This is an optimization exercise on Yosys and OpenROAD, whose aim is small area, not a production implementation.
At most, simulation tests tie the RTL to the original design; equivalence was not proved.
Some runs may be left out. An edit can pass the tests and still lose a function that they never use.
For runs 2 to 5, 12 and 13, only the layout was checked, not whether the RTL still works.
Power and IR drop assume default switching activity.

--- design/flow/run.sh ---
#!/bin/bash
# synth_recipe.tcl (not shown) runs the flow's synth.tcl, then flattens the netlist and writes it again
# the make line also repeats each setting of config.mk as NAME=value (left out here)
make -C /OpenROAD-flow-scripts/flow DESIGN_CONFIG=/design/flow/config.mk WORK_HOME=/design/flow/orfs CLKGATE_MAP_FILE= SYNTH_SCRIPT=/design/flow/synth_recipe.tcl finish
--- design/flow/constraint.sdc ---
create_clock -name core_clock -period 4.5 [get_ports {clk}]
set_input_delay 0.9000 -clock core_clock [delete_from_list [all_inputs] [get_ports {clk}]]
set_output_delay 0.9000 -clock core_clock [all_outputs]
set_load 0.01 [all_outputs]
--- design/flow/design.v ---
module my_fifo #(
                   parameter DATA_W           = 128      ,         
                   parameter DEPTH            = 16     ,         
                   parameter UPP_TH           = 4      ,         
                   parameter LOW_TH           = 2                
                )
                (
                   input                   clk         ,         
                   input                   rstn        ,         
                   input                   i_wren      ,         
                   input  [DATA_W - 1 : 0] i_wrdata    ,         
                   output                  o_alm_full  ,         
                   output                  o_full      ,         
                   input                   i_rden      ,         
                   output [DATA_W - 1 : 0] o_rddata    ,         
                   output                  o_alm_empty ,         
                   output                  o_empty               
                );
logic [DATA_W - 1        : 0] data_rg [DEPTH] ;         
logic [$clog2(DEPTH) - 1 : 0] wrptr_rg        ;         
logic [$clog2(DEPTH) - 1 : 0] rdptr_rg        ;         
logic [$clog2(DEPTH)     : 0] dcount_rg       ;         
logic                         wren_s          ;         
logic                         rden_s          ;         
logic                         full_s          ;         
logic                         empty_s         ;         
always @ (posedge clk) begin
   if (!rstn) begin      
      for (int i = 0; i < DEPTH; i++) begin
         data_rg[i] <= '0 ;
      end
      wrptr_rg  <= 0              ;
      rdptr_rg  <= 0              ;      
      dcount_rg <= 0              ;
   end
   else begin   
      if (wren_s) begin                          
         data_rg [wrptr_rg] <= i_wrdata ;         
         if (wrptr_rg == DEPTH - 1) begin
            wrptr_rg <= 0               ;         
         end
         else begin
            wrptr_rg <= wrptr_rg + 1    ;         
         end
      end
      if (rden_s) begin         
         if (rdptr_rg == DEPTH - 1) begin
            rdptr_rg <= 0               ;         
         end
         else begin
            rdptr_rg <= rdptr_rg + 1    ;         
         end
      end
      if (wren_s && !rden_s) begin                
         dcount_rg <= dcount_rg + 1 ;
      end                    
      else if (!wren_s && rden_s) begin           
         dcount_rg <= dcount_rg - 1 ;         
      end
   end
end
assign full_s      = (dcount_rg == DEPTH) ? 1'b1 : 0                ; 
assign empty_s     = (dcount_rg == 0    ) ? 1'b1 : 0                ;
assign wren_s      = i_wren & !full_s                               ;  
assign rden_s      = i_rden & !empty_s                              ;
assign o_full      = full_s                          ;
assign o_empty     = empty_s                                        ;
assign o_alm_full  = ((dcount_rg > UPP_TH) ? 1'b1 : 0)              ;
assign o_alm_empty = (dcount_rg < LOW_TH) ? 1'b1 : 0                ;  
assign o_rddata    = data_rg [rdptr_rg]                             ;   
endmodule
--- design/flow/config.mk ---
export PLATFORM = sky130hd
export DESIGN_NAME = my_fifo
export DESIGN_NICKNAME = my_fifo
export VERILOG_FILES = /design/flow/design.v
export SDC_FILE = /design/flow/constraint.sdc
export NUM_CORES = 4
export LEC_CHECK = 0
export CAP_MARGIN = 20
export CORE_MARGIN = 2
export CORE_UTILIZATION = 45
export PLACE_DENSITY = 0.6
export SLEW_MARGIN = 20
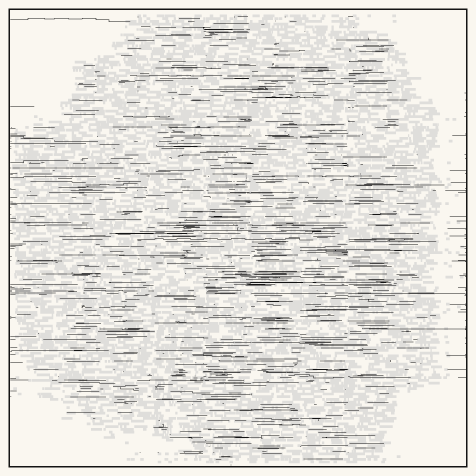
Figure 1: run 1, metal 3.
Drawn at 1 px/um. Cells faint in the background.
The layer holds 7.6% of the routed length. The layer carries 20.3 mm of wire. 393 nets have wire on it.

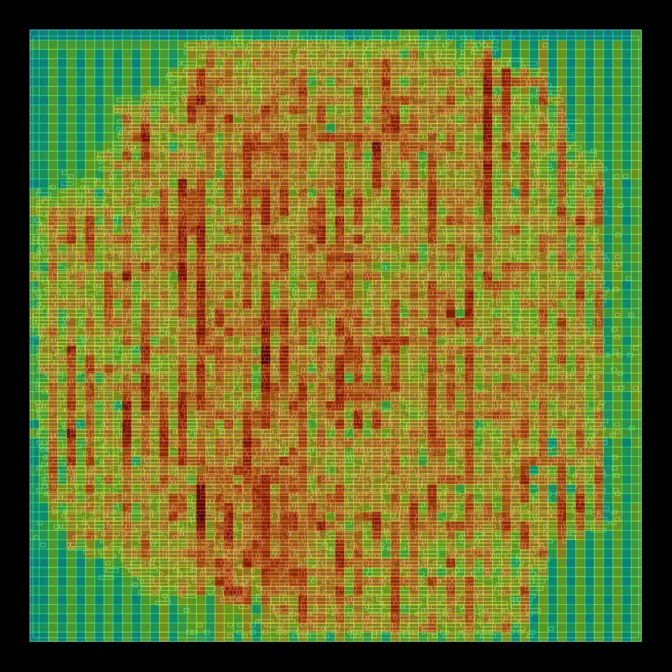
Figure 2: run 1, routing congestion.
GR Util met1: 0.351
final core occ: 0.517
grt met2 use: 0.432
Avg WL per Cell: 30.8 um
GR peak layer: met2

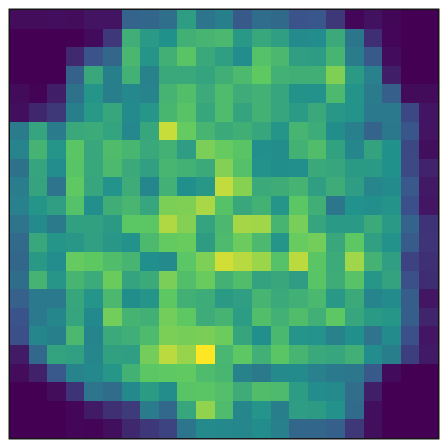
Figure 3: run 1, routed metal per tile.
23 x 23 tiles, from dark purple (low) to yellow (high), scaled to the fullest tile. Values are wire area over tile area, all layers added.
The densest ninth of the die: centre. The fullest tile reaches 0.44. The mean over all tiles is 0.21. 56% of the tiles are over half the peak.

==> results.toml, run 1 <==
[finish]
num-nets-final = 5925
regArea_um2 = 61900
final_common_cell = "and2_1"

[pwr]
powerComb_uw = 8430
top_power_group = "registers"
internal-power_uw = 35500
leakage_uw = 0.0372
share_comb_of_total_power = 0.176

[global_routing]
grt_pass1_vias = 52400
antenna_found_initial = 38
grt_usage = 0.257

[place]
hpwl_um = 129000

[synthesis]
avgSynthCellArea_um2 = 16.2
synth_top_cells_by_count = "and2_1 (2051), edfxtp_1 (2048), mux4_2 (512)"
yosys.cell_count.top_type = "and2_1"
synth-async-reset-ratio = 0
synth_area_leaders = "edfxtp_1 (67%), and2_1 (14%), mux4_2 (13%)"
synth_ff_type = "edfxtp_1"
ys_ff_latch = 2065
synth_nets = 5819

[detailed_routing]
drt-total-wl_um = 266000

[hold_path]
hp-start = "rstn"
min_to = "wrptr_rg[3]"

[timing]
max_freq_ghz = 0.225
maxSlewHeadroom = 0.294
fin_skew_ps = 48.0
rsz0062_at_grt = "no"
finalMaxSlewViolations = 0
worst_slew_pin_slew_ps = 1060

[worst_setup_path]
crit_type = "reg2out"
cpPeakStageDelay_ps = 690
worstPathRequired_ps = 3600
slowest_stage = "dfxtp_4"
timing.reg2reg.setup_slack_ps = 810

[die]
dieArea_um2 = 208000
initial_core_util = 0.454

[job]
max_cap_violations = 0

[status]
outcome = "finished clean"

[cts]
ctsHoldBuffers = 0
cts_buffers = 213
run 1: sequential cells by signal, summed over array words and instances (netlist names), named ones only:
signal and flops:
data_rg 2048, dcount_rg 5, rdptr_rg 4, wrptr_rg 4
run 1: per-stage QoR:
| step | setup WS (ps) | cells | power, uW |
|---|---|---|---|
| after floorplan | -906 | 5677 | 27800 |
| after global routing | 3.03 | 8643 | 49400 |
| final | 59.4 | 8647 | 47900 |
| after global placement | 738 | 8232 | 31200 |
| after detailed placement | 773 | 8232 | 31300 |
| after CTS | 0.101 | 8635 | 48300 |
run 1: what timing repair did:
item / in CTS / in global routing
gates cloned: 1 / 0
resized for setup: 3 / 3
setup buffers: 5 / 2
setup endpoints to repair: 47 / 4
pin swaps: 1 / 0
run 1: layout make-up:
class	count	share of cell area
antenna	10	0.000239
clock buffer	278	0.0534
timing repair buffer	422	0.0482
sequential	2065	0.590
tap	2672	0.0319
inverter	9	0.000322
multi-input combinational	3072	0.266
clock inverter	119	0.0103
run 1: worst reg2reg max path: cells and delay by family, from the launching register on:
family	cells	cell delay, ps
mux	2	430
fa+ha+maj	2	710
flops	1	360
compound gates	2	1040
simple gates	2	850
buf+inv	1	220
==> run 2: changes to the inputs <==
==> design/flow/design.v (replaced) <==
module my_fifo #(
                   parameter DATA_W           = 128      ,
                   parameter DEPTH            = 16     ,
                   parameter UPP_TH           = 4      ,
                   parameter LOW_TH           = 2
                )
                (
                   input                   clk         ,
                   input                   rstn        ,
                   input                   i_wren      ,
                   input  [DATA_W - 1 : 0] i_wrdata    ,
                   output                  o_alm_full  ,
                   output                  o_full      ,
                   input                   i_rden      ,
                   output [DATA_W - 1 : 0] o_rddata    ,
                   output                  o_alm_empty ,
                   output                  o_empty
                );
logic [DATA_W - 1        : 0] data_rg [DEPTH] ;
logic [DEPTH - 1         : 0] wrsel_rg        ;         
logic [DEPTH - 1         : 0] wrseln_rg       ;         
logic [DEPTH - 1         : 0] rdsel_rg        ;         
logic [$clog2(DEPTH)     : 0] dcount_rg       ;
logic [DATA_W - 1        : 0] rd_s            ;
logic [DEPTH - 1         : 0] we_s, hold_s    ;
logic wren_s, rden_s, full_s, empty_s;
assign we_s   = wrsel_rg & {DEPTH{wren_s}};
assign hold_s = wrseln_rg | {DEPTH{!wren_s}};
always @ (posedge clk) begin
   for (int i = 0; i < DEPTH; i++)
      data_rg[i] <= ({DATA_W{we_s[i]}} & i_wrdata) | ({DATA_W{hold_s[i]}} & data_rg[i]);
end
always @ (posedge clk) begin
   if (!rstn) begin
      wrsel_rg  <= 1;
      wrseln_rg <= ~1;
      rdsel_rg  <= 1;
      dcount_rg <= 0;
   end
   else begin
      if (wren_s) begin
         wrsel_rg  <= {wrsel_rg[DEPTH-2:0], wrsel_rg[DEPTH-1]};
         wrseln_rg <= {wrseln_rg[DEPTH-2:0], wrseln_rg[DEPTH-1]};
      end
      if (rden_s) rdsel_rg <= {rdsel_rg[DEPTH-2:0], rdsel_rg[DEPTH-1]};
      if (wren_s && !rden_s)      dcount_rg <= dcount_rg + 1'b1;
      else if (!wren_s && rden_s) dcount_rg <= dcount_rg - 1'b1;
   end
end
assign full_s      = (dcount_rg == DEPTH);
assign empty_s     = (dcount_rg == 0);
assign wren_s      = i_wren & !full_s & rstn;
assign rden_s      = i_rden & !empty_s;
assign o_full      = full_s;
assign o_empty     = empty_s;
assign o_alm_full  = (dcount_rg > UPP_TH);
assign o_alm_empty = (dcount_rg < LOW_TH);
always_comb begin
   rd_s = '0;
   for (int i = 0; i < DEPTH; i++) rd_s = rd_s | ({DATA_W{rdsel_rg[i]}} & data_rg[i]);
end
assign o_rddata    = rd_s;
endmodule
--- a/design/flow/config.mk
+++ b/design/flow/config.mk
@@ -8,5 +8,5 @@
 export CAP_MARGIN = 20
 export CORE_MARGIN = 2
-export CORE_UTILIZATION = 45
-export PLACE_DENSITY = 0.6
+export CORE_UTILIZATION = 65
+export PLACE_DENSITY = 0.75
 export SLEW_MARGIN = 20
==> run 2 against run 1 <==
Wire length rose by 3.0%. Via count rose by 23%. Fmax rose by 0.39%. Worst hold slack got worse by 38 ps. Flip-flop and latch count rose by 36. Utilization rose by 21 points. Sequential share of layout area fell by 9.3 points.
==> results.toml, run 2 <==
[global_routing]
grt_usage = 0.445
antenna_found_initial = 26
grt_pass1_vias = 59900
use_met2 = 0.664
met1_usage = 0.601

[timing]
setup_ws_ps = 76.7
fin_skew_ps = 23.1
rsz0062_at_grt = "no"
worst_slew_pin_slew_ps = 1240
maxSlewHeadroom = 0.171

[pwr]
internal-power_uw = 35100
top_power_group = "registers"
total_power_uw = 47000

[finish]
final_common_cell = "a22o_1"
num-nets-final = 6218
largest_register = "data_rg"
final_cells = 7771
largest_register_ffs = 2048

[worst_setup_path]
slowest_stage = "dfxtp_4"
worstPathRequired_ps = 3600
timing.reg2reg.setup_slack_ps = 1360
critPathLaunch = "rdsel_rg[6]"
crit_type = "reg2out"

[status]
outcome = "finished clean"

[synthesis]
synth_ff_type = "dfxtp_1"
synth-async-reset-ratio = 0
avgSynthCellArea_um2 = 11.8
yosys.cell_count.top_type = "a22o_1"
synth_area_leaders = "dfxtp_1 (56%), a22o_1 (30%), a221oi_1 (5.9%)"
synth_top_cells_by_count = "a22o_1 (2560), dfxtp_1 (2101), a221oi_1 (512)"
ys_ff_latch = 2101
synth_nets = 6522

[die]
dieArea_um2 = 119000

[detailed_routing]
wire_per_inst_um = 35.3
drt-total-wl_um = 275000

[cts]
cts_buffers = 199
post_cts_buffers = 0
cts_resized = 0
ctsHoldBuffers = 0

[hold_path]
hp-start = "wrsel_rg[2]"
min_to = "wrsel_rg[2]"

[place]
place_inst = 7404

[job]
max_cap_violations = 0
## run 2: changes by cell type after synthesis, moves of 216 or more
| cell | previous run | this run |
|---|---|---|
| edfxtp_1 | 2048 | 0 |
| mux4_2 | 512 | 0 |
| and2_1 | 2051 | 5 |
| dfxtp_1 | 17 | 2101 |
| a221oi_1 | 0 | 512 |
| a22oi_1 | 216 | 0 |
| a22o_1 | 0 | 2560 |
## run 2: cell families (layout without fill, tap and decap cells)
family                   count (synthesis)  count (layout)  share of synthesized area
AND/OR/NAND/NOR                        202             202                     0.0169
flip-flops                            2101            2101                      0.557
buffers and inverters                  944             788                     0.0616
AO/OA/AOI/OAI                         3111            3111                      0.360
XOR/XNOR                                 2               2                   0.000232
other                                    0              18                          0
multiplexers                            20              20                    0.00265
adder cells (fa/ha/maj)                  5               5                   0.000929
## run 2: final cells by class
type | instances | area, um2 | area share
Tap cell | 1524 | 1910 | 0.0225
Clock inverter | 58 | 811 | 0.00957
Antenna cell | 18 | 45.0 | 0.000532
Clock buffer | 291 | 5970 | 0.0705
Timing Repair Buffer | 435 | 4960 | 0.0586
Multi-Input combinational cell | 3340 | 28900 | 0.341
Inverter | 4 | 15.0 | 0.000177
Sequential cell | 2101 | 42100 | 0.497
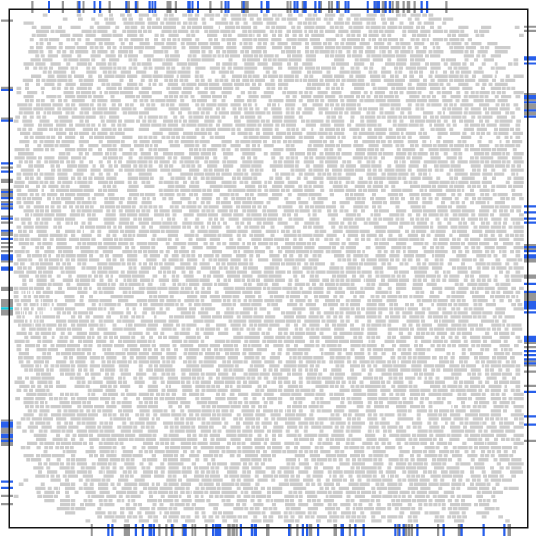
Figure 4: run 2, pin map.
Drawn at 1.5 px/um. Pins as bars across the die edge, other pins in grey.
Key: i_rden = cyan [pins 1, direction input, edge west]; o_rddata = blue [pins 128, direction output, edge 36 north, 35 south, 33 east, 24 west]
All pins by edge: 72 north, 71 south, 62 west, 59 east.

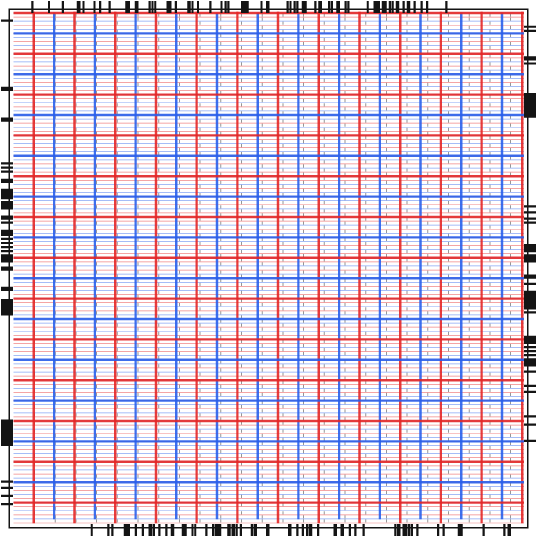
Figure 5: run 2, floorplan with the power grid.
Drawn at 1.5 px/um. Pins as bars on the die edge. Tap cells in grey.
Key: VDD = blue; VSS = red
25 straps on met5. 25 straps on met4. The core has 125 rows.
Core ar.: 116000 um2
Die Ht: 345 um
peak supply drop: 0.000445 V
die width: 345 um

==> run 3: changes to the inputs <==
--- a/design/flow/config.mk
+++ b/design/flow/config.mk
@@ -9,4 +9,6 @@
 export CORE_MARGIN = 2
 export CORE_UTILIZATION = 65
+export CTS_BUF_LIST = sky130_fd_sc_hd__clkbuf_2 sky130_fd_sc_hd__clkbuf_4
+export CTS_CLUSTER_SIZE = 20
 export PLACE_DENSITY = 0.75
 export SLEW_MARGIN = 20
==> run 3 against run 2 <==
Global-route usage rose by 0.99 points. Critical path type unchanged. Clock skew rose by 63 ps. Sequential power barely moved. First-iteration DRC count increased by 4.4%. Wire length grew 2.3%. Final cell count rose by 7.2%. Still clean on timing, DRC and antenna.
==> results.toml, run 3 <==
[global_routing]
use_met2 = 0.675
grt_pass1_vias = 62900
busiest_layer = "met2"

[synthesis]
synth_area_leaders = "dfxtp_1 (56%), a22o_1 (30%), a221oi_1 (5.9%)"
synth_nets = 6522
synth_xor_area_frac = 0.000232
synth_top_family_by_area = "compound AO/OA/AOI/OAI gates"
synth_fa_ha_area_frac = 0.000929
synth_compound_area_frac = 0.360
synth-async-reset-ratio = 0
yosys.cell_count.top_type = "a22o_1"
avgSynthCellArea_um2 = 11.8
synth_mux_area_frac = 0.00265

[worst_setup_path]
worstPathRequired_ps = 3600
critPathLaunch = "rdsel_rg[15]"

[place]
post-place-ws_ps = 893

[pwr]
share_comb_of_total_power = 0.164
ir_drop_v = 0.000494
internal-power_uw = 32900
leakage_uw = 0.0333

[die]
initial_core_util = 0.652

[finish]
finish.utilization = 0.731

[timing]
maxSlewHeadroom = 0.167
worst_slew_pin_slew_ps = 1250

[job]
max_cap_violations = 0

[status]
outcome = "finished clean"

[hold_path]
hp-start = "rstn"

[cts]
cts_buffers = 543
[run 3: cell counts after synthesis]
No cell type changed its count.
[run 3: final cells by class]
type	count	area share
multi-input cells	3340	0.341
repair buffers	450	0.0628
clock buffers	754	0.0669
flip-flops and latches	2101	0.498
well taps	1524	0.0225
inverters	4	0.000177
clock inverters	126	0.00797
diodes	28	0.000828
[run 3: worst max path at each step]
stage	end	slack, ps	cells after the start
after floorplan	dcount_rg[3]	1570	11
after CTS	o_rddata[1]	4	5
after detailed placement	dcount_rg[3]	890	9
after global routing	o_rddata[93]	-9	5
final	o_rddata[14]	30	5
after global placement	dcount_rg[3]	880	9
[run 3: timing repair]
item                                    in CTS  in global routing
setup buffers                               12                  2
endpoints found under the hold margin        0                  0
endpoints found under the setup margin     121                 10
gates resized for setup                      4                  7
pin swaps                                    3                  6
[run 3: power by group through the flow]
| stage | Clock, uW | Combinational (uW) | Sequential [uW] |
|---|---|---|---|
| after floorplan | 0 | 4510 | 22000 |
| after global placement | 0 | 7020 | 22400 |
| after detailed placement | 0 | 7140 | 22500 |
| after CTS | 15800 | 7260 | 22100 |
| after global routing | 16800 | 7820 | 22300 |
| final | 15700 | 7420 | 22100 |
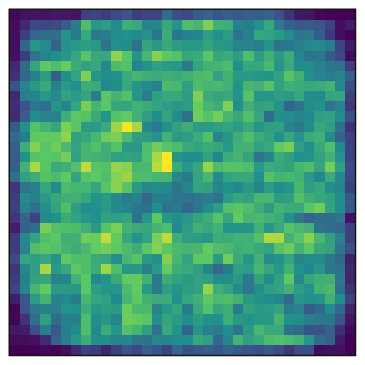
Figure 6: run 3, routed metal per tile.
Drawn at 1 px/um. 34 x 34 tiles, from dark purple (low) to yellow (high), scaled to the fullest tile. Values are wire area over tile area, all layers added.
The mean over all tiles is 0.43. 61% of the tiles are over half the peak. 1.2% of the tiles are nearly empty. The fullest tile reaches 0.83.
Avg WL per Cell: 33.7 um
aggregate routed wire length: 281000 um
GRT Util Overall: 0.455
Via Count: 64400

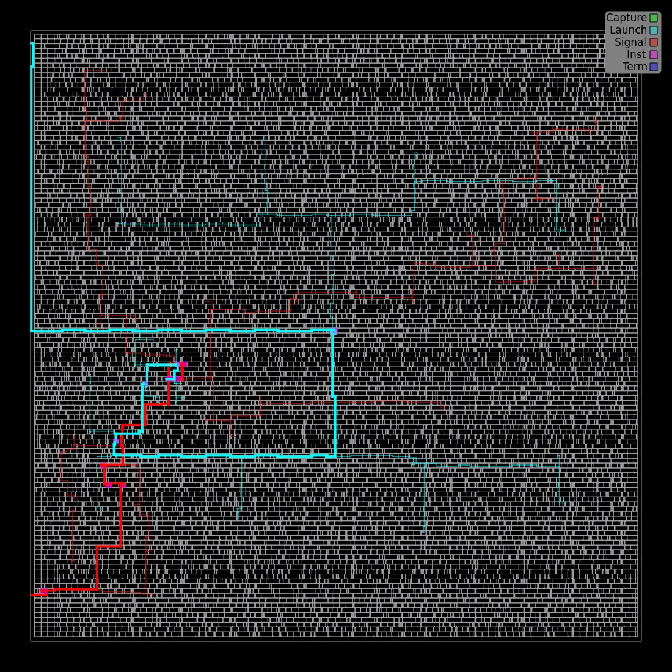
Figure 7: run 3, critical path on the layout.
Final min period: 4470 ps
Setup WS post-layout: 27.5 ps

==> run 4: changes to the inputs <==
==> design/flow/design.v (replaced) <==
module my_fifo #(
                   parameter DATA_W           = 128      ,         
                   parameter DEPTH            = 16     ,         
                   parameter UPP_TH           = 4      ,         
                   parameter LOW_TH           = 2                
                )
                (
                   input                   clk         ,
                   input                   rstn        ,
                   input                   i_wren      ,
                   input  [DATA_W - 1 : 0] i_wrdata    ,
                   output                  o_alm_full  ,
                   output                  o_full      ,
                   input                   i_rden      ,
                   output [DATA_W - 1 : 0] o_rddata    ,
                   output                  o_alm_empty ,
                   output                  o_empty
                );
localparam NS = DEPTH - 1;
logic [DATA_W - 1        : 0] head_rg         ;         
logic [DATA_W - 1        : 0] mem_rg [NS]     ;         
logic [NS - 1            : 0] wrsel_rg        ;         
logic [NS - 1            : 0] wrseln_rg       ;         
logic [NS - 1            : 0] rdsel_rg        ;         
logic [$clog2(DEPTH)     : 0] dcount_rg       ;         
logic wren_s, rden_s, full_s, empty_s, one_s;
logic ld_wr_s, ld_mem_s, hold_head_s, wr_mem_s;
logic [NS - 1 : 0] we_s, hold_s, rs_s;
logic [DATA_W - 1 : 0] head_nx_s;
assign full_s   = (dcount_rg == DEPTH);
assign empty_s  = (dcount_rg == 0);
assign one_s    = (dcount_rg == 1);
assign wren_s   = i_wren & !full_s & rstn;
assign rden_s   = i_rden & !empty_s;
assign ld_wr_s     = wren_s & (empty_s | (one_s & i_rden));
assign ld_mem_s    = rden_s & !one_s;
assign hold_head_s = !(ld_wr_s | ld_mem_s);
assign wr_mem_s    = wren_s & !ld_wr_s;
assign we_s   = wrsel_rg & {NS{wr_mem_s}};
assign hold_s = wrseln_rg | {NS{!wr_mem_s}};
assign rs_s   = rdsel_rg & {NS{ld_mem_s}};
always @ (posedge clk) begin
   for (int i = 0; i < NS; i++)
      mem_rg[i] <= ({DATA_W{we_s[i]}} & i_wrdata) | ({DATA_W{hold_s[i]}} & mem_rg[i]);
end
always_comb begin
   head_nx_s = ({DATA_W{ld_wr_s}} & i_wrdata) | ({DATA_W{hold_head_s}} & head_rg);
   for (int i = 0; i < NS; i++) head_nx_s = head_nx_s | ({DATA_W{rs_s[i]}} & mem_rg[i]);
end
always @ (posedge clk) head_rg <= head_nx_s;
always @ (posedge clk) begin
   if (!rstn) begin
      wrsel_rg  <= 1;
      wrseln_rg <= ~1;
      rdsel_rg  <= 1;
      dcount_rg <= 0;
   end
   else begin
      if (wr_mem_s) begin
         wrsel_rg  <= {wrsel_rg[NS-2:0], wrsel_rg[NS-1]};
         wrseln_rg <= {wrseln_rg[NS-2:0], wrseln_rg[NS-1]};
      end
      if (ld_mem_s) rdsel_rg <= {rdsel_rg[NS-2:0], rdsel_rg[NS-1]};
      if (wren_s && !rden_s)      dcount_rg <= dcount_rg + 1'b1;
      else if (!wren_s && rden_s) dcount_rg <= dcount_rg - 1'b1;
   end
end
assign o_full      = full_s;
assign o_empty     = empty_s;
assign o_alm_full  = (dcount_rg > UPP_TH);
assign o_alm_empty = (dcount_rg < LOW_TH);
assign o_rddata    = head_rg;
endmodule
==> design/flow/flow/run.sh (new file) <==
#!/bin/bash
# Standard ORFS layout, with smaller port buffers and a clock tree without dummy loads.
set -euo pipefail
cat >> config.mk <<'EOF'
export BUFFER_PORTS_ARGS = -buffer_cell sky130_fd_sc_hd__buf_1
export CTS_ARGS = -sink_clustering_enable -repair_clock_nets -dont_use_dummy_load -buf_list {sky130_fd_sc_hd__clkbuf_2 sky130_fd_sc_hd__clkbuf_4 sky130_fd_sc_hd__clkbuf_8} -root_buf sky130_fd_sc_hd__clkbuf_8
EOF
bash standard.sh > standard.log 2>&1
==> design/flow/standard.sh (new file) <==
#!/bin/bash
# synth_recipe.tcl (not shown) runs the flow's synth.tcl, then flattens the netlist and writes it again
# the make line also repeats each setting of config.mk as NAME=value (left out here)
make -C /OpenROAD-flow-scripts/flow DESIGN_CONFIG=/design/flow/config.mk WORK_HOME=/design/flow/orfs CLKGATE_MAP_FILE= SYNTH_SCRIPT=/design/flow/synth_recipe.tcl "${@:-finish}"
--- a/design/flow/config.mk
+++ b/design/flow/config.mk
@@ -9,6 +9,6 @@
 export CORE_MARGIN = 2
 export CORE_UTILIZATION = 65
-export CTS_BUF_LIST = sky130_fd_sc_hd__clkbuf_2 sky130_fd_sc_hd__clkbuf_4
-export CTS_CLUSTER_SIZE = 20
 export PLACE_DENSITY = 0.75
 export SLEW_MARGIN = 20
+export BUFFER_PORTS_ARGS = -buffer_cell sky130_fd_sc_hd__buf_1
+export CTS_ARGS = -sink_clustering_enable -repair_clock_nets -dont_use_dummy_load -buf_list {sky130_fd_sc_hd__clkbuf_2 sky130_fd_sc_hd__clkbuf_4 sky130_fd_sc_hd__clkbuf_8} -root_buf sky130_fd_sc_hd__clkbuf_8
removed: design/flow/run.sh
==> run 4 against run 3 <==
Largest cell class unchanged. Flip-flop and latch count down 3. Highest routed layer unchanged. Critical endpoint is now o_alm_empty. Global-route usage decreased by 2.4 points. Critical path type unchanged. Non-clock buffer count fell by 27. Worst hold slack lost 180 ps.
==> results.toml, run 4 <==
[global_routing]
antenna_found_initial = 27
met1_usage = 0.566
busiest_layer = "met2"
grt_pass1_vias = 60000
use_met2 = 0.656

[worst_setup_path]
endpoint = "o_alm_empty"
worstPathMaxFanout = 20
timing.reg2reg.setup_slack_ps = 1070
worstPathRequired_ps = 3600
crit_type = "reg2out"
start_kind = "register"
critPathLaunch = "dcount_rg[2]"

[pwr]
share_comb_of_total_power = 0.181
powerComb_uw = 7770
powerSeq_uw = 22000
leakage_uw = 0.0298
powerClk_uw = 13200
internal-power_uw = 30500
seq_power_share = 0.512
top_power_group = "registers"

[timing]
fin_skew_ps = 75.5
rsz0062_at_grt = "no"
min_period_ps = 3530
finalMaxSlewViolations = 0
maxSlewHeadroom = 0.177
worst_slew_pin_slew_ps = 1230

[place]
place_inst = 7419
place_congestion = 0.800
hpwl_um = 128000

[detailed_routing]
drt-total-wl_um = 263000
wire_per_inst_um = 33.8
vias = 61800

[hold_path]
hp-start = "rstn"
min_to = "dcount_rg[2]"

[synthesis]
synth_ff_type = "dfxtp_1"
synth-async-reset-ratio = 0
avgSynthCellArea_um2 = 11.6
synth_area_leaders = "dfxtp_1 (56%), a22o_1 (25%), a22oi_1 (3.4%)"
ys_ff_latch = 2098
synth_top_cells_by_count = "a22o_1 (2136), dfxtp_1 (2098), clkbuf_1 (512)"
yosys.cell_count.top_type = "a22o_1"
seq_area_frac_synth = 0.563
synth_nets = 6575

[cts]
ctsHoldBuffers = 0
htreeDepth = 5
cts_buffers = 333
post_cts_buffers = 0
cts_resized = 0

[status]
outcome = "finished clean"

[die]
dieArea_um2 = 118000
ios = 264
initial_core_util = 0.654

[job]
max_cap_violations = 0

[finish]
reg_top3 = "mem_rg (1920), head_rg (128)"
largest_register_ffs = 1920
largest_register = "mem_rg"
drive_gt1_frac = 0.0878
final_common_cell = "a22o_1"
final_cells = 7763
-- run 4: cell count changes in the layout (fill, tap and decap cells not counted), moves of 263 or more --
cell      delta
clkbuf_8   +333
a22o_1     -424
clkbuf_4   -754
a22oi_1    +336
buf_1      +263
a221oi_1   -296
-- run 4: kinds of logic after synthesis --
logic type,count (synthesis),share of synthesized area
muxes,1,0.000134
buffers and inverters,957,0.0538
AOI/OAI and AO/OA,3157,0.364
DFF,2098,0.563
xor gates and xnor gates,4,0.000470
adders and majority gates,5,0.000838
and+or+nand+nor,216,0.0179
-- run 4: cell type report --
class / instances / area [um2] / area share
flip-flops and latches: 2098 / 42100 / 0.522
multi-input cells: 3383 / 28800 / 0.358
clock buffers: 333 / 4580 / 0.0569
repair buffers: 423 / 3150 / 0.0391
well taps: 1512 / 1890 / 0.0235
diodes: 10 / 25.0 / 0.000311
inverters: 4 / 15.0 / 0.000187
-- run 4: through the flow --
stage	instance area, um2	power [uW]
detailed placement	75900	29900
finish	80500	43000
floorplan	74600	27000
global placement	75900	29700
global route	80500	44300
CTS	80400	42800
-- run 4: critical path, cell delays in order (launching register included) --
cell,delay (ps)
dfxtp_1,490
or3_1,880
nor2_1,120
buf_1,170
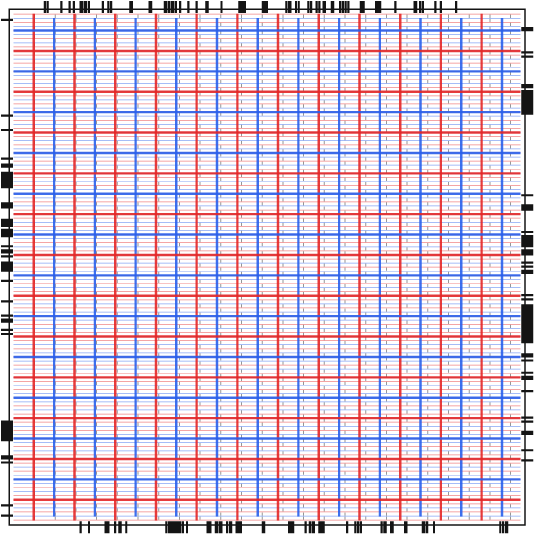
Figure 8: run 4, floorplan with the power grid.
Drawn at 1.5 px/um. Pins as bars on the die edge. Tap cells in grey.
Key: VSS = red; VDD = blue
1512 tap cells. 125 met1 rails follow the rows.
peak supply drop: 0.000673 V
die width: 343 um
Die Ht: 343 um
Core ar.: 114000 um2

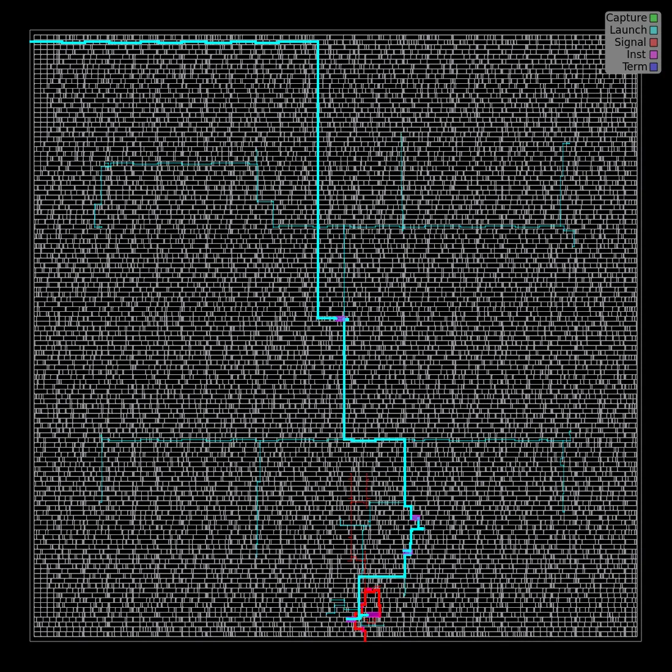
Figure 9: run 4, critical path on the layout.
final core occ: 0.706
Setup WS post-layout: 971 ps

## Run 5: files that changed since run 4, shown whole
==> design/flow/design.v <==
module fifo_ao22 (input a1, input a2, input b1, input b2, output x);
   assign x = (a1 & a2) | (b1 & b2);
endmodule
module fifo_aoi222 (input a1, input a2, input b1, input b2, input c1, input c2, output y);
   assign y = ~((a1 & a2) | (b1 & b2) | (c1 & c2));
endmodule
module fifo_nand2 (input a, input b, output y);
   assign y = ~(a & b);
endmodule
module fifo_nor2 (input a, input b, output y);
   assign y = ~(a | b);
endmodule
module my_fifo #(
                   parameter DATA_W           = 128      ,         
                   parameter DEPTH            = 16     ,         
                   parameter UPP_TH           = 4      ,         
                   parameter LOW_TH           = 2                
                )
                (
                   input                   clk         ,
                   input                   rstn        ,
                   input                   i_wren      ,
                   input  [DATA_W - 1 : 0] i_wrdata    ,
                   output                  o_alm_full  ,
                   output                  o_full      ,
                   input                   i_rden      ,
                   output [DATA_W - 1 : 0] o_rddata    ,
                   output                  o_alm_empty ,
                   output                  o_empty
                );
localparam NS = DEPTH - 1;           
localparam NC = 4;                   
localparam NB = DATA_W / NC;         
localparam NP = NS + 2;              
localparam NG = (NP + 2) / 3;        
logic [DATA_W - 1        : 0] head_rg         ;         
logic [DATA_W - 1        : 0] mem_rg [NS]     ;         
logic [3                 : 0] wrptr_rg        ;         
logic [3                 : 0] rdptr_rg        ;         
logic [NS - 1            : 0] wrsel_s         ;         
logic [NS - 1            : 0] rdsel_s         ;         
logic [$clog2(DEPTH)     : 0] dcount_rg       ;         
logic wren_s, rden_s, full_s, empty_s, one_s;
logic ld_wr_s, ld_mem_s, hold_head_s, wr_mem_s;
logic [NC * NS - 1 : 0] we_c, hold_c;                    
logic [NC * NP - 1 : 0] hsel_c;                          
assign full_s   = (dcount_rg == DEPTH);
assign empty_s  = (dcount_rg == 0);
assign one_s    = (dcount_rg == 1);
assign wren_s   = i_wren & !full_s & rstn;
assign rden_s   = i_rden & !empty_s;
assign ld_wr_s     = wren_s & (empty_s | (one_s & i_rden));
assign ld_mem_s    = rden_s & !one_s;
assign hold_head_s = !(ld_wr_s | ld_mem_s);
assign wr_mem_s    = wren_s & !ld_wr_s;
function automatic [3:0] lfsr_nx(input [3:0] p);
   lfsr_nx = {p[2:0], p[3] ^ p[2]};
endfunction
function automatic [3:0] lfsr_st(input integer k);    
   integer j;
   lfsr_st = 4'b0001;
   for (j = 0; j < k; j = j + 1) lfsr_st = lfsr_nx(lfsr_st);
endfunction
genvar k;
generate
   for (k = 0; k < NS; k++) begin : g_dec
      assign wrsel_s[k] = (wrptr_rg == lfsr_st(k));
      assign rdsel_s[k] = (rdptr_rg == lfsr_st(k));
   end
endgenerate
genvar c, i, b, g;
generate
   for (c = 0; c < NC; c++) begin : g_cp
      for (i = 0; i < NS; i++) begin : g_ent
         fifo_nor2  u_we (.a(~wrsel_s[i]), .b(full_s),    .y(we_c[c * NS + i]));
         fifo_nand2 u_ho (.a(wrsel_s[i]),  .b(!full_s),   .y(hold_c[c * NS + i]));
         fifo_nor2  u_rs (.a(~rdsel_s[i]), .b(!ld_mem_s), .y(hsel_c[c * NP + i]));
      end
      fifo_nor2 u_lw (.a(!wren_s), .b(!(empty_s | (one_s & i_rden))), .y(hsel_c[c * NP + NS]));
      fifo_nor2 u_hh (.a(ld_wr_s), .b(ld_mem_s), .y(hsel_c[c * NP + NS + 1]));
   end
endgenerate
generate
   for (i = 0; i < NS; i++) begin : g_ent
      logic [DATA_W - 1 : 0] nx;
      for (b = 0; b < DATA_W; b++) begin : g_bit
         fifo_ao22 u_mx (.a1(i_wrdata[b]), .a2(we_c[(b / NB) * NS + i]), .b1(mem_rg[i][b]),
                         .b2(hold_c[(b / NB) * NS + i]), .x(nx[b]));
      end
      always @ (posedge clk) mem_rg[i] <= nx;
   end
   for (b = 0; b < DATA_W; b++) begin : g_rd
      logic [NP - 1 : 0]     src;
      logic [3 * NG - 1 : 0] sel_p, src_p;
      logic [NG - 1 : 0]     z;
      logic                  z2;
      for (i = 0; i < NS; i++) begin : g_src
         assign src[i] = mem_rg[i][b];
      end
      assign src[NS]     = i_wrdata[b];
      assign src[NS + 1] = head_rg[b];
      assign sel_p = {{(3 * NG - NP){1'b0}}, hsel_c[(b / NB) * NP +: NP]};
      assign src_p = {{(3 * NG - NP){1'b0}}, src};
      for (g = 0; g < NG; g++) begin : g_grp
         if (3 * g + 2 < NP) begin : g3
            fifo_aoi222 u_ao (.a1(sel_p[3*g]), .a2(src_p[3*g]), .b1(sel_p[3*g+1]), .b2(src_p[3*g+1]),
                              .c1(sel_p[3*g+2]), .c2(src_p[3*g+2]), .y(z[g]));
         end else begin : g2
            fifo_nand2 u_n0 (.a(sel_p[3*g]), .b(src_p[3*g]), .y(z[g]));
            fifo_nand2 u_n1 (.a(sel_p[3*g+1]), .b(src_p[3*g+1]), .y(z2));
         end
      end
      always @ (posedge clk) head_rg[b] <= ~(&z & z2);
   end
endgenerate
always @ (posedge clk) begin
   if (!rstn) begin
      wrptr_rg  <= 4'b0001;
      rdptr_rg  <= 4'b0001;
      dcount_rg <= 0;
   end
   else begin
      if (wr_mem_s) wrptr_rg <= lfsr_nx(wrptr_rg);
      if (ld_mem_s) rdptr_rg <= lfsr_nx(rdptr_rg);
      if (wren_s && !rden_s)      dcount_rg <= dcount_rg + 1'b1;
      else if (!wren_s && rden_s) dcount_rg <= dcount_rg - 1'b1;
   end
end
assign o_full      = full_s;
assign o_empty     = empty_s;
assign o_alm_full  = (dcount_rg > UPP_TH);
assign o_alm_empty = (dcount_rg < LOW_TH);
assign o_rddata    = head_rg;
endmodule
==> design/flow/flow/run.sh <==
#!/bin/bash
# Standard ORFS layout, with small port buffers and a clock tree of small buffers without
# dummy loads.
set -euo pipefail
cat >> config.mk <<'EOF'
export BUFFER_PORTS_ARGS = -buffer_cell sky130_fd_sc_hd__buf_1
export CTS_ARGS = -sink_clustering_enable -repair_clock_nets -dont_use_dummy_load -buf_list {sky130_fd_sc_hd__clkbuf_4 sky130_fd_sc_hd__clkbuf_8} -root_buf sky130_fd_sc_hd__clkbuf_8 -sink_clustering_buffer sky130_fd_sc_hd__clkbuf_8 -sink_clustering_size 18 -sink_clustering_max_diameter 40
EOF
bash standard.sh > standard.log 2>&1
==> design/flow/config.mk <==
export PLATFORM = sky130hd
export DESIGN_NAME = my_fifo
export DESIGN_NICKNAME = my_fifo
export VERILOG_FILES = /design/flow/design.v
export SDC_FILE = /design/flow/constraint.sdc
export NUM_CORES = 4
export LEC_CHECK = 0
export CAP_MARGIN = 20
export CORE_MARGIN = 2
export CORE_UTILIZATION = 60
export PLACE_DENSITY = 0.75
export SLEW_MARGIN = 20
export SYNTH_HIERARCHICAL = 1
export SYNTH_MINIMUM_KEEP_SIZE = 0
export BUFFER_PORTS_ARGS = -buffer_cell sky130_fd_sc_hd__buf_1
export CTS_ARGS = -sink_clustering_enable -repair_clock_nets -dont_use_dummy_load -buf_list {sky130_fd_sc_hd__clkbuf_4 sky130_fd_sc_hd__clkbuf_8} -root_buf sky130_fd_sc_hd__clkbuf_8 -sink_clustering_buffer sky130_fd_sc_hd__clkbuf_8 -sink_clustering_size 18 -sink_clustering_max_diameter 40
==> run 5 against run 4 <==
Fmax down 4.4%. Worst hold slack better by 110 ps. Utilization down 4.3 points. Critical endpoint is now o_alm_full. Largest cell class unchanged.
==> results.toml, run 5 <==
[status]
outcome = "finished clean"

[pwr]
powerComb_uw = 12400
internal-power_uw = 32700
ir_drop_v = 0.000466
share_comb_of_total_power = 0.257
powerSeq_uw = 26200
powerClk_uw = 9800
leakage_uw = 0.0289

[synthesis]
synth_fa_ha_area_frac = 0.00233
synth_nets = 5730
synth_ff_type = "dfxtp_1"
ys_ff_latch = 2061
yosys.cell_count.top_type = "dfxtp_1"
synth_top_cells_by_count = "dfxtp_1 (2061), a22o_1 (1920), a222oi_1 (640)"
yosys.area_share.simple = 0.0562
synth-async-reset-ratio = 0
synth_compound_area_frac = 0.334
synth_mux_area_frac = 0.00143
seq_area_frac_synth = 0.591
avgSynthCellArea_um2 = 12.5

[finish]
reg_top3 = "mem_rg (1920), head_rg (128), dcount_rg (5)"
largest_register = "mem_rg"
clock_area_frac = 0.0356
multiInputGateArea_um2 = 28600
final-nonclk-buf-share = 0.0290
seq_share = 0.537
num-nets-final = 6212
n_antenna_cell = 18
seq_cells = 2061
finish.utilization = 0.663
drive_gt1_frac = 0.0859
multi_input_area_share = 0.372

[global_routing]
busiest_layer = "met2"
met1_usage = 0.527
grt_pass1_vias = 57400
antenna_found_initial = 33
use_met2 = 0.580

[die]
initial_core_util = 0.603
num_tap_cells = 1524
ios = 264

[worst_setup_path]
endpoint = "o_alm_full"
cp.depth = 4
worstPathMaxFanout = 6
crit_type = "reg2out"
cp_cell_sequence = "inv_1 -> ha_1 -> o21ai_0 -> buf_1"
slowest_stage = "o21ai_0"

[cts]
ctsHoldBuffers = 0
cts_resized = 0
cts_buffers = 199

[timing]
worst_slew_pin_slew_ps = 1250
finalMaxSlewViolations = 0

[place]
place_congestion = 0.911
hpwl_um = 127000

[hold_path]
min_to = "rdptr_rg[0]"
hp-start = "rstn"

[job]
max_cap_violations = 0

[detailed_routing]
drt-total-wl_um = 247000
## run 5: changes by cell type after synthesis, moves of 133 or more
cell / previous run / this run
a222oi_1: 128 / 640
a221oi_1: 216 / 0
a22o_1: 2136 / 1920
nor2_1: 5 / 138
nand2_1: 49 / 349
buf_2: 270 / 1
a22oi_1: 336 / 0
buf_1: 159 / 0
clkbuf_1: 512 / 3
## run 5: Yosys stat by module, one instance, submodules excluded
module,flip-flops and latches,area (um2),copies in the design,cells
my_fifo,2061,45000,1,2581
fifo_nand2,0,3.75,316,1
fifo_ao22,0,8.76,1920,1
fifo_aoi222,0,10.0,640,1
fifo_nor2,0,3.75,128,1
## run 5: tightest hold or removal path, delay by kind of cell
kind / cells / cell delay (ps)
buf+inv: 2 / 260
compound gates: 1 / 100
## run 5: through the flow
step                      hold WS (ps)  cell area (um2)  setup slack (ps)  power, uW  cells
after floorplan                    441            69900               909      33900   5585
after global placement             454            74000               924      37900   7386
after detailed placement           453            74000               863      38300   7386
after CTS                          329            76700               790      47900   7585
after global routing               388            76800               691      50300   7605
final                              383            76900               809      48400   7607
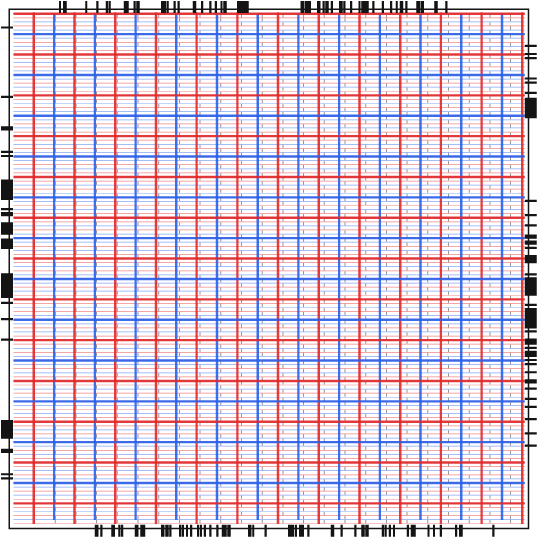
Figure 10: run 5, floorplan with the power grid.
Drawn at 1.5 px/um. Pins as bars on the die edge. Tap cells in grey.
Key: VDD = blue; VSS = red
1524 tap cells. The core has 125 rows. 25 straps on met5. 25 straps on met4. 126 met1 rails follow the rows.

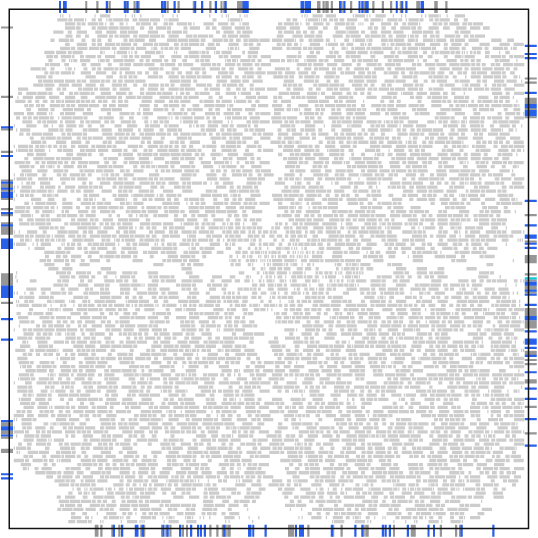
Figure 11: run 5, pin map.
Drawn at 1.5 px/um. Pins as bars across the die edge, other pins in grey.
Key: o_rddata = blue [pins 128, direction output, edge 35 north, 33 east, 32 south, 28 west]; i_rden = cyan [pins 1, direction input, edge east]
All pins by edge: 71 north, 68 east, 67 south, 58 west.
Buffers on Ports: 263
Die Ht: 345 um
die width: 345 um

==> run 6: changes to the inputs <==
--- a/design/flow/design.v
+++ b/design/flow/design.v
@@ -7,7 +7,4 @@
 module fifo_nand2 (input a, input b, output y);
    assign y = ~(a & b);
-endmodule
-module fifo_nor2 (input a, input b, output y);
-   assign y = ~(a | b);
 endmodule
 module my_fifo #(
@@ -30,6 +27,4 @@
                 );
 localparam NS = DEPTH - 1;           
-localparam NC = 4;                   
-localparam NB = DATA_W / NC;         
 localparam NP = NS + 2;              
 localparam NG = (NP + 2) / 3;        
@@ -43,6 +38,6 @@
 logic wren_s, rden_s, full_s, empty_s, one_s;
 logic ld_wr_s, ld_mem_s, hold_head_s, wr_mem_s;
-logic [NC * NS - 1 : 0] we_c, hold_c;                    
-logic [NC * NP - 1 : 0] hsel_c;                          
+logic [NS - 1 : 0] we_s, hold_s;
+logic [NP - 1 : 0] hsel_s;                               
 assign full_s   = (dcount_rg == DEPTH);
 assign empty_s  = (dcount_rg == 0);
@@ -69,22 +64,13 @@
    end
 endgenerate
-genvar c, i, b, g;
-generate
-   for (c = 0; c < NC; c++) begin : g_cp
-      for (i = 0; i < NS; i++) begin : g_ent
-         fifo_nor2  u_we (.a(~wrsel_s[i]), .b(full_s),    .y(we_c[c * NS + i]));
-         fifo_nand2 u_ho (.a(wrsel_s[i]),  .b(!full_s),   .y(hold_c[c * NS + i]));
-         fifo_nor2  u_rs (.a(~rdsel_s[i]), .b(!ld_mem_s), .y(hsel_c[c * NP + i]));
-      end
-      fifo_nor2 u_lw (.a(!wren_s), .b(!(empty_s | (one_s & i_rden))), .y(hsel_c[c * NP + NS]));
-      fifo_nor2 u_hh (.a(ld_wr_s), .b(ld_mem_s), .y(hsel_c[c * NP + NS + 1]));
-   end
-endgenerate
+assign we_s   = wrsel_s & {NS{!full_s}};
+assign hold_s = ~we_s;
+assign hsel_s = {hold_head_s, ld_wr_s, rdsel_s & {NS{ld_mem_s}}};
+genvar i, b, g;
 generate
    for (i = 0; i < NS; i++) begin : g_ent
       logic [DATA_W - 1 : 0] nx;
       for (b = 0; b < DATA_W; b++) begin : g_bit
-         fifo_ao22 u_mx (.a1(i_wrdata[b]), .a2(we_c[(b / NB) * NS + i]), .b1(mem_rg[i][b]),
-                         .b2(hold_c[(b / NB) * NS + i]), .x(nx[b]));
+         fifo_ao22 u_mx (.a1(i_wrdata[b]), .a2(we_s[i]), .b1(mem_rg[i][b]), .b2(hold_s[i]), .x(nx[b]));
       end
       always @ (posedge clk) mem_rg[i] <= nx;
@@ -100,5 +86,5 @@
       assign src[NS]     = i_wrdata[b];
       assign src[NS + 1] = head_rg[b];
-      assign sel_p = {{(3 * NG - NP){1'b0}}, hsel_c[(b / NB) * NP +: NP]};
+      assign sel_p = {{(3 * NG - NP){1'b0}}, hsel_s};
       assign src_p = {{(3 * NG - NP){1'b0}}, src};
       for (g = 0; g < NG; g++) begin : g_grp
==> run 6 against run 5 <==
Clock skew increased by 1.9 ps. Synthesized cell count decreased by 3.1%. Sequential share of layout area increased by 0.53 points. Fmax increased by 1.2%. Still clean. Count of clock-buffer cells in the layout decreased by 7. Critical path type is now reg2reg. Power decreased by 3.2%.
==> results.toml, run 6 <==
[status]
outcome = "finished clean"

[die]
dieArea_um2 = 118000
initial_core_util = 0.606

[pwr]
leakage_uw = 0.0285
share_comb_of_total_power = 0.247
ir_drop_v = 0.000983
powerSeq_uw = 25700

[finish]
reg_top3 = "mem_rg (1920), head_rg (128), dcount_rg (5)"
seq_cells = 2061
n_all_inverters = 11
n_all_buffers = 400
multiInputGateArea_um2 = 27300
dominant_cells = "registers"
final_common_cell = "dfxtp_1"
multi_input_area_share = 0.359
n_antenna_cell = 20

[hold_path]
min_to = "rdptr_rg[0]"
hp-start = "rstn"

[detailed_routing]
vias = 58700
drt-total-wl_um = 249000

[worst_setup_path]
critPathLaunch = "dcount_rg[1]"
slowest_stage = "nor2_4"

[cts]
cts_resized = 0
htreeDepth = 4

[synthesis]
avgSynthCellArea_um2 = 12.8
ys_ff_latch = 2061
synth_area_leaders = "dfxtp_1 (60%), a22o_1 (24%), a222oi_1 (9.3%)"
synth_top_cells_by_count = "dfxtp_1 (2061), a22o_1 (1920), a222oi_1 (640)"
yosys.cell_count.top_type = "dfxtp_1"
synth-async-reset-ratio = 0

[place]
place_inst = 7185
post-place-ws_ps = 985
place.port_buffers = 263

[timing]
setup_ws_ps = 854
fin_skew_ps = 96.6
run 6: changes by cell type after synthesis, moves of 2 or more:
cell | before | now
nand2_1 | 349 | 286
nand3_1 | 9 | 4
nor3_1 | 1 | 6
o211ai_1 | 2 | 5
and4_1 | 128 | 130
nor2_1 | 138 | 30
inv_1 | 22 | 11
inv_2 | 2 | 0
run 6: cells by family after synthesis:
logic type,after synthesis,share of synthesized area
buffers and inverters,147,0.0151
multiplexers,11,0.00166
adder cells (fa/ha/maj),13,0.00235
AND/OR/NAND/NOR,602,0.0477
flip-flops,2061,0.596
XOR/XNOR,2,0.000253
AO/OA/AOI/OAI,2574,0.337
run 6: per-layer routing:
metal | vias to the layer above | GRT usage
met5 | - | 0
li1 | 24100 | -
met1 | 28800 | 0.566
met2 | 4901 | 0.580
met3 | 874 | 0.110
met4 | 32 | 0.189
run 6: critical path, delay by kind of cell, from the launching register on:
family	cells	cell delay [ps]
flip-flops	1	370
AO/OA/AOI/OAI	1	290
adder cells (fa/ha/maj)	1	200
AND/OR/NAND/NOR	3	1670
buffers and inverters	2	990
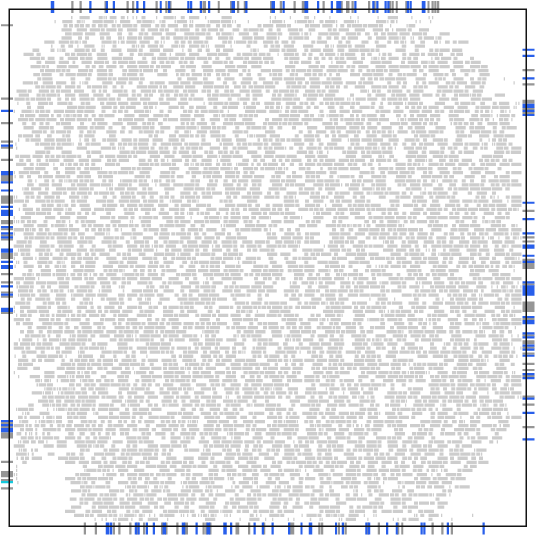
Figure 12: run 6, pin map.
Drawn at 1.5 px/um. Pins as bars across the die edge, other pins in grey.
Key: i_rden = cyan [pins 1, direction input, edge west]; o_rddata = blue [pins 128, direction output, edge 35 north, 34 south, 33 east, 26 west]
All pins by edge: 69 north, 67 south, 64 west, 64 east.
Die Ht: 344 um
die width: 344 um

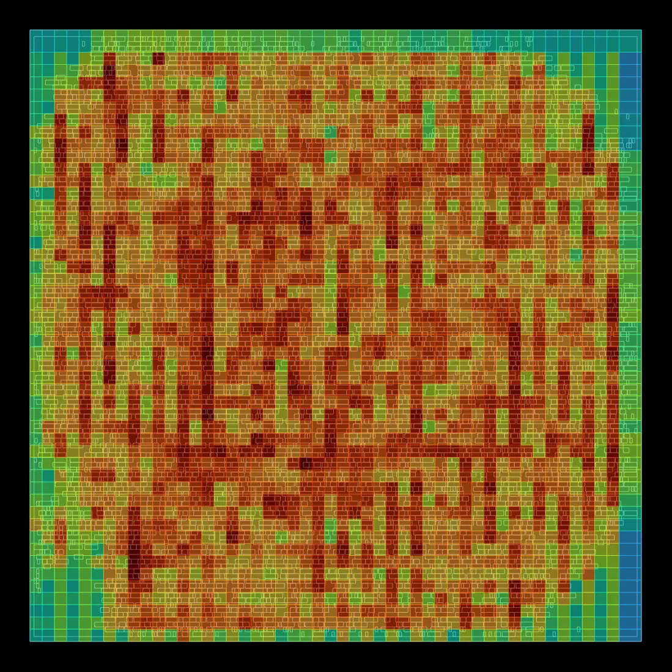
Figure 13: run 6, routing congestion.
final core occ: 0.666
GRT Util Overall: 0.404
GR Util met3: 0.110

==> run 7: changes to the inputs <==
==> design/flow/flow/run.sh (replaced) <==
#!/bin/bash
# Standard ORFS layout, with small port buffers and a clock tree of small buffers without
# dummy loads.
set -euo pipefail
cat >> config.mk <<'EOF'
export BUFFER_PORTS_ARGS = -buffer_cell sky130_fd_sc_hd__buf_1
export CTS_ARGS = -sink_clustering_enable -repair_clock_nets -dont_use_dummy_load -buf_list {sky130_fd_sc_hd__clkbuf_4 sky130_fd_sc_hd__clkbuf_8} -root_buf sky130_fd_sc_hd__clkbuf_8 -sink_clustering_buffer sky130_fd_sc_hd__clkbuf_8 -sink_clustering_size 18 -sink_clustering_max_diameter 50
EOF
bash standard.sh > standard.log 2>&1
--- a/design/flow/config.mk
+++ b/design/flow/config.mk
@@ -14,3 +14,3 @@
 export SYNTH_MINIMUM_KEEP_SIZE = 0
 export BUFFER_PORTS_ARGS = -buffer_cell sky130_fd_sc_hd__buf_1
-export CTS_ARGS = -sink_clustering_enable -repair_clock_nets -dont_use_dummy_load -buf_list {sky130_fd_sc_hd__clkbuf_4 sky130_fd_sc_hd__clkbuf_8} -root_buf sky130_fd_sc_hd__clkbuf_8 -sink_clustering_buffer sky130_fd_sc_hd__clkbuf_8 -sink_clustering_size 18 -sink_clustering_max_diameter 40
+export CTS_ARGS = -sink_clustering_enable -repair_clock_nets -dont_use_dummy_load -buf_list {sky130_fd_sc_hd__clkbuf_4 sky130_fd_sc_hd__clkbuf_8} -root_buf sky130_fd_sc_hd__clkbuf_8 -sink_clustering_buffer sky130_fd_sc_hd__clkbuf_8 -sink_clustering_size 18 -sink_clustering_max_diameter 50
==> run 7 against run 6 <==
Count of clock-buffer cells in the layout is 40 lower. Global-route usage is 0.15 points lower. Still clean on timing, DRC and antenna. Critical path type unchanged. First-iteration DRC count is 0.39% lower. Clock power is 9.9% lower. Critical path depth is 3 lower. Synthesized cell count stayed put. Cell area is 0.73% lower. Via count is 0.28% lower. Sequential power hardly changed. Highest routed layer unchanged. Largest cell class unchanged.
==> results.toml, run 7 <==
[hold_path]
min_to = "head_rg[13]"
hp-start = "mem_rg[4][13]"

[finish]
largest_register_ffs = 1920
drive_gt1_frac = 0.0596
largest_register = "mem_rg"
reg_top3 = "mem_rg (1920), head_rg (128), dcount_rg (5)"
final_common_cell = "dfxtp_1"

[worst_setup_path]
cpPeakStageDelay_ps = 1030
crit_family = "simple AND/OR/NAND/NOR gates"
cp_num_buf_inv = 1
start_kind = "register"
worstPathMaxFanout = 53
endpoint = "mem_rg[4][120]"
critPathLaunch = "wrptr_rg[1]"
worstPathRequired_ps = 5310
crit_type = "reg2reg"
slowest_stage = "nor2_4"
cp_cell_sequence = "nand2_1 -> nor2_4 -> buf_4 -> a22o_1"

[synthesis]
seq_area_frac_synth = 0.596
synth_area_leaders = "dfxtp_1 (60%), a22o_1 (24%), a222oi_1 (9.3%)"
yosys.cell_count.top_type = "dfxtp_1"
synth_nets = 5555
avgSynthCellArea_um2 = 12.8
synth_ff_type = "dfxtp_1"

[timing]
hold_ws_ps = 445
finalMaxSlewViolations = 0
max_freq_ghz = 0.273
min_period_ps = 3660
fin_skew_ps = 68.2
worst_slew_pin_slew_ps = 1220
maxSlewHeadroom = 0.187

[die]
dieArea_um2 = 118000
die_w_um = 344
ios = 264
die_height_um = 344

[global_routing]
antenna_found_initial = 30
busiest_layer = "met2"

[place]
place_congestion = 0.803
place.port_buffers = 263
place_inst = 7185
placed_area_um2 = 73400
post-place-ws_ps = 985

[cts]
htreeDepth = 4
post_cts_buffers = 0
ctsHoldBuffers = 0
cts_resized = 0
cts_buffers = 152

[status]
outcome = "finished clean"

[detailed_routing]
drt-total-wl_um = 249000

[job]
max_cap_violations = 0
run 7: cell counts after synthesis:
Identical to the previous run, type by type.
run 7: kinds of logic (layout without fill, tap and decap cells):
logic type | count (synthesis) | in the layout | synth area share
buf+inv | 147 | 563 | 0.0151
other cells | 0 | 19 | 0
xor+xnor | 2 | 2 | 0.000253
mux | 11 | 11 | 0.00166
fa+ha+maj | 13 | 13 | 0.00235
simple gates | 602 | 602 | 0.0477
flops | 2061 | 2061 | 0.596
compound gates | 2574 | 2574 | 0.337
run 7: report_power, final:
group	internal [uW]	switching (uW)	leakage [uW]
combinational	5180	6390	0.0103
clock	3030	5650	0.00109
sequential	22800	2810	0.0168
run 7: cell type report:
cell class | count | area [um2] | share of cell area
Sequential cell | 2061 | 41300 | 0.546
Multi-Input combinational cell | 3202 | 27300 | 0.362
Timing Repair Buffer | 400 | 2890 | 0.0383
Clock buffer | 152 | 2090 | 0.0277
Tap cell | 1512 | 1890 | 0.0250
Antenna cell | 19 | 47.5 | 0.000629
Inverter | 11 | 43.8 | 0.000580
run 7: tightest hold or removal path, cell delays in order (launching register included):
cell and delay [ps]:
dfxtp_1 330, a222oi_1 60, nand4_1 70
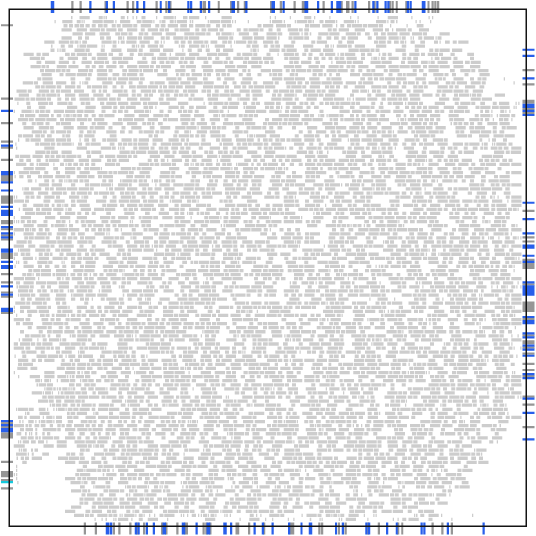
Figure 14: run 7, pin map.
Drawn at 1.5 px/um. Pins as bars across the die edge, other pins in grey.
Key: o_rddata = blue [pins 128, direction output, edge 35 north, 34 south, 33 east, 26 west]; i_rden = cyan [pins 1, direction input, edge west]

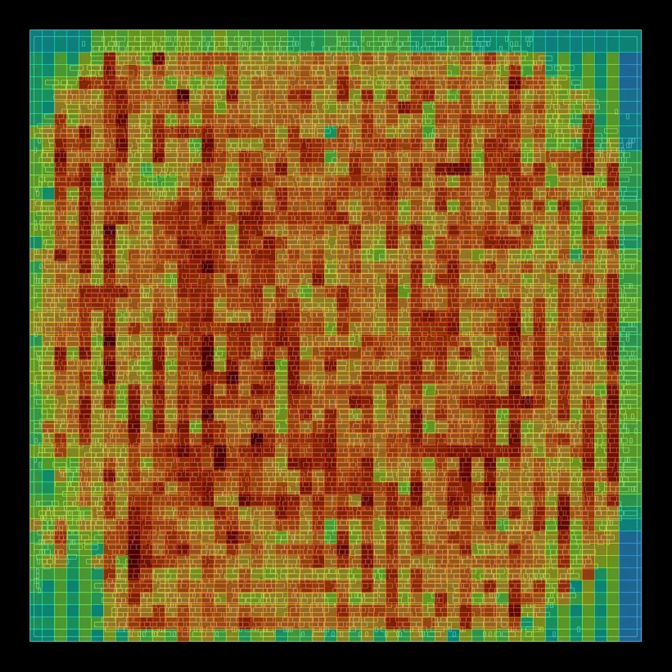
Figure 15: run 7, routing congestion.
GR Util met3: 0.0960
grt met2 use: 0.582
GRT Util Overall: 0.403
GR Util met1: 0.572
Avg WL per Cell: 33.8 um

==> run 8: changes to the inputs <==
--- a/design/flow/config.mk
+++ b/design/flow/config.mk
@@ -6,9 +6,9 @@
 export NUM_CORES = 4
 export LEC_CHECK = 0
-export CAP_MARGIN = 20
+export CAP_MARGIN = 0
 export CORE_MARGIN = 2
 export CORE_UTILIZATION = 60
 export PLACE_DENSITY = 0.75
-export SLEW_MARGIN = 20
+export SLEW_MARGIN = 0
 export SYNTH_HIERARCHICAL = 1
 export SYNTH_MINIMUM_KEEP_SIZE = 0
==> run 8 against run 7 <==
Die area unchanged. Clock skew is 25 ps higher. Synthesized cell count unchanged. Still clean on timing, DRC and antenna. Power hardly changed. First-iteration DRC count decreased by 4.5%. Setup slack improved by 22 ps. Final cell count fell by 0.12%. Non-clock buffer count shrank 2. Sequential share of layout area barely moved. Worst hold slack improved by 20 ps. Register-to-register slack gained 20 ps.
==> results.toml, run 8 <==
[finish]
final_common_cell = "dfxtp_1"
drive_gt1_frac = 0.0597
clkbuf_count = 155
dominant_cells = "registers"
seq_cells = 2061
final-nonclk-buf-share = 0.0376
multi_input_area_share = 0.362
n_all_buffers = 398
final_area_um2 = 75500
clock_area_frac = 0.0283
seq_share = 0.546

[die]
die_w_um = 344
initial_core_util = 0.606
num_tap_cells = 1512
core_um2 = 114000
dieArea_um2 = 118000
die_height_um = 344

[global_routing]
met1_usage = 0.573
grt_pass1_vias = 56100
grt_util_met3 = 0.0994
grt_usage = 0.402
antenna_found_initial = 29

[pwr]
total_power_uw = 45900
leakage_uw = 0.0282
ir_drop_v = 0.000980
p_sw_frac = 0.323
share_comb_of_total_power = 0.251
seq_power_share = 0.558
clockPowerShare = 0.190

[worst_setup_path]
worstPathMaxFanout = 53
cp.depth = 4
slowest_stage = "nor2_4"
timing.reg2reg.setup_slack_ps = 860
crit_type = "reg2reg"
cp_num_buf_inv = 1
cp_cell_sequence = "nand2_1 -> nor2_4 -> buf_4 -> a22o_1"

[cts]
post_cts_buffers = 0
htreeDepth = 4
cts_resized = 0
ctsHoldBuffers = 0

[place]
place_inst = 7184
post-place-ws_ps = 953
hpwl_um = 124000
placed_area_um2 = 73400

[job]
max_cap_violations = 0

[detailed_routing]
vias = 58500
wire_per_inst_um = 33.8

[synthesis]
synth_top_cells_by_count = "dfxtp_1 (2061), a22o_1 (1920), a222oi_1 (640)"
yosys.cell_count.top_type = "dfxtp_1"
synth-async-reset-ratio = 0
seq_area_frac_synth = 0.596

[timing]
finalMaxSlewViolations = 0
min_period_ps = 3640

[status]
outcome = "finished clean"

[hold_path]
hp-start = "mem_rg[1][104]"
==> run 8: changes by cell type in the layout (fill, tap and decap cells not counted) <==
cell,delta
buf_16,-2
clkbuf_8,+3
diode_2,-10
==> run 8: kinds of logic after synthesis <==
kind of cell	count (synthesis)	share of synthesized area
compound gates	2574	0.337
flops	2061	0.596
simple gates	602	0.0477
buf+inv	147	0.0151
fa+ha+maj	13	0.00235
mux	11	0.00166
xor+xnor	2	0.000253
==> run 8: stage by stage <==
stage,hold slack (ps),util
floorplan,441,-
global placement,454,0.642
detailed placement,453,0.642
CTS,411,0.660
global route,456,0.660
finish,465,0.660
==> run 8: modules after synthesis, one instance, submodules excluded <==
| module | cells inside | cell area [um2] |
|---|---|---|
| fifo_nand2 | 1 | 3.75 |
| fifo_aoi222 | 1 | 10.0 |
| fifo_ao22 | 1 | 8.76 |
| my_fifo | 2594 | 45100 |
==> run 8: how the worst max path moves through the flow <==
stage,start,end,slack (ps)
floorplan,i_rden,head_rg[100],-4090
global placement,i_rden,head_rg[52],960
detailed placement,i_rden,head_rg[107],950
CTS,wrptr_rg[1],mem_rg[4][69],1030
global route,dcount_rg[0],mem_rg[3][76],840
finish,wrptr_rg[1],mem_rg[4][69],860
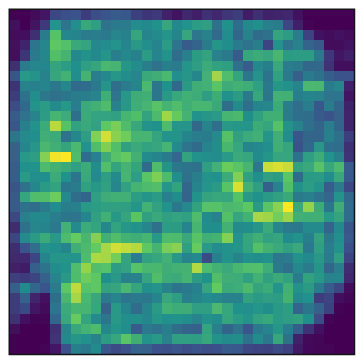
Figure 16: run 8, routed metal per tile.
Drawn at 1 px/um. 34 x 34 tiles, from dark purple (low) to yellow (high), scaled to the fullest tile. Values are wire area over tile area, all layers added.
48% of the tiles are over half the peak. The mean over all tiles is 0.37. The fullest tile reaches 0.80. 3.7% of the tiles are nearly empty.

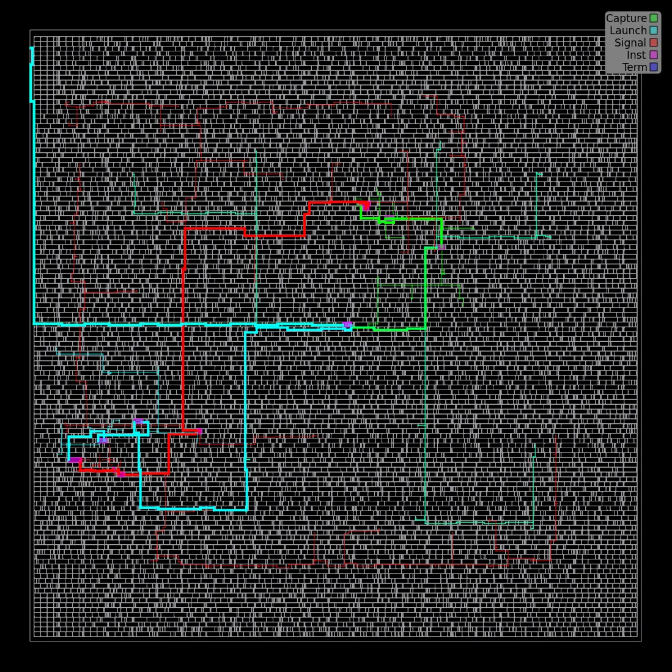
Figure 17: run 8, critical path on the layout.
fin cells: 7348
final core occ: 0.660
Setup WS post-layout: 863 ps

==> run 9: changes to the inputs <==
--- a/design/flow/config.mk
+++ b/design/flow/config.mk
@@ -8,6 +8,6 @@
 export CAP_MARGIN = 0
 export CORE_MARGIN = 2
-export CORE_UTILIZATION = 60
-export PLACE_DENSITY = 0.75
+export CORE_UTILIZATION = 70
+export PLACE_DENSITY = 0.8
 export SLEW_MARGIN = 0
 export SYNTH_HIERARCHICAL = 1
==> run 9 against run 8 <==
Largest cell class unchanged. Register-to-register slack better by 90 ps. Largest power group unchanged. Clock power decreased by 2.5%. Critical endpoint is now head_rg[36]. Synthesized cell count unchanged.
==> results.toml, run 9 <==
[status]
outcome = "finished clean"

[worst_setup_path]
critPathLaunch = "dcount_rg[4]"
timing.reg2reg.setup_slack_ps = 950
worstPathRequired_ps = 5210
crit_type = "reg2reg"
start_kind = "register"
worstPathMaxFanout = 28

[cts]
cts_resized = 0
ctsHoldBuffers = 0
post_cts_buffers = 0

[timing]
max_freq_ghz = 0.282
worst_slew_pin_slew_ps = 1220
finalMaxSlewViolations = 0
rsz0062_at_grt = "no"
maxSlewHeadroom = 0.187
fin_skew_ps = 90.2
hold_ws_ps = 429
setup_ws_ps = 951

[finish]
num-nets-final = 5994
syn2layout_area_growth_pct = 8.52
final_cells = 7156
largest_register = "mem_rg"
reg_top3 = "mem_rg (1920), head_rg (128), dcount_rg (5)"
finish.utilization = 0.765
final_common_cell = "dfxtp_1"

[detailed_routing]
wire_per_inst_um = 35.0

[place]
placed_area_um2 = 73100
place_inst = 6987
place_congestion = 0.833
post-place-ws_ps = 1020
hpwl_um = 130000
place.port_buffers = 263

[hold_path]
hp-start = "rstn"
min_to = "rdptr_rg[0]"

[synthesis]
synth_area_leaders = "dfxtp_1 (60%), a22o_1 (24%), a222oi_1 (9.3%)"
synth_top_cells_by_count = "dfxtp_1 (2061), a22o_1 (1920), a222oi_1 (640)"
synth_nets = 5555
avgSynthCellArea_um2 = 12.8
synth-async-reset-ratio = 0
yosys.cell_count.top_type = "dfxtp_1"

[global_routing]
grt_usage = 0.475
antenna_found_initial = 26
grt_pass1_vias = 58400

[die]
ios = 264
dieArea_um2 = 101000
initial_core_util = 0.705
core_um2 = 98300

[job]
max_cap_violations = 0

[pwr]
total_power_uw = 45800
## run 9: cell families (layout without fill, tap and decap cells)
group	count (synthesis)	count (layout)	share of synthesized area
fa+ha+maj	13	13	0.00235
mux	11	11	0.00166
buf+inv	147	584	0.0151
flops	2061	2061	0.596
xor+xnor	2	2	0.000253
compound gates	2574	2574	0.337
simple gates	602	602	0.0477
other cells	0	22	0
## run 9: final cells by class
class                      instances  area, um2  area share
sequential                      2061      41300       0.549
multi-input combinational       3202      27300       0.364
timing repair buffer             426       2820      0.0376
clock buffer                     147       2020      0.0269
tap                             1287       1610      0.0214
antenna                           22       55.1    0.000733
inverter                          11       43.8    0.000583
## run 9: worst max-delay path: stages (launching register included)
cell      delay, ps
dfxtp_1         350
or3_1           580
o211ai_1        830
nor2_4          360
buf_4           390
a222oi_1        450
and4_1          250
nand4_1         120
## run 9: routing by layer
metal  part of all wire  track usage  vias up
met3               0.16        0.128     1214
met5            0.00050            0        -
met1               0.35        0.622    29100
met4              0.063        0.274       18
met2               0.43        0.712     5678
li1                   -            -    24100
## run 9: power breakdown
| part | internal [uW] | switching [uW] |
|---|---|---|
| clock network | 2940 | 5590 |
| registers | 22800 | 2770 |
| logic | 5170 | 6470 |
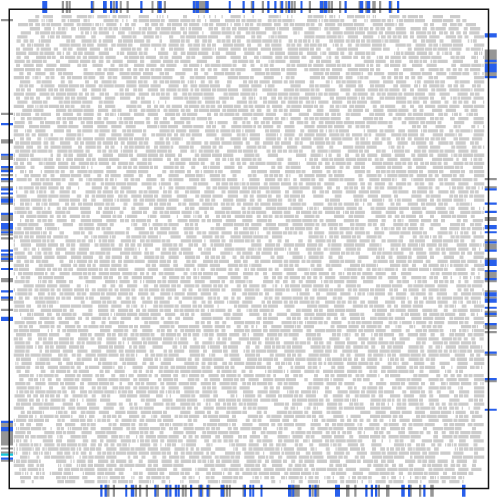
Figure 18: run 9, pin map.
Drawn at 1.5 px/um. Pins as bars across the die edge, other pins in grey.
Key: o_rddata = blue [pins 128, direction output, edge 36 south, 35 north, 31 east, 26 west]; i_rden = cyan [pins 1, direction input, edge west]
All pins by edge: 72 south, 68 north, 63 west, 61 east.
Die Ht: 319 um
die width: 319 um

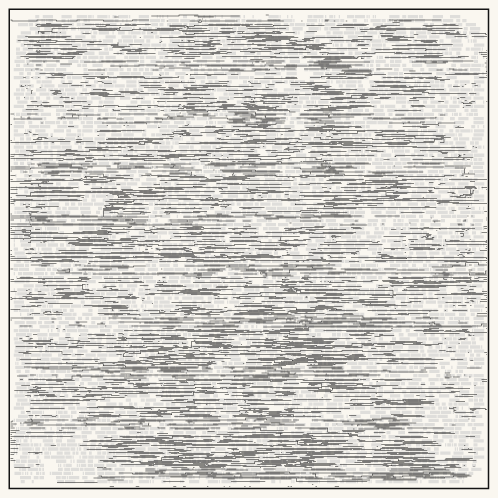
Figure 19: run 9, metal 3.
Drawn at 1.5 px/um. Cells faint in the background.
The longest straight run is 166 um. 792 nets have wire on it. The layer carries 39.2 mm of wire. The wires run mostly horizontal.
Via Count: 60100
GR Util met3: 0.128
aggregate routed wire length: 251000 um

==> run 10: changes to the inputs <==
==> design/flow/flow/run.sh (replaced) <==
#!/bin/bash
# Standard ORFS layout, with small port buffers and a clock tree of small buffers without
# dummy loads.
set -euo pipefail
cat >> config.mk <<'EOF'
export BUFFER_PORTS_ARGS = -buffer_cell sky130_fd_sc_hd__buf_1
export CTS_ARGS = -sink_clustering_enable -repair_clock_nets -dont_use_dummy_load -buf_list {sky130_fd_sc_hd__clkbuf_4 sky130_fd_sc_hd__clkbuf_8} -root_buf sky130_fd_sc_hd__clkbuf_8 -sink_clustering_buffer sky130_fd_sc_hd__clkbuf_8 -sink_clustering_size 18 -sink_clustering_max_diameter 60
EOF
bash standard.sh > standard.log 2>&1
--- a/design/flow/config.mk
+++ b/design/flow/config.mk
@@ -14,3 +14,3 @@
 export SYNTH_MINIMUM_KEEP_SIZE = 0
 export BUFFER_PORTS_ARGS = -buffer_cell sky130_fd_sc_hd__buf_1
-export CTS_ARGS = -sink_clustering_enable -repair_clock_nets -dont_use_dummy_load -buf_list {sky130_fd_sc_hd__clkbuf_4 sky130_fd_sc_hd__clkbuf_8} -root_buf sky130_fd_sc_hd__clkbuf_8 -sink_clustering_buffer sky130_fd_sc_hd__clkbuf_8 -sink_clustering_size 18 -sink_clustering_max_diameter 50
+export CTS_ARGS = -sink_clustering_enable -repair_clock_nets -dont_use_dummy_load -buf_list {sky130_fd_sc_hd__clkbuf_4 sky130_fd_sc_hd__clkbuf_8} -root_buf sky130_fd_sc_hd__clkbuf_8 -sink_clustering_buffer sky130_fd_sc_hd__clkbuf_8 -sink_clustering_size 18 -sink_clustering_max_diameter 60
==> run 10 against run 9 <==
Power fell by 0.54%. Combinational power barely moved. Global-route usage fell by 0.071 points. Register-to-register slack improved by 20 ps. Synthesized cell count did not move. Critical endpoint is now head_rg[17]. Area after synthesis did not move. Sequential power barely moved. Critical path type unchanged.
==> results.toml, run 10 <==
[pwr]
seq_power_share = 0.562
share_comb_of_total_power = 0.255

[finish]
n_all_buffers = 426
reg_top3 = "mem_rg (1920), head_rg (128), dcount_rg (5)"
multi_input_area_share = 0.364
clkbuf_count = 138
final_area_um2 = 75000
final_common_cell = "dfxtp_1"
syn2layout_area_growth_pct = 8.34
drive_gt1_frac = 0.0615
dominant_cells = "registers"

[die]
num_tap_cells = 1287
core_um2 = 98300

[worst_setup_path]
cp_cell_sequence = "or3_1 -> o211ai_1 -> nor2_4 -> buf_4 -> a222oi_1 -> and4_1 -> nand4_1"
worstPathMaxFanout = 25
critPathLaunch = "dcount_rg[2]"
endpoint = "head_rg[17]"
start_kind = "register"
timing.reg2reg.setup_slack_ps = 970

[global_routing]
use_met2 = 0.710
antenna_found_initial = 27

[place]
placed_area_um2 = 73100
place_inst = 6987

[hold_path]
hp-start = "rstn"
min_to = "rdptr_rg[0]"

[cts]
post_cts_buffers = 0
cts_buffers = 138

[synthesis]
synth_ff_type = "dfxtp_1"
synth_nets = 5555

[detailed_routing]
dr_wl_met2_um = 108000
top_layer_used = "met5"

[timing]
finalMaxSlewViolations = 0

[status]
outcome = "finished clean"
[run 10: cell types whose count changed in the layout (fill, tap and decap cells not counted), sizes merged]
cell    previous run  this run
clkbuf           147       138
diode             22        21
[run 10: logic make-up (layout without fill, tap and decap cells)]
family,count (synthesis),in the layout,share of synthesized area
XOR/XNOR,2,2,0.000253
flip-flops,2061,2061,0.596
multiplexers,11,11,0.00166
buffers and inverters,147,575,0.0151
adder cells (fa/ha/maj),13,13,0.00235
other,0,21,0
AND/OR/NAND/NOR,602,602,0.0477
AO/OA/AOI/OAI,2574,2574,0.337
[run 10: power groups by stage]
stage | Combinational, uW | Sequential [uW] | Clock (uW)
floorplan | 8340 | 24800 | 0
global placement | 10800 | 25700 | 0
detailed placement | 11200 | 25700 | 0
CTS | 11300 | 25400 | 8260
global route | 12200 | 26000 | 8910
finish | 11600 | 25600 | 8310
[run 10: critical path: cells and delay by family, from the launching register on]
kind                   cells  cell delay, ps
AOI/OAI and AO/OA          2            1350
DFF                        1             380
buffers and inverters      1             390
and+or+nand+nor            4            1310
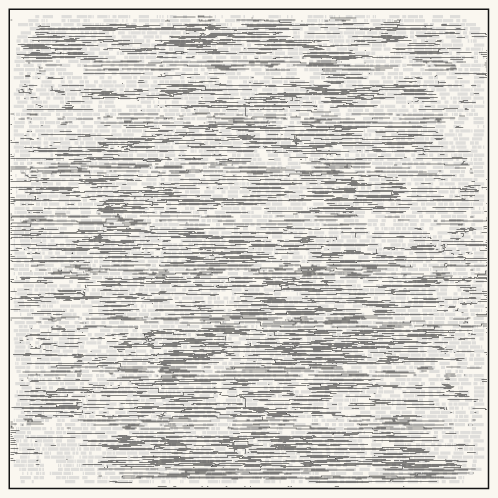
Figure 20: run 10, metal 3.
Drawn at 1.5 px/um. Cells faint in the background.
The wires run mostly horizontal. 781 nets have wire on it. The longest straight run is 161 um. The layer carries 39.2 mm of wire. The layer holds 16% of the routed length.
GR Util met3: 0.121
aggregate routed wire length: 251000 um
Via Count: 59600

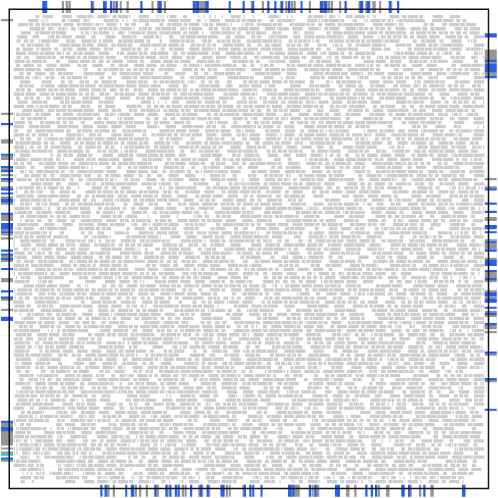
Figure 21: run 10, pin map.
Drawn at 1.5 px/um. Pins as bars across the die edge, other pins in grey.
Key: o_rddata = blue [pins 128, direction output, edge 36 south, 35 north, 31 east, 26 west]; i_rden = cyan [pins 1, direction input, edge west]

==> run 11: changes to the inputs <==
--- a/design/flow/config.mk
+++ b/design/flow/config.mk
@@ -8,6 +8,6 @@
 export CAP_MARGIN = 0
 export CORE_MARGIN = 2
-export CORE_UTILIZATION = 70
-export PLACE_DENSITY = 0.8
+export CORE_UTILIZATION = 75
+export PLACE_DENSITY = 0.85
 export SLEW_MARGIN = 0
 export SYNTH_HIERARCHICAL = 1
==> run 11 against run 10 <==
Final cell count decreased by 1.9%. Non-clock buffer count is 33 lower. Sequential power is essentially flat. Die area is 6.6% lower. Count of clock-buffer cells in the layout did not move. Largest power group unchanged. Area after synthesis is the same. Via count increased by 0.65%. Fmax grew 2.3%. Critical path depth down 3.
==> results.toml, run 11 <==
[die]
ios = 264
initial_core_util = 0.757
die_height_um = 308

[pwr]
internal-power_uw = 30800
powerClk_uw = 8260
share_comb_of_total_power = 0.254
leakage_uw = 0.0280
seq_power_share = 0.564
p_sw_uw = 14700
powerComb_uw = 11600
total_power_uw = 45500
p_sw_frac = 0.323
ir_drop_v = 0.00103

[synthesis]
seq_area_frac_synth = 0.596
ys_ff_latch = 2061
synth_fa_ha_area_frac = 0.00235
yosys.cell_count.top_type = "dfxtp_1"
synth_top_family_by_area = "compound AO/OA/AOI/OAI gates"
synth_ff_type = "dfxtp_1"
synth_xor_area_frac = 0.000253
synth_compound_area_frac = 0.337

[finish]
final_cells = 7013
final_common_cell = "dfxtp_1"
num-nets-final = 5952
finish.utilization = 0.818
reg_top3 = "mem_rg (1920), head_rg (128), dcount_rg (5)"
largest_register_ffs = 1920

[timing]
hold_ws_ps = 442
min_period_ps = 3450

[worst_setup_path]
crit_type = "reg2reg"
cpPeakStageDelay_ps = 1030
endpoint = "mem_rg[4][63]"
cp.depth = 4
cp_cell_sequence = "nand2_1 -> nor2_4 -> buf_12 -> a22o_1"
start_kind = "register"
worstPathRequired_ps = 5310
crit_family = "simple AND/OR/NAND/NOR gates"
timing.reg2reg.setup_slack_ps = 1050
critPathLaunch = "wrptr_rg[0]"

[place]
placed_area_um2 = 72900
place_congestion = 0.844
place.port_buffers = 263
hpwl_um = 122000
post-place-ws_ps = 798

[cts]
post_cts_buffers = 0
ctsHoldBuffers = 0

[status]
outcome = "finished clean"

[detailed_routing]
drt-total-wl_um = 241000
vias = 60000

[global_routing]
antenna_found_initial = 31
==> run 11: cell families (layout without fill, tap and decap cells) <==
family / Yosys count / in the layout
compound gates: 2574 / 2574
flops: 2061 / 2061
simple gates: 602 / 602
buf+inv: 147 / 542
fa+ha+maj: 13 / 13
mux: 11 / 11
xor+xnor: 2 / 2
other cells: 0 / 22
==> run 11: final cells by class <==
class,count,area share
Inverter,11,0.000585
Sequential cell,2061,0.551
Clock buffer,138,0.0254
Timing Repair Buffer,393,0.0370
Multi-Input combinational cell,3202,0.365
Tap cell,1186,0.0198
Antenna cell,22,0.000736
==> run 11: worst min-delay path by stage <==
stage | start | to | slack, ps
floorplan | mem_rg[0][0] | mem_rg[0][0] | 440
global placement | mem_rg[9][26] | mem_rg[9][26] | 450
detailed placement | mem_rg[0][33] | mem_rg[0][33] | 450
CTS | rstn | rdptr_rg[0] | 400
global route | rstn | rdptr_rg[0] | 430
finish | rstn | rdptr_rg[0] | 440
==> run 11: metal layers <==
metal  track usage  wire [um]  share of wire
met4         0.283      14800          0.061
met2         0.706     101000           0.42
met3         0.167      40800           0.17
met5       0.00258        133        0.00055
met1         0.649      84700           0.35
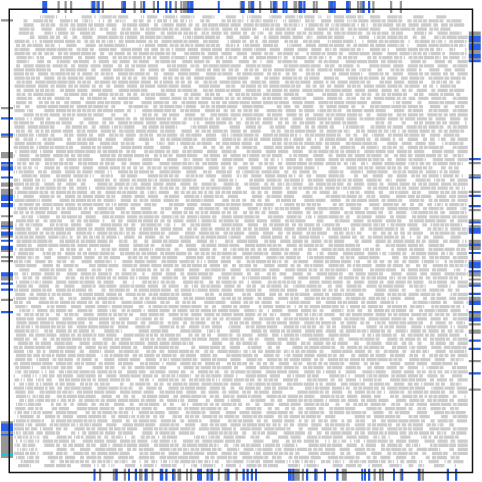
Figure 22: run 11, pin map.
Drawn at 1.5 px/um. Pins as bars across the die edge, other pins in grey.
Key: o_rddata = blue [pins 128, direction output, edge 34 north, 34 south, 33 east, 27 west]; i_rden = cyan [pins 1, direction input, edge west]
All pins by edge: 70 north, 68 south, 63 west, 63 east.

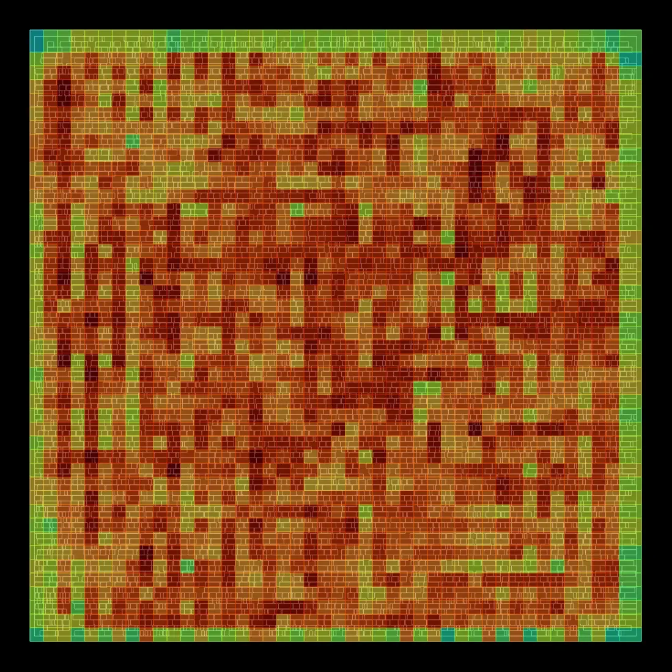
Figure 23: run 11, routing congestion.
GRT Util Overall: 0.492
GR Util met3: 0.167
GR Util met1: 0.649
Avg WL per Cell: 34.4 um

==> run 12: changes to the inputs <==
--- a/design/flow/design.v
+++ b/design/flow/design.v
@@ -31,8 +31,6 @@
 logic [DATA_W - 1        : 0] head_rg         ;         
 logic [DATA_W - 1        : 0] mem_rg [NS]     ;         
-logic [3                 : 0] wrptr_rg        ;         
-logic [3                 : 0] rdptr_rg        ;         
-logic [NS - 1            : 0] wrsel_s         ;         
-logic [NS - 1            : 0] rdsel_s         ;         
+logic [NS - 1            : 0] wrsel_rg        ;         
+logic [NS - 1            : 0] rdsel_rg        ;         
 logic [$clog2(DEPTH)     : 0] dcount_rg       ;         
 logic wren_s, rden_s, full_s, empty_s, one_s;
@@ -49,22 +47,7 @@
 assign hold_head_s = !(ld_wr_s | ld_mem_s);
 assign wr_mem_s    = wren_s & !ld_wr_s;
-function automatic [3:0] lfsr_nx(input [3:0] p);
-   lfsr_nx = {p[2:0], p[3] ^ p[2]};
-endfunction
-function automatic [3:0] lfsr_st(input integer k);    
-   integer j;
-   lfsr_st = 4'b0001;
-   for (j = 0; j < k; j = j + 1) lfsr_st = lfsr_nx(lfsr_st);
-endfunction
-genvar k;
-generate
-   for (k = 0; k < NS; k++) begin : g_dec
-      assign wrsel_s[k] = (wrptr_rg == lfsr_st(k));
-      assign rdsel_s[k] = (rdptr_rg == lfsr_st(k));
-   end
-endgenerate
-assign we_s   = wrsel_s & {NS{!full_s}};
+assign we_s   = wrsel_rg & {NS{wr_mem_s}};
 assign hold_s = ~we_s;
-assign hsel_s = {hold_head_s, ld_wr_s, rdsel_s & {NS{ld_mem_s}}};
+assign hsel_s = {hold_head_s, ld_wr_s, rdsel_rg & {NS{ld_mem_s}}};
 genvar i, b, g;
 generate
@@ -102,11 +85,11 @@
 always @ (posedge clk) begin
    if (!rstn) begin
-      wrptr_rg  <= 4'b0001;
-      rdptr_rg  <= 4'b0001;
+      wrsel_rg  <= 1;
+      rdsel_rg  <= 1;
       dcount_rg <= 0;
    end
    else begin
-      if (wr_mem_s) wrptr_rg <= lfsr_nx(wrptr_rg);
-      if (ld_mem_s) rdptr_rg <= lfsr_nx(rdptr_rg);
+      if (wr_mem_s) wrsel_rg <= {wrsel_rg[NS-2:0], wrsel_rg[NS-1]};
+      if (ld_mem_s) rdsel_rg <= {rdsel_rg[NS-2:0], rdsel_rg[NS-1]};
       if (wren_s && !rden_s)      dcount_rg <= dcount_rg + 1'b1;
       else if (!wren_s && rden_s) dcount_rg <= dcount_rg - 1'b1;
==> design/flow/flow/run.sh (replaced) <==
#!/bin/bash
# Standard ORFS layout, with small port buffers, a clock tree of small buffers without
# dummy loads, and power recovery (downsizing) after global routing.
set -euo pipefail
cat >> config.mk <<'EOF'
export BUFFER_PORTS_ARGS = -buffer_cell sky130_fd_sc_hd__buf_1
export CTS_ARGS = -sink_clustering_enable -repair_clock_nets -dont_use_dummy_load -buf_list {sky130_fd_sc_hd__clkbuf_4 sky130_fd_sc_hd__clkbuf_8} -root_buf sky130_fd_sc_hd__clkbuf_8 -sink_clustering_buffer sky130_fd_sc_hd__clkbuf_4 -sink_clustering_size 10 -sink_clustering_max_diameter 35
export RECOVER_POWER = 100
EOF
bash standard.sh > standard.log 2>&1
==> design/flow/config.mk (replaced) <==
export PLATFORM = sky130hd
export DESIGN_NAME = my_fifo
export DESIGN_NICKNAME = my_fifo
export VERILOG_FILES = /design/flow/design.v
export SDC_FILE = /design/flow/constraint.sdc
export NUM_CORES = 4
export LEC_CHECK = 0
export CAP_MARGIN = 0
export CORE_MARGIN = 2
export CORE_UTILIZATION = 65
export PLACE_DENSITY = 0.8
export SLEW_MARGIN = 0
export SYNTH_HIERARCHICAL = 1
export SYNTH_MINIMUM_KEEP_SIZE = 0
export BUFFER_PORTS_ARGS = -buffer_cell sky130_fd_sc_hd__buf_1
export CTS_ARGS = -sink_clustering_enable -repair_clock_nets -dont_use_dummy_load -buf_list {sky130_fd_sc_hd__clkbuf_4 sky130_fd_sc_hd__clkbuf_8} -root_buf sky130_fd_sc_hd__clkbuf_8 -sink_clustering_buffer sky130_fd_sc_hd__clkbuf_4 -sink_clustering_size 10 -sink_clustering_max_diameter 35
export RECOVER_POWER = 100
==> run 12 against run 11 <==
Now fails the layout checks on capacitance limit, slew limit. Clock skew is essentially flat. Register-to-register slack worse by 630 ps. Flip-flop and latch count increased by 22. Utilization shrank 10 points. Largest power group unchanged.
==> results.toml, run 12 <==
[worst_setup_path]
crit_type = "reg2reg"
worstPathRequired_ps = 5360
cp_cell_sequence = "inv_1 -> ha_1 -> or4bb_1 -> buf_4 -> o2111ai_1 -> clkbuf_2 -> clkbuf_2 -> a22o_1"
crit_top_cell = "clkbuf_2"
timing.reg2reg.setup_slack_ps = 420
crit_family = "buffers and inverters"

[synthesis]
avgSynthCellArea_um2 = 12.8
synth-async-reset-ratio = 0
synth_area_leaders = "dfxtp_1 (60%), a22o_1 (24%), a222oi_1 (9.2%)"

[pwr]
powerClk_uw = 9470
powerSeq_uw = 23100
internal-power_uw = 28100
seq_power_share = 0.574

[finish]
seq_share = 0.548
final_area_um2 = 76100
reg_top3 = "mem_rg (1920), head_rg (128)"
drive_gt1_frac = 0.0801
multiInputGateArea_um2 = 27100
final_common_cell = "dfxtp_1"

[timing]
maxSlewHeadroom = -0.675
max_freq_ghz = 0.245
finalMaxSlewViolations = 1316

[detailed_routing]
vias = 60700
drt-total-wl_um = 251000

[status]
violatedChecks = "capacitance limit, slew limit"
outcome = "complete, but fails checks"

[die]
num_tap_cells = 1403
initial_core_util = 0.654
die_w_um = 332

[cts]
post_cts_buffers = 0

[place]
place_congestion = 0.816
placed_area_um2 = 74000

[job]
max_cap_violations = 19
## run 12: Yosys stat by module (local to each module, per instance)
module | cell area (um2) | copies in the design | flops+latches | cells
fifo_ao22 | 8.76 | 1920 | 0 | 1
fifo_aoi222 | 10.0 | 640 | 0 | 1
fifo_nand2 | 3.75 | 256 | 0 | 1
my_fifo | 45600 | 1 | 2083 | 2637
## run 12: worst paths after layout
check	depth (start not counted)	from	end
setup / recovery	8	dcount_rg[1]	mem_rg[6][89]
hold / removal	2	mem_rg[1][80]	head_rg[80]
setup reg to reg	8	dcount_rg[1]	mem_rg[6][89]
hold reg to reg	2	mem_rg[1][80]	head_rg[80]
## run 12: cells by family after synthesis
group	count (synthesis)	share of synthesized area
XOR/XNOR	2	0.000251
flip-flops	2083	0.597
adder cells (fa/ha/maj)	5	0.000896
AND/OR/NAND/NOR	576	0.0459
multiplexers	18	0.00258
AO/OA/AOI/OAI	2602	0.337
buffers and inverters	167	0.0163
## run 12: layer usage
metal	track usage	vias to the layer above	wire length [um]
met3	0.126	1117	39900
met4	0.234	30	14200
met1	0.580	29300	90700
met5	0	-	180
met2	0.642	5612	106000
li1	-	24600	-
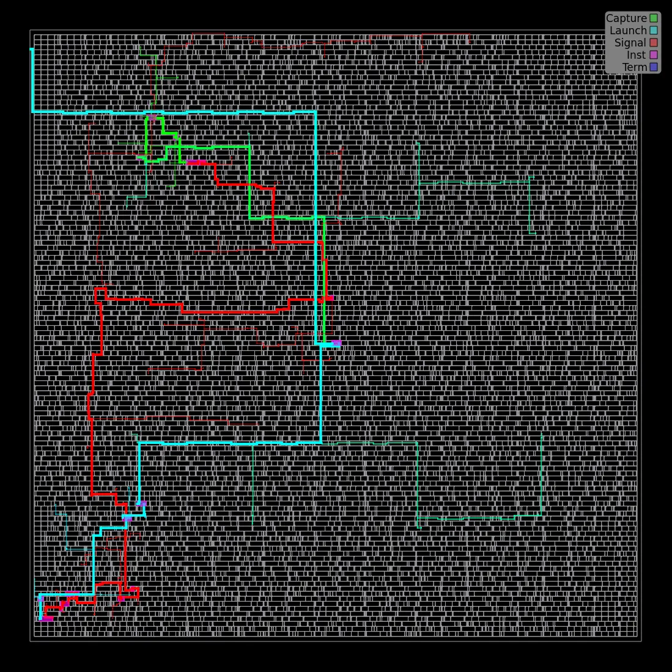
Figure 24: run 12, critical path on the layout.
fin cells: 7452
Final min period: 4080 ps
setup tns final: 0 ps

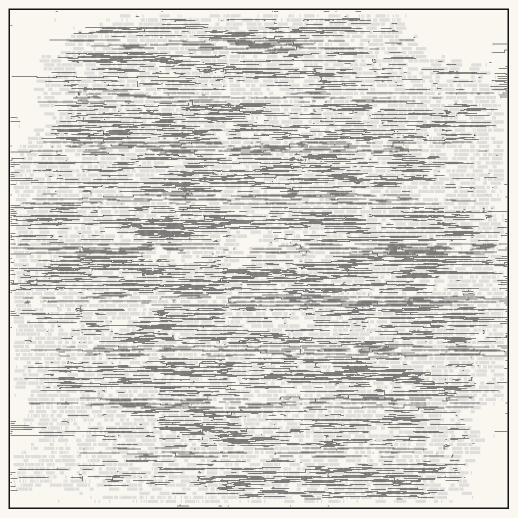
Figure 25: run 12, metal 3.
Drawn at 1.5 px/um. Cells faint in the background.
The layer carries 39.9 mm of wire. The longest straight run is 119 um. The layer holds 16% of the routed length. The wires run mostly horizontal.

==> run 13: changes to the inputs <==
==> design/flow/flow/run.sh (replaced) <==
#!/bin/bash
# Standard ORFS layout, with small port buffers, a clock tree of small buffers without
# dummy loads, and power recovery (downsizing) after global routing.
set -euo pipefail
cat >> config.mk <<'EOF'
export BUFFER_PORTS_ARGS = -buffer_cell sky130_fd_sc_hd__buf_1
export CTS_ARGS = -sink_clustering_enable -repair_clock_nets -dont_use_dummy_load -buf_list {sky130_fd_sc_hd__clkbuf_4 sky130_fd_sc_hd__clkbuf_8} -root_buf sky130_fd_sc_hd__clkbuf_8 -sink_clustering_buffer sky130_fd_sc_hd__clkbuf_8 -sink_clustering_size 16 -sink_clustering_max_diameter 40
export RECOVER_POWER = 100
EOF
bash standard.sh > standard.log 2>&1
--- a/design/flow/config.mk
+++ b/design/flow/config.mk
@@ -14,4 +14,4 @@
 export SYNTH_MINIMUM_KEEP_SIZE = 0
 export BUFFER_PORTS_ARGS = -buffer_cell sky130_fd_sc_hd__buf_1
-export CTS_ARGS = -sink_clustering_enable -repair_clock_nets -dont_use_dummy_load -buf_list {sky130_fd_sc_hd__clkbuf_4 sky130_fd_sc_hd__clkbuf_8} -root_buf sky130_fd_sc_hd__clkbuf_8 -sink_clustering_buffer sky130_fd_sc_hd__clkbuf_4 -sink_clustering_size 10 -sink_clustering_max_diameter 35
+export CTS_ARGS = -sink_clustering_enable -repair_clock_nets -dont_use_dummy_load -buf_list {sky130_fd_sc_hd__clkbuf_4 sky130_fd_sc_hd__clkbuf_8} -root_buf sky130_fd_sc_hd__clkbuf_8 -sink_clustering_buffer sky130_fd_sc_hd__clkbuf_8 -sink_clustering_size 16 -sink_clustering_max_diameter 40
 export RECOVER_POWER = 100
==> run 13 against run 12 <==
The layout still fails its checks (capacitance limit, slew limit). Register-to-register slack better by 20 ps. Clock power up 0.7%. Synthesized cell count unchanged. Highest routed layer unchanged. Via count down 1.4%. Clock skew up 8.0 ps. Sequential power about the same. Power up 0.13%. Sequential share of layout area about the same. Count of clock-buffer cells in the layout down 107.
==> results.toml, run 13 <==
[status]
outcome = "complete, but fails checks"
violatedChecks = "capacitance limit, slew limit"

[worst_setup_path]
worstPathRequired_ps = 5320
cp_cell_sequence = "inv_1 -> ha_1 -> or4bb_1 -> buf_4 -> o2111ai_1 -> clkbuf_2 -> clkbuf_2 -> a22o_1"
r2r_end = "mem_rg[6][97]"
r2r_cells = 8
crit_top_cell = "clkbuf_2"
critPathLaunch = "dcount_rg[1]"

[detailed_routing]
drt-met1-wl_um = 91100

[pwr]
share_comb_of_total_power = 0.190
p_sw_frac = 0.298
leakage_uw = 0.0282
powerSeq_uw = 23100
top_power_group = "registers"

[job]
max_cap_violations = 18

[timing]
finalMaxSlewViolations = 1288
worst_slew_pin_slew_ps = 2540
maxSlewHeadroom = -0.691
hold_ws_ps = 448
fin_skew_ps = 93.6

[cts]
cts_buffers = 186

[synthesis]
synth_mux_area_frac = 0.00258
ys_ff_latch = 2083
synth_ff_type = "dfxtp_1"
synth_compound_area_frac = 0.337
synth_top_family_by_area = "compound AO/OA/AOI/OAI gates"
seq_area_frac_synth = 0.597

[finish]
final_cells = 7347
finish.utilization = 0.713

[place]
place.port_buffers = 263
[run 13: kinds of logic (layout without fill, tap and decap cells)]
logic type | after synthesis | in the layout
AOI/OAI and AO/OA | 2602 | 2602
buffers and inverters | 167 | 638
xor gates and xnor gates | 2 | 2
muxes | 18 | 18
adders and majority gates | 5 | 5
DFF | 2083 | 2083
other | 0 | 20
and+or+nand+nor | 576 | 576
[run 13: worst min-delay path by stage]
stage                        startpoint  cells past startpoint       endpoint  slack (ps)
after global routing      mem_rg[4][91]                      2    head_rg[91]         480
after detailed placement  mem_rg[6][79]                      1  mem_rg[6][79]         450
after floorplan             rdsel_rg[0]                      2    rdsel_rg[1]         440
final                     mem_rg[4][91]                      2    head_rg[91]         450
after CTS                 mem_rg[4][91]                      2    head_rg[91]         460
after global placement     rdsel_rg[14]                      2   rdsel_rg[14]         450
[run 13: area by class of cell]
cell class	count	area (um2)	area share
repair buffers	429	2800	0.0367
well taps	1403	1760	0.0231
clock buffers	186	2560	0.0336
multi-input cells	3203	27100	0.356
inverters	23	191	0.00251
diodes	20	50.0	0.000657
flip-flops and latches	2083	41700	0.548
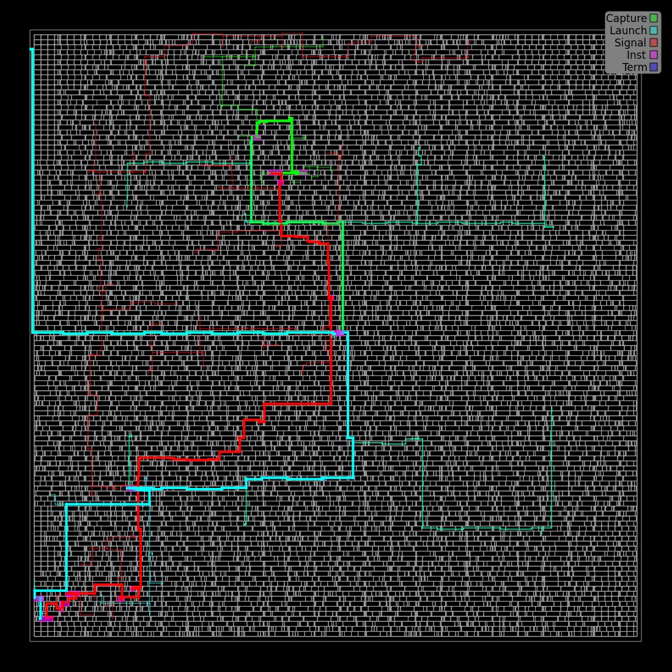
Figure 26: run 13, critical path on the layout.
Final min period: 4070 ps
Setup WS post-layout: 431 ps

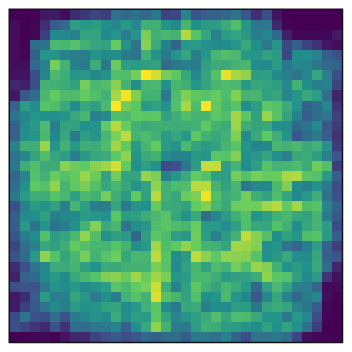
Figure 27: run 13, routed metal per tile.
Drawn at 1 px/um. 33 x 33 tiles, from dark purple (low) to yellow (high), scaled to the fullest tile. Values are wire area over tile area, all layers added.
The fullest tile reaches 0.79. 3.4% of the tiles are nearly empty. 62% of the tiles are over half the peak. The mean over all tiles is 0.42.


==> gallery <==
Floorplan with the power grid.
Plate I
Drawn at 1.5 px/um. Pins as bars on the die edge. Tap cells in grey.
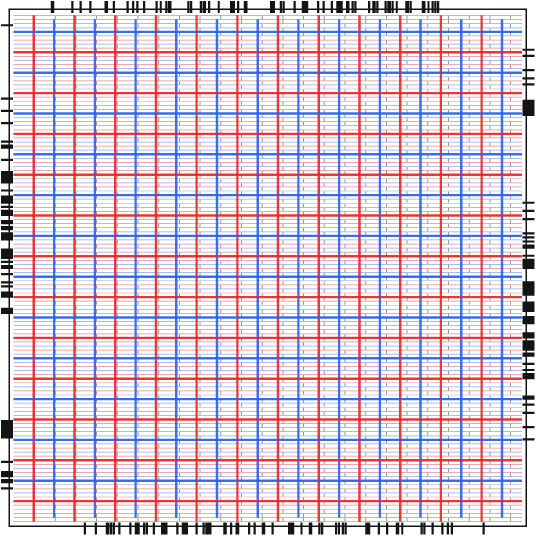
Plate II
Drawn at 1.5 px/um. Pins as bars on the die edge. Tap cells in grey.
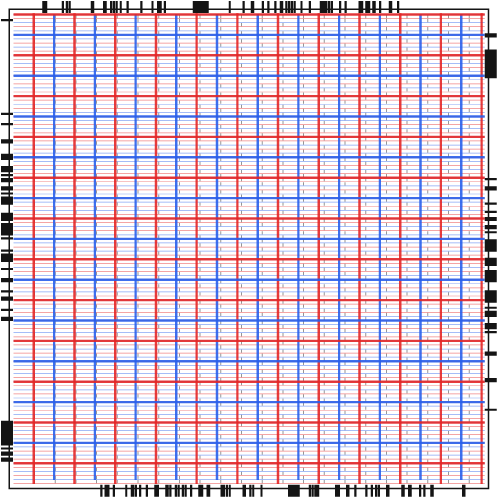
Plate III
Drawn at 1 px/um. Pins as bars on the die edge. Tap cells in grey.
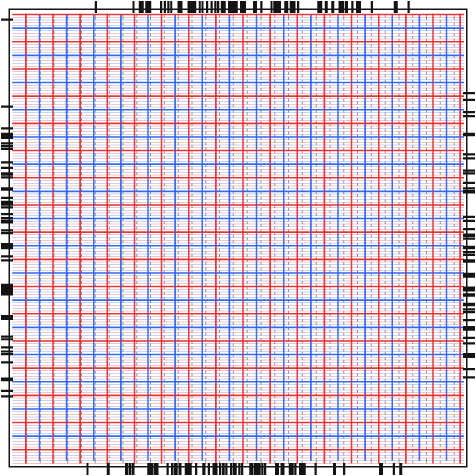
| from | picture |
|---|---|
| run 6 | Plate I |
| run 1 | Plate III |
| run 9 | Plate II |


==> screenshots <==
Critical path on the layout.
image #1
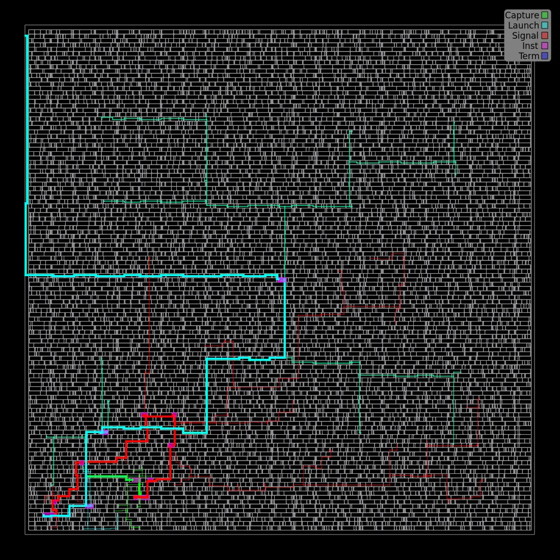
image #2
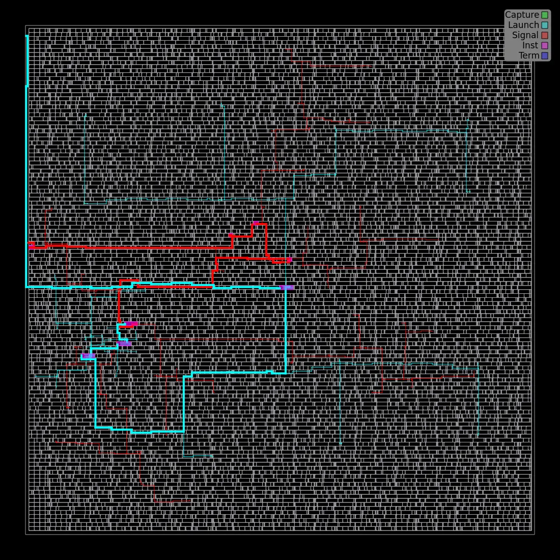
image #3
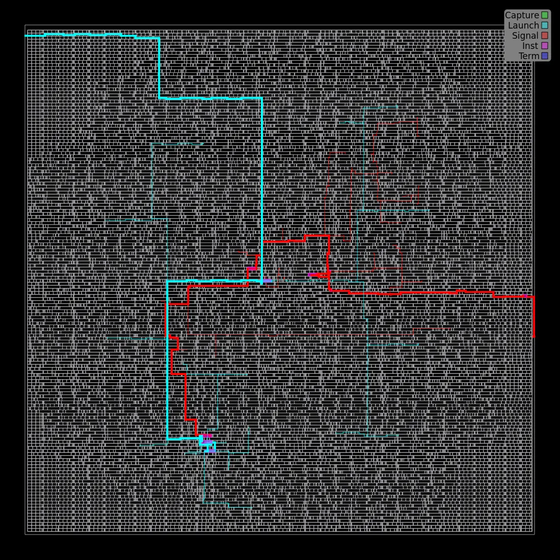
run 10: image #1
run 1: image #3
run 2: image #2
The one with the lowest utilization is image #3.

[separate check: timing with driven ports]
The flow's constraints put no driver on any port. The routed layouts listed below were extracted and timed again, unchanged, in two steps.
Step 1 sets driving cells, clkbuf_16 on the clock port and buf_2 on the other inputs (assumed; they add their load-dependent delay and slew).
Step 2 adds t to the input delays and takes it off the output delays; t is the mean of the earliest and latest rising clock arrival at the registers after step 1. Input paths then give back, and output paths get back, about the clock's delay inside the block.
a / b / c = ideal / step 1 / step 2; a / b = the first two.
| run | shift t [ns] | setup slack, ns | hold slack, ns | clock arrival spread, ns | worst data-port slew with drivers (ns) |
|---|---|---|---|---|---|
| run 1 | 0.950 | 0.059 / -0.035 / 0.810 | 0.488 / 0.449 / 0.543 | 0.051 / 0.052 | 0.21 |
| run 2 | 0.895 | 0.077 / 0.002 / 0.878 | 0.450 / 0.450 / 0.450 | 0.031 / 0.031 | 0.20 |
| run 3 | 1.316 | 0.028 / -0.043 / 0.856 | 0.449 / 0.399 / 0.452 | 0.118 / 0.117 | 0.21 |
| run 4 | 1.042 | 0.971 / 0.893 / 0.991 | 0.273 / 0.215 / 0.477 | 0.082 / 0.081 | 0.17 |
| run 5 | 0.999 | 0.809 / 0.739 / 0.751 | 0.383 / 0.337 / 0.459 | 0.110 / 0.110 | 0.15 |
| run 6 | 1.018 | 0.854 / 0.854 / 0.854 | 0.414 / 0.352 / 0.451 | 0.107 / 0.107 | 0.16 |
| run 7 | 0.953 | 0.841 / 0.841 / 0.841 | 0.445 / 0.387 / 0.445 | 0.092 / 0.092 | 0.17 |
| run 8 | 0.956 | 0.863 / 0.863 / 0.757 | 0.465 / 0.410 / 0.465 | 0.093 / 0.093 | 0.16 |
| run 9 | 0.929 | 0.951 / 0.951 / 0.841 | 0.429 / 0.368 / 0.449 | 0.100 / 0.100 | 0.15 |
| run 10 | 0.927 | 0.967 / 0.967 / 0.848 | 0.480 / 0.427 / 0.481 | 0.071 / 0.070 | 0.16 |
| run 11 | 0.919 | 1.046 / 1.036 / 0.935 | 0.442 / 0.392 / 0.480 | 0.085 / 0.085 | 0.18 |
| run 12 | 1.020 | 0.415 / 0.415 / 0.081 | 0.446 / 0.425 / 0.446 | 0.097 / 0.096 | 0.15 |
| run 13 | 0.963 | 0.431 / 0.431 / 0.100 | 0.448 / 0.448 / 0.448 | 0.094 / 0.094 | 0.15 |
For run 12, which loses most, drivers alone change the setup slack by 0.000 ns; drivers and shift together by -0.334 ns.
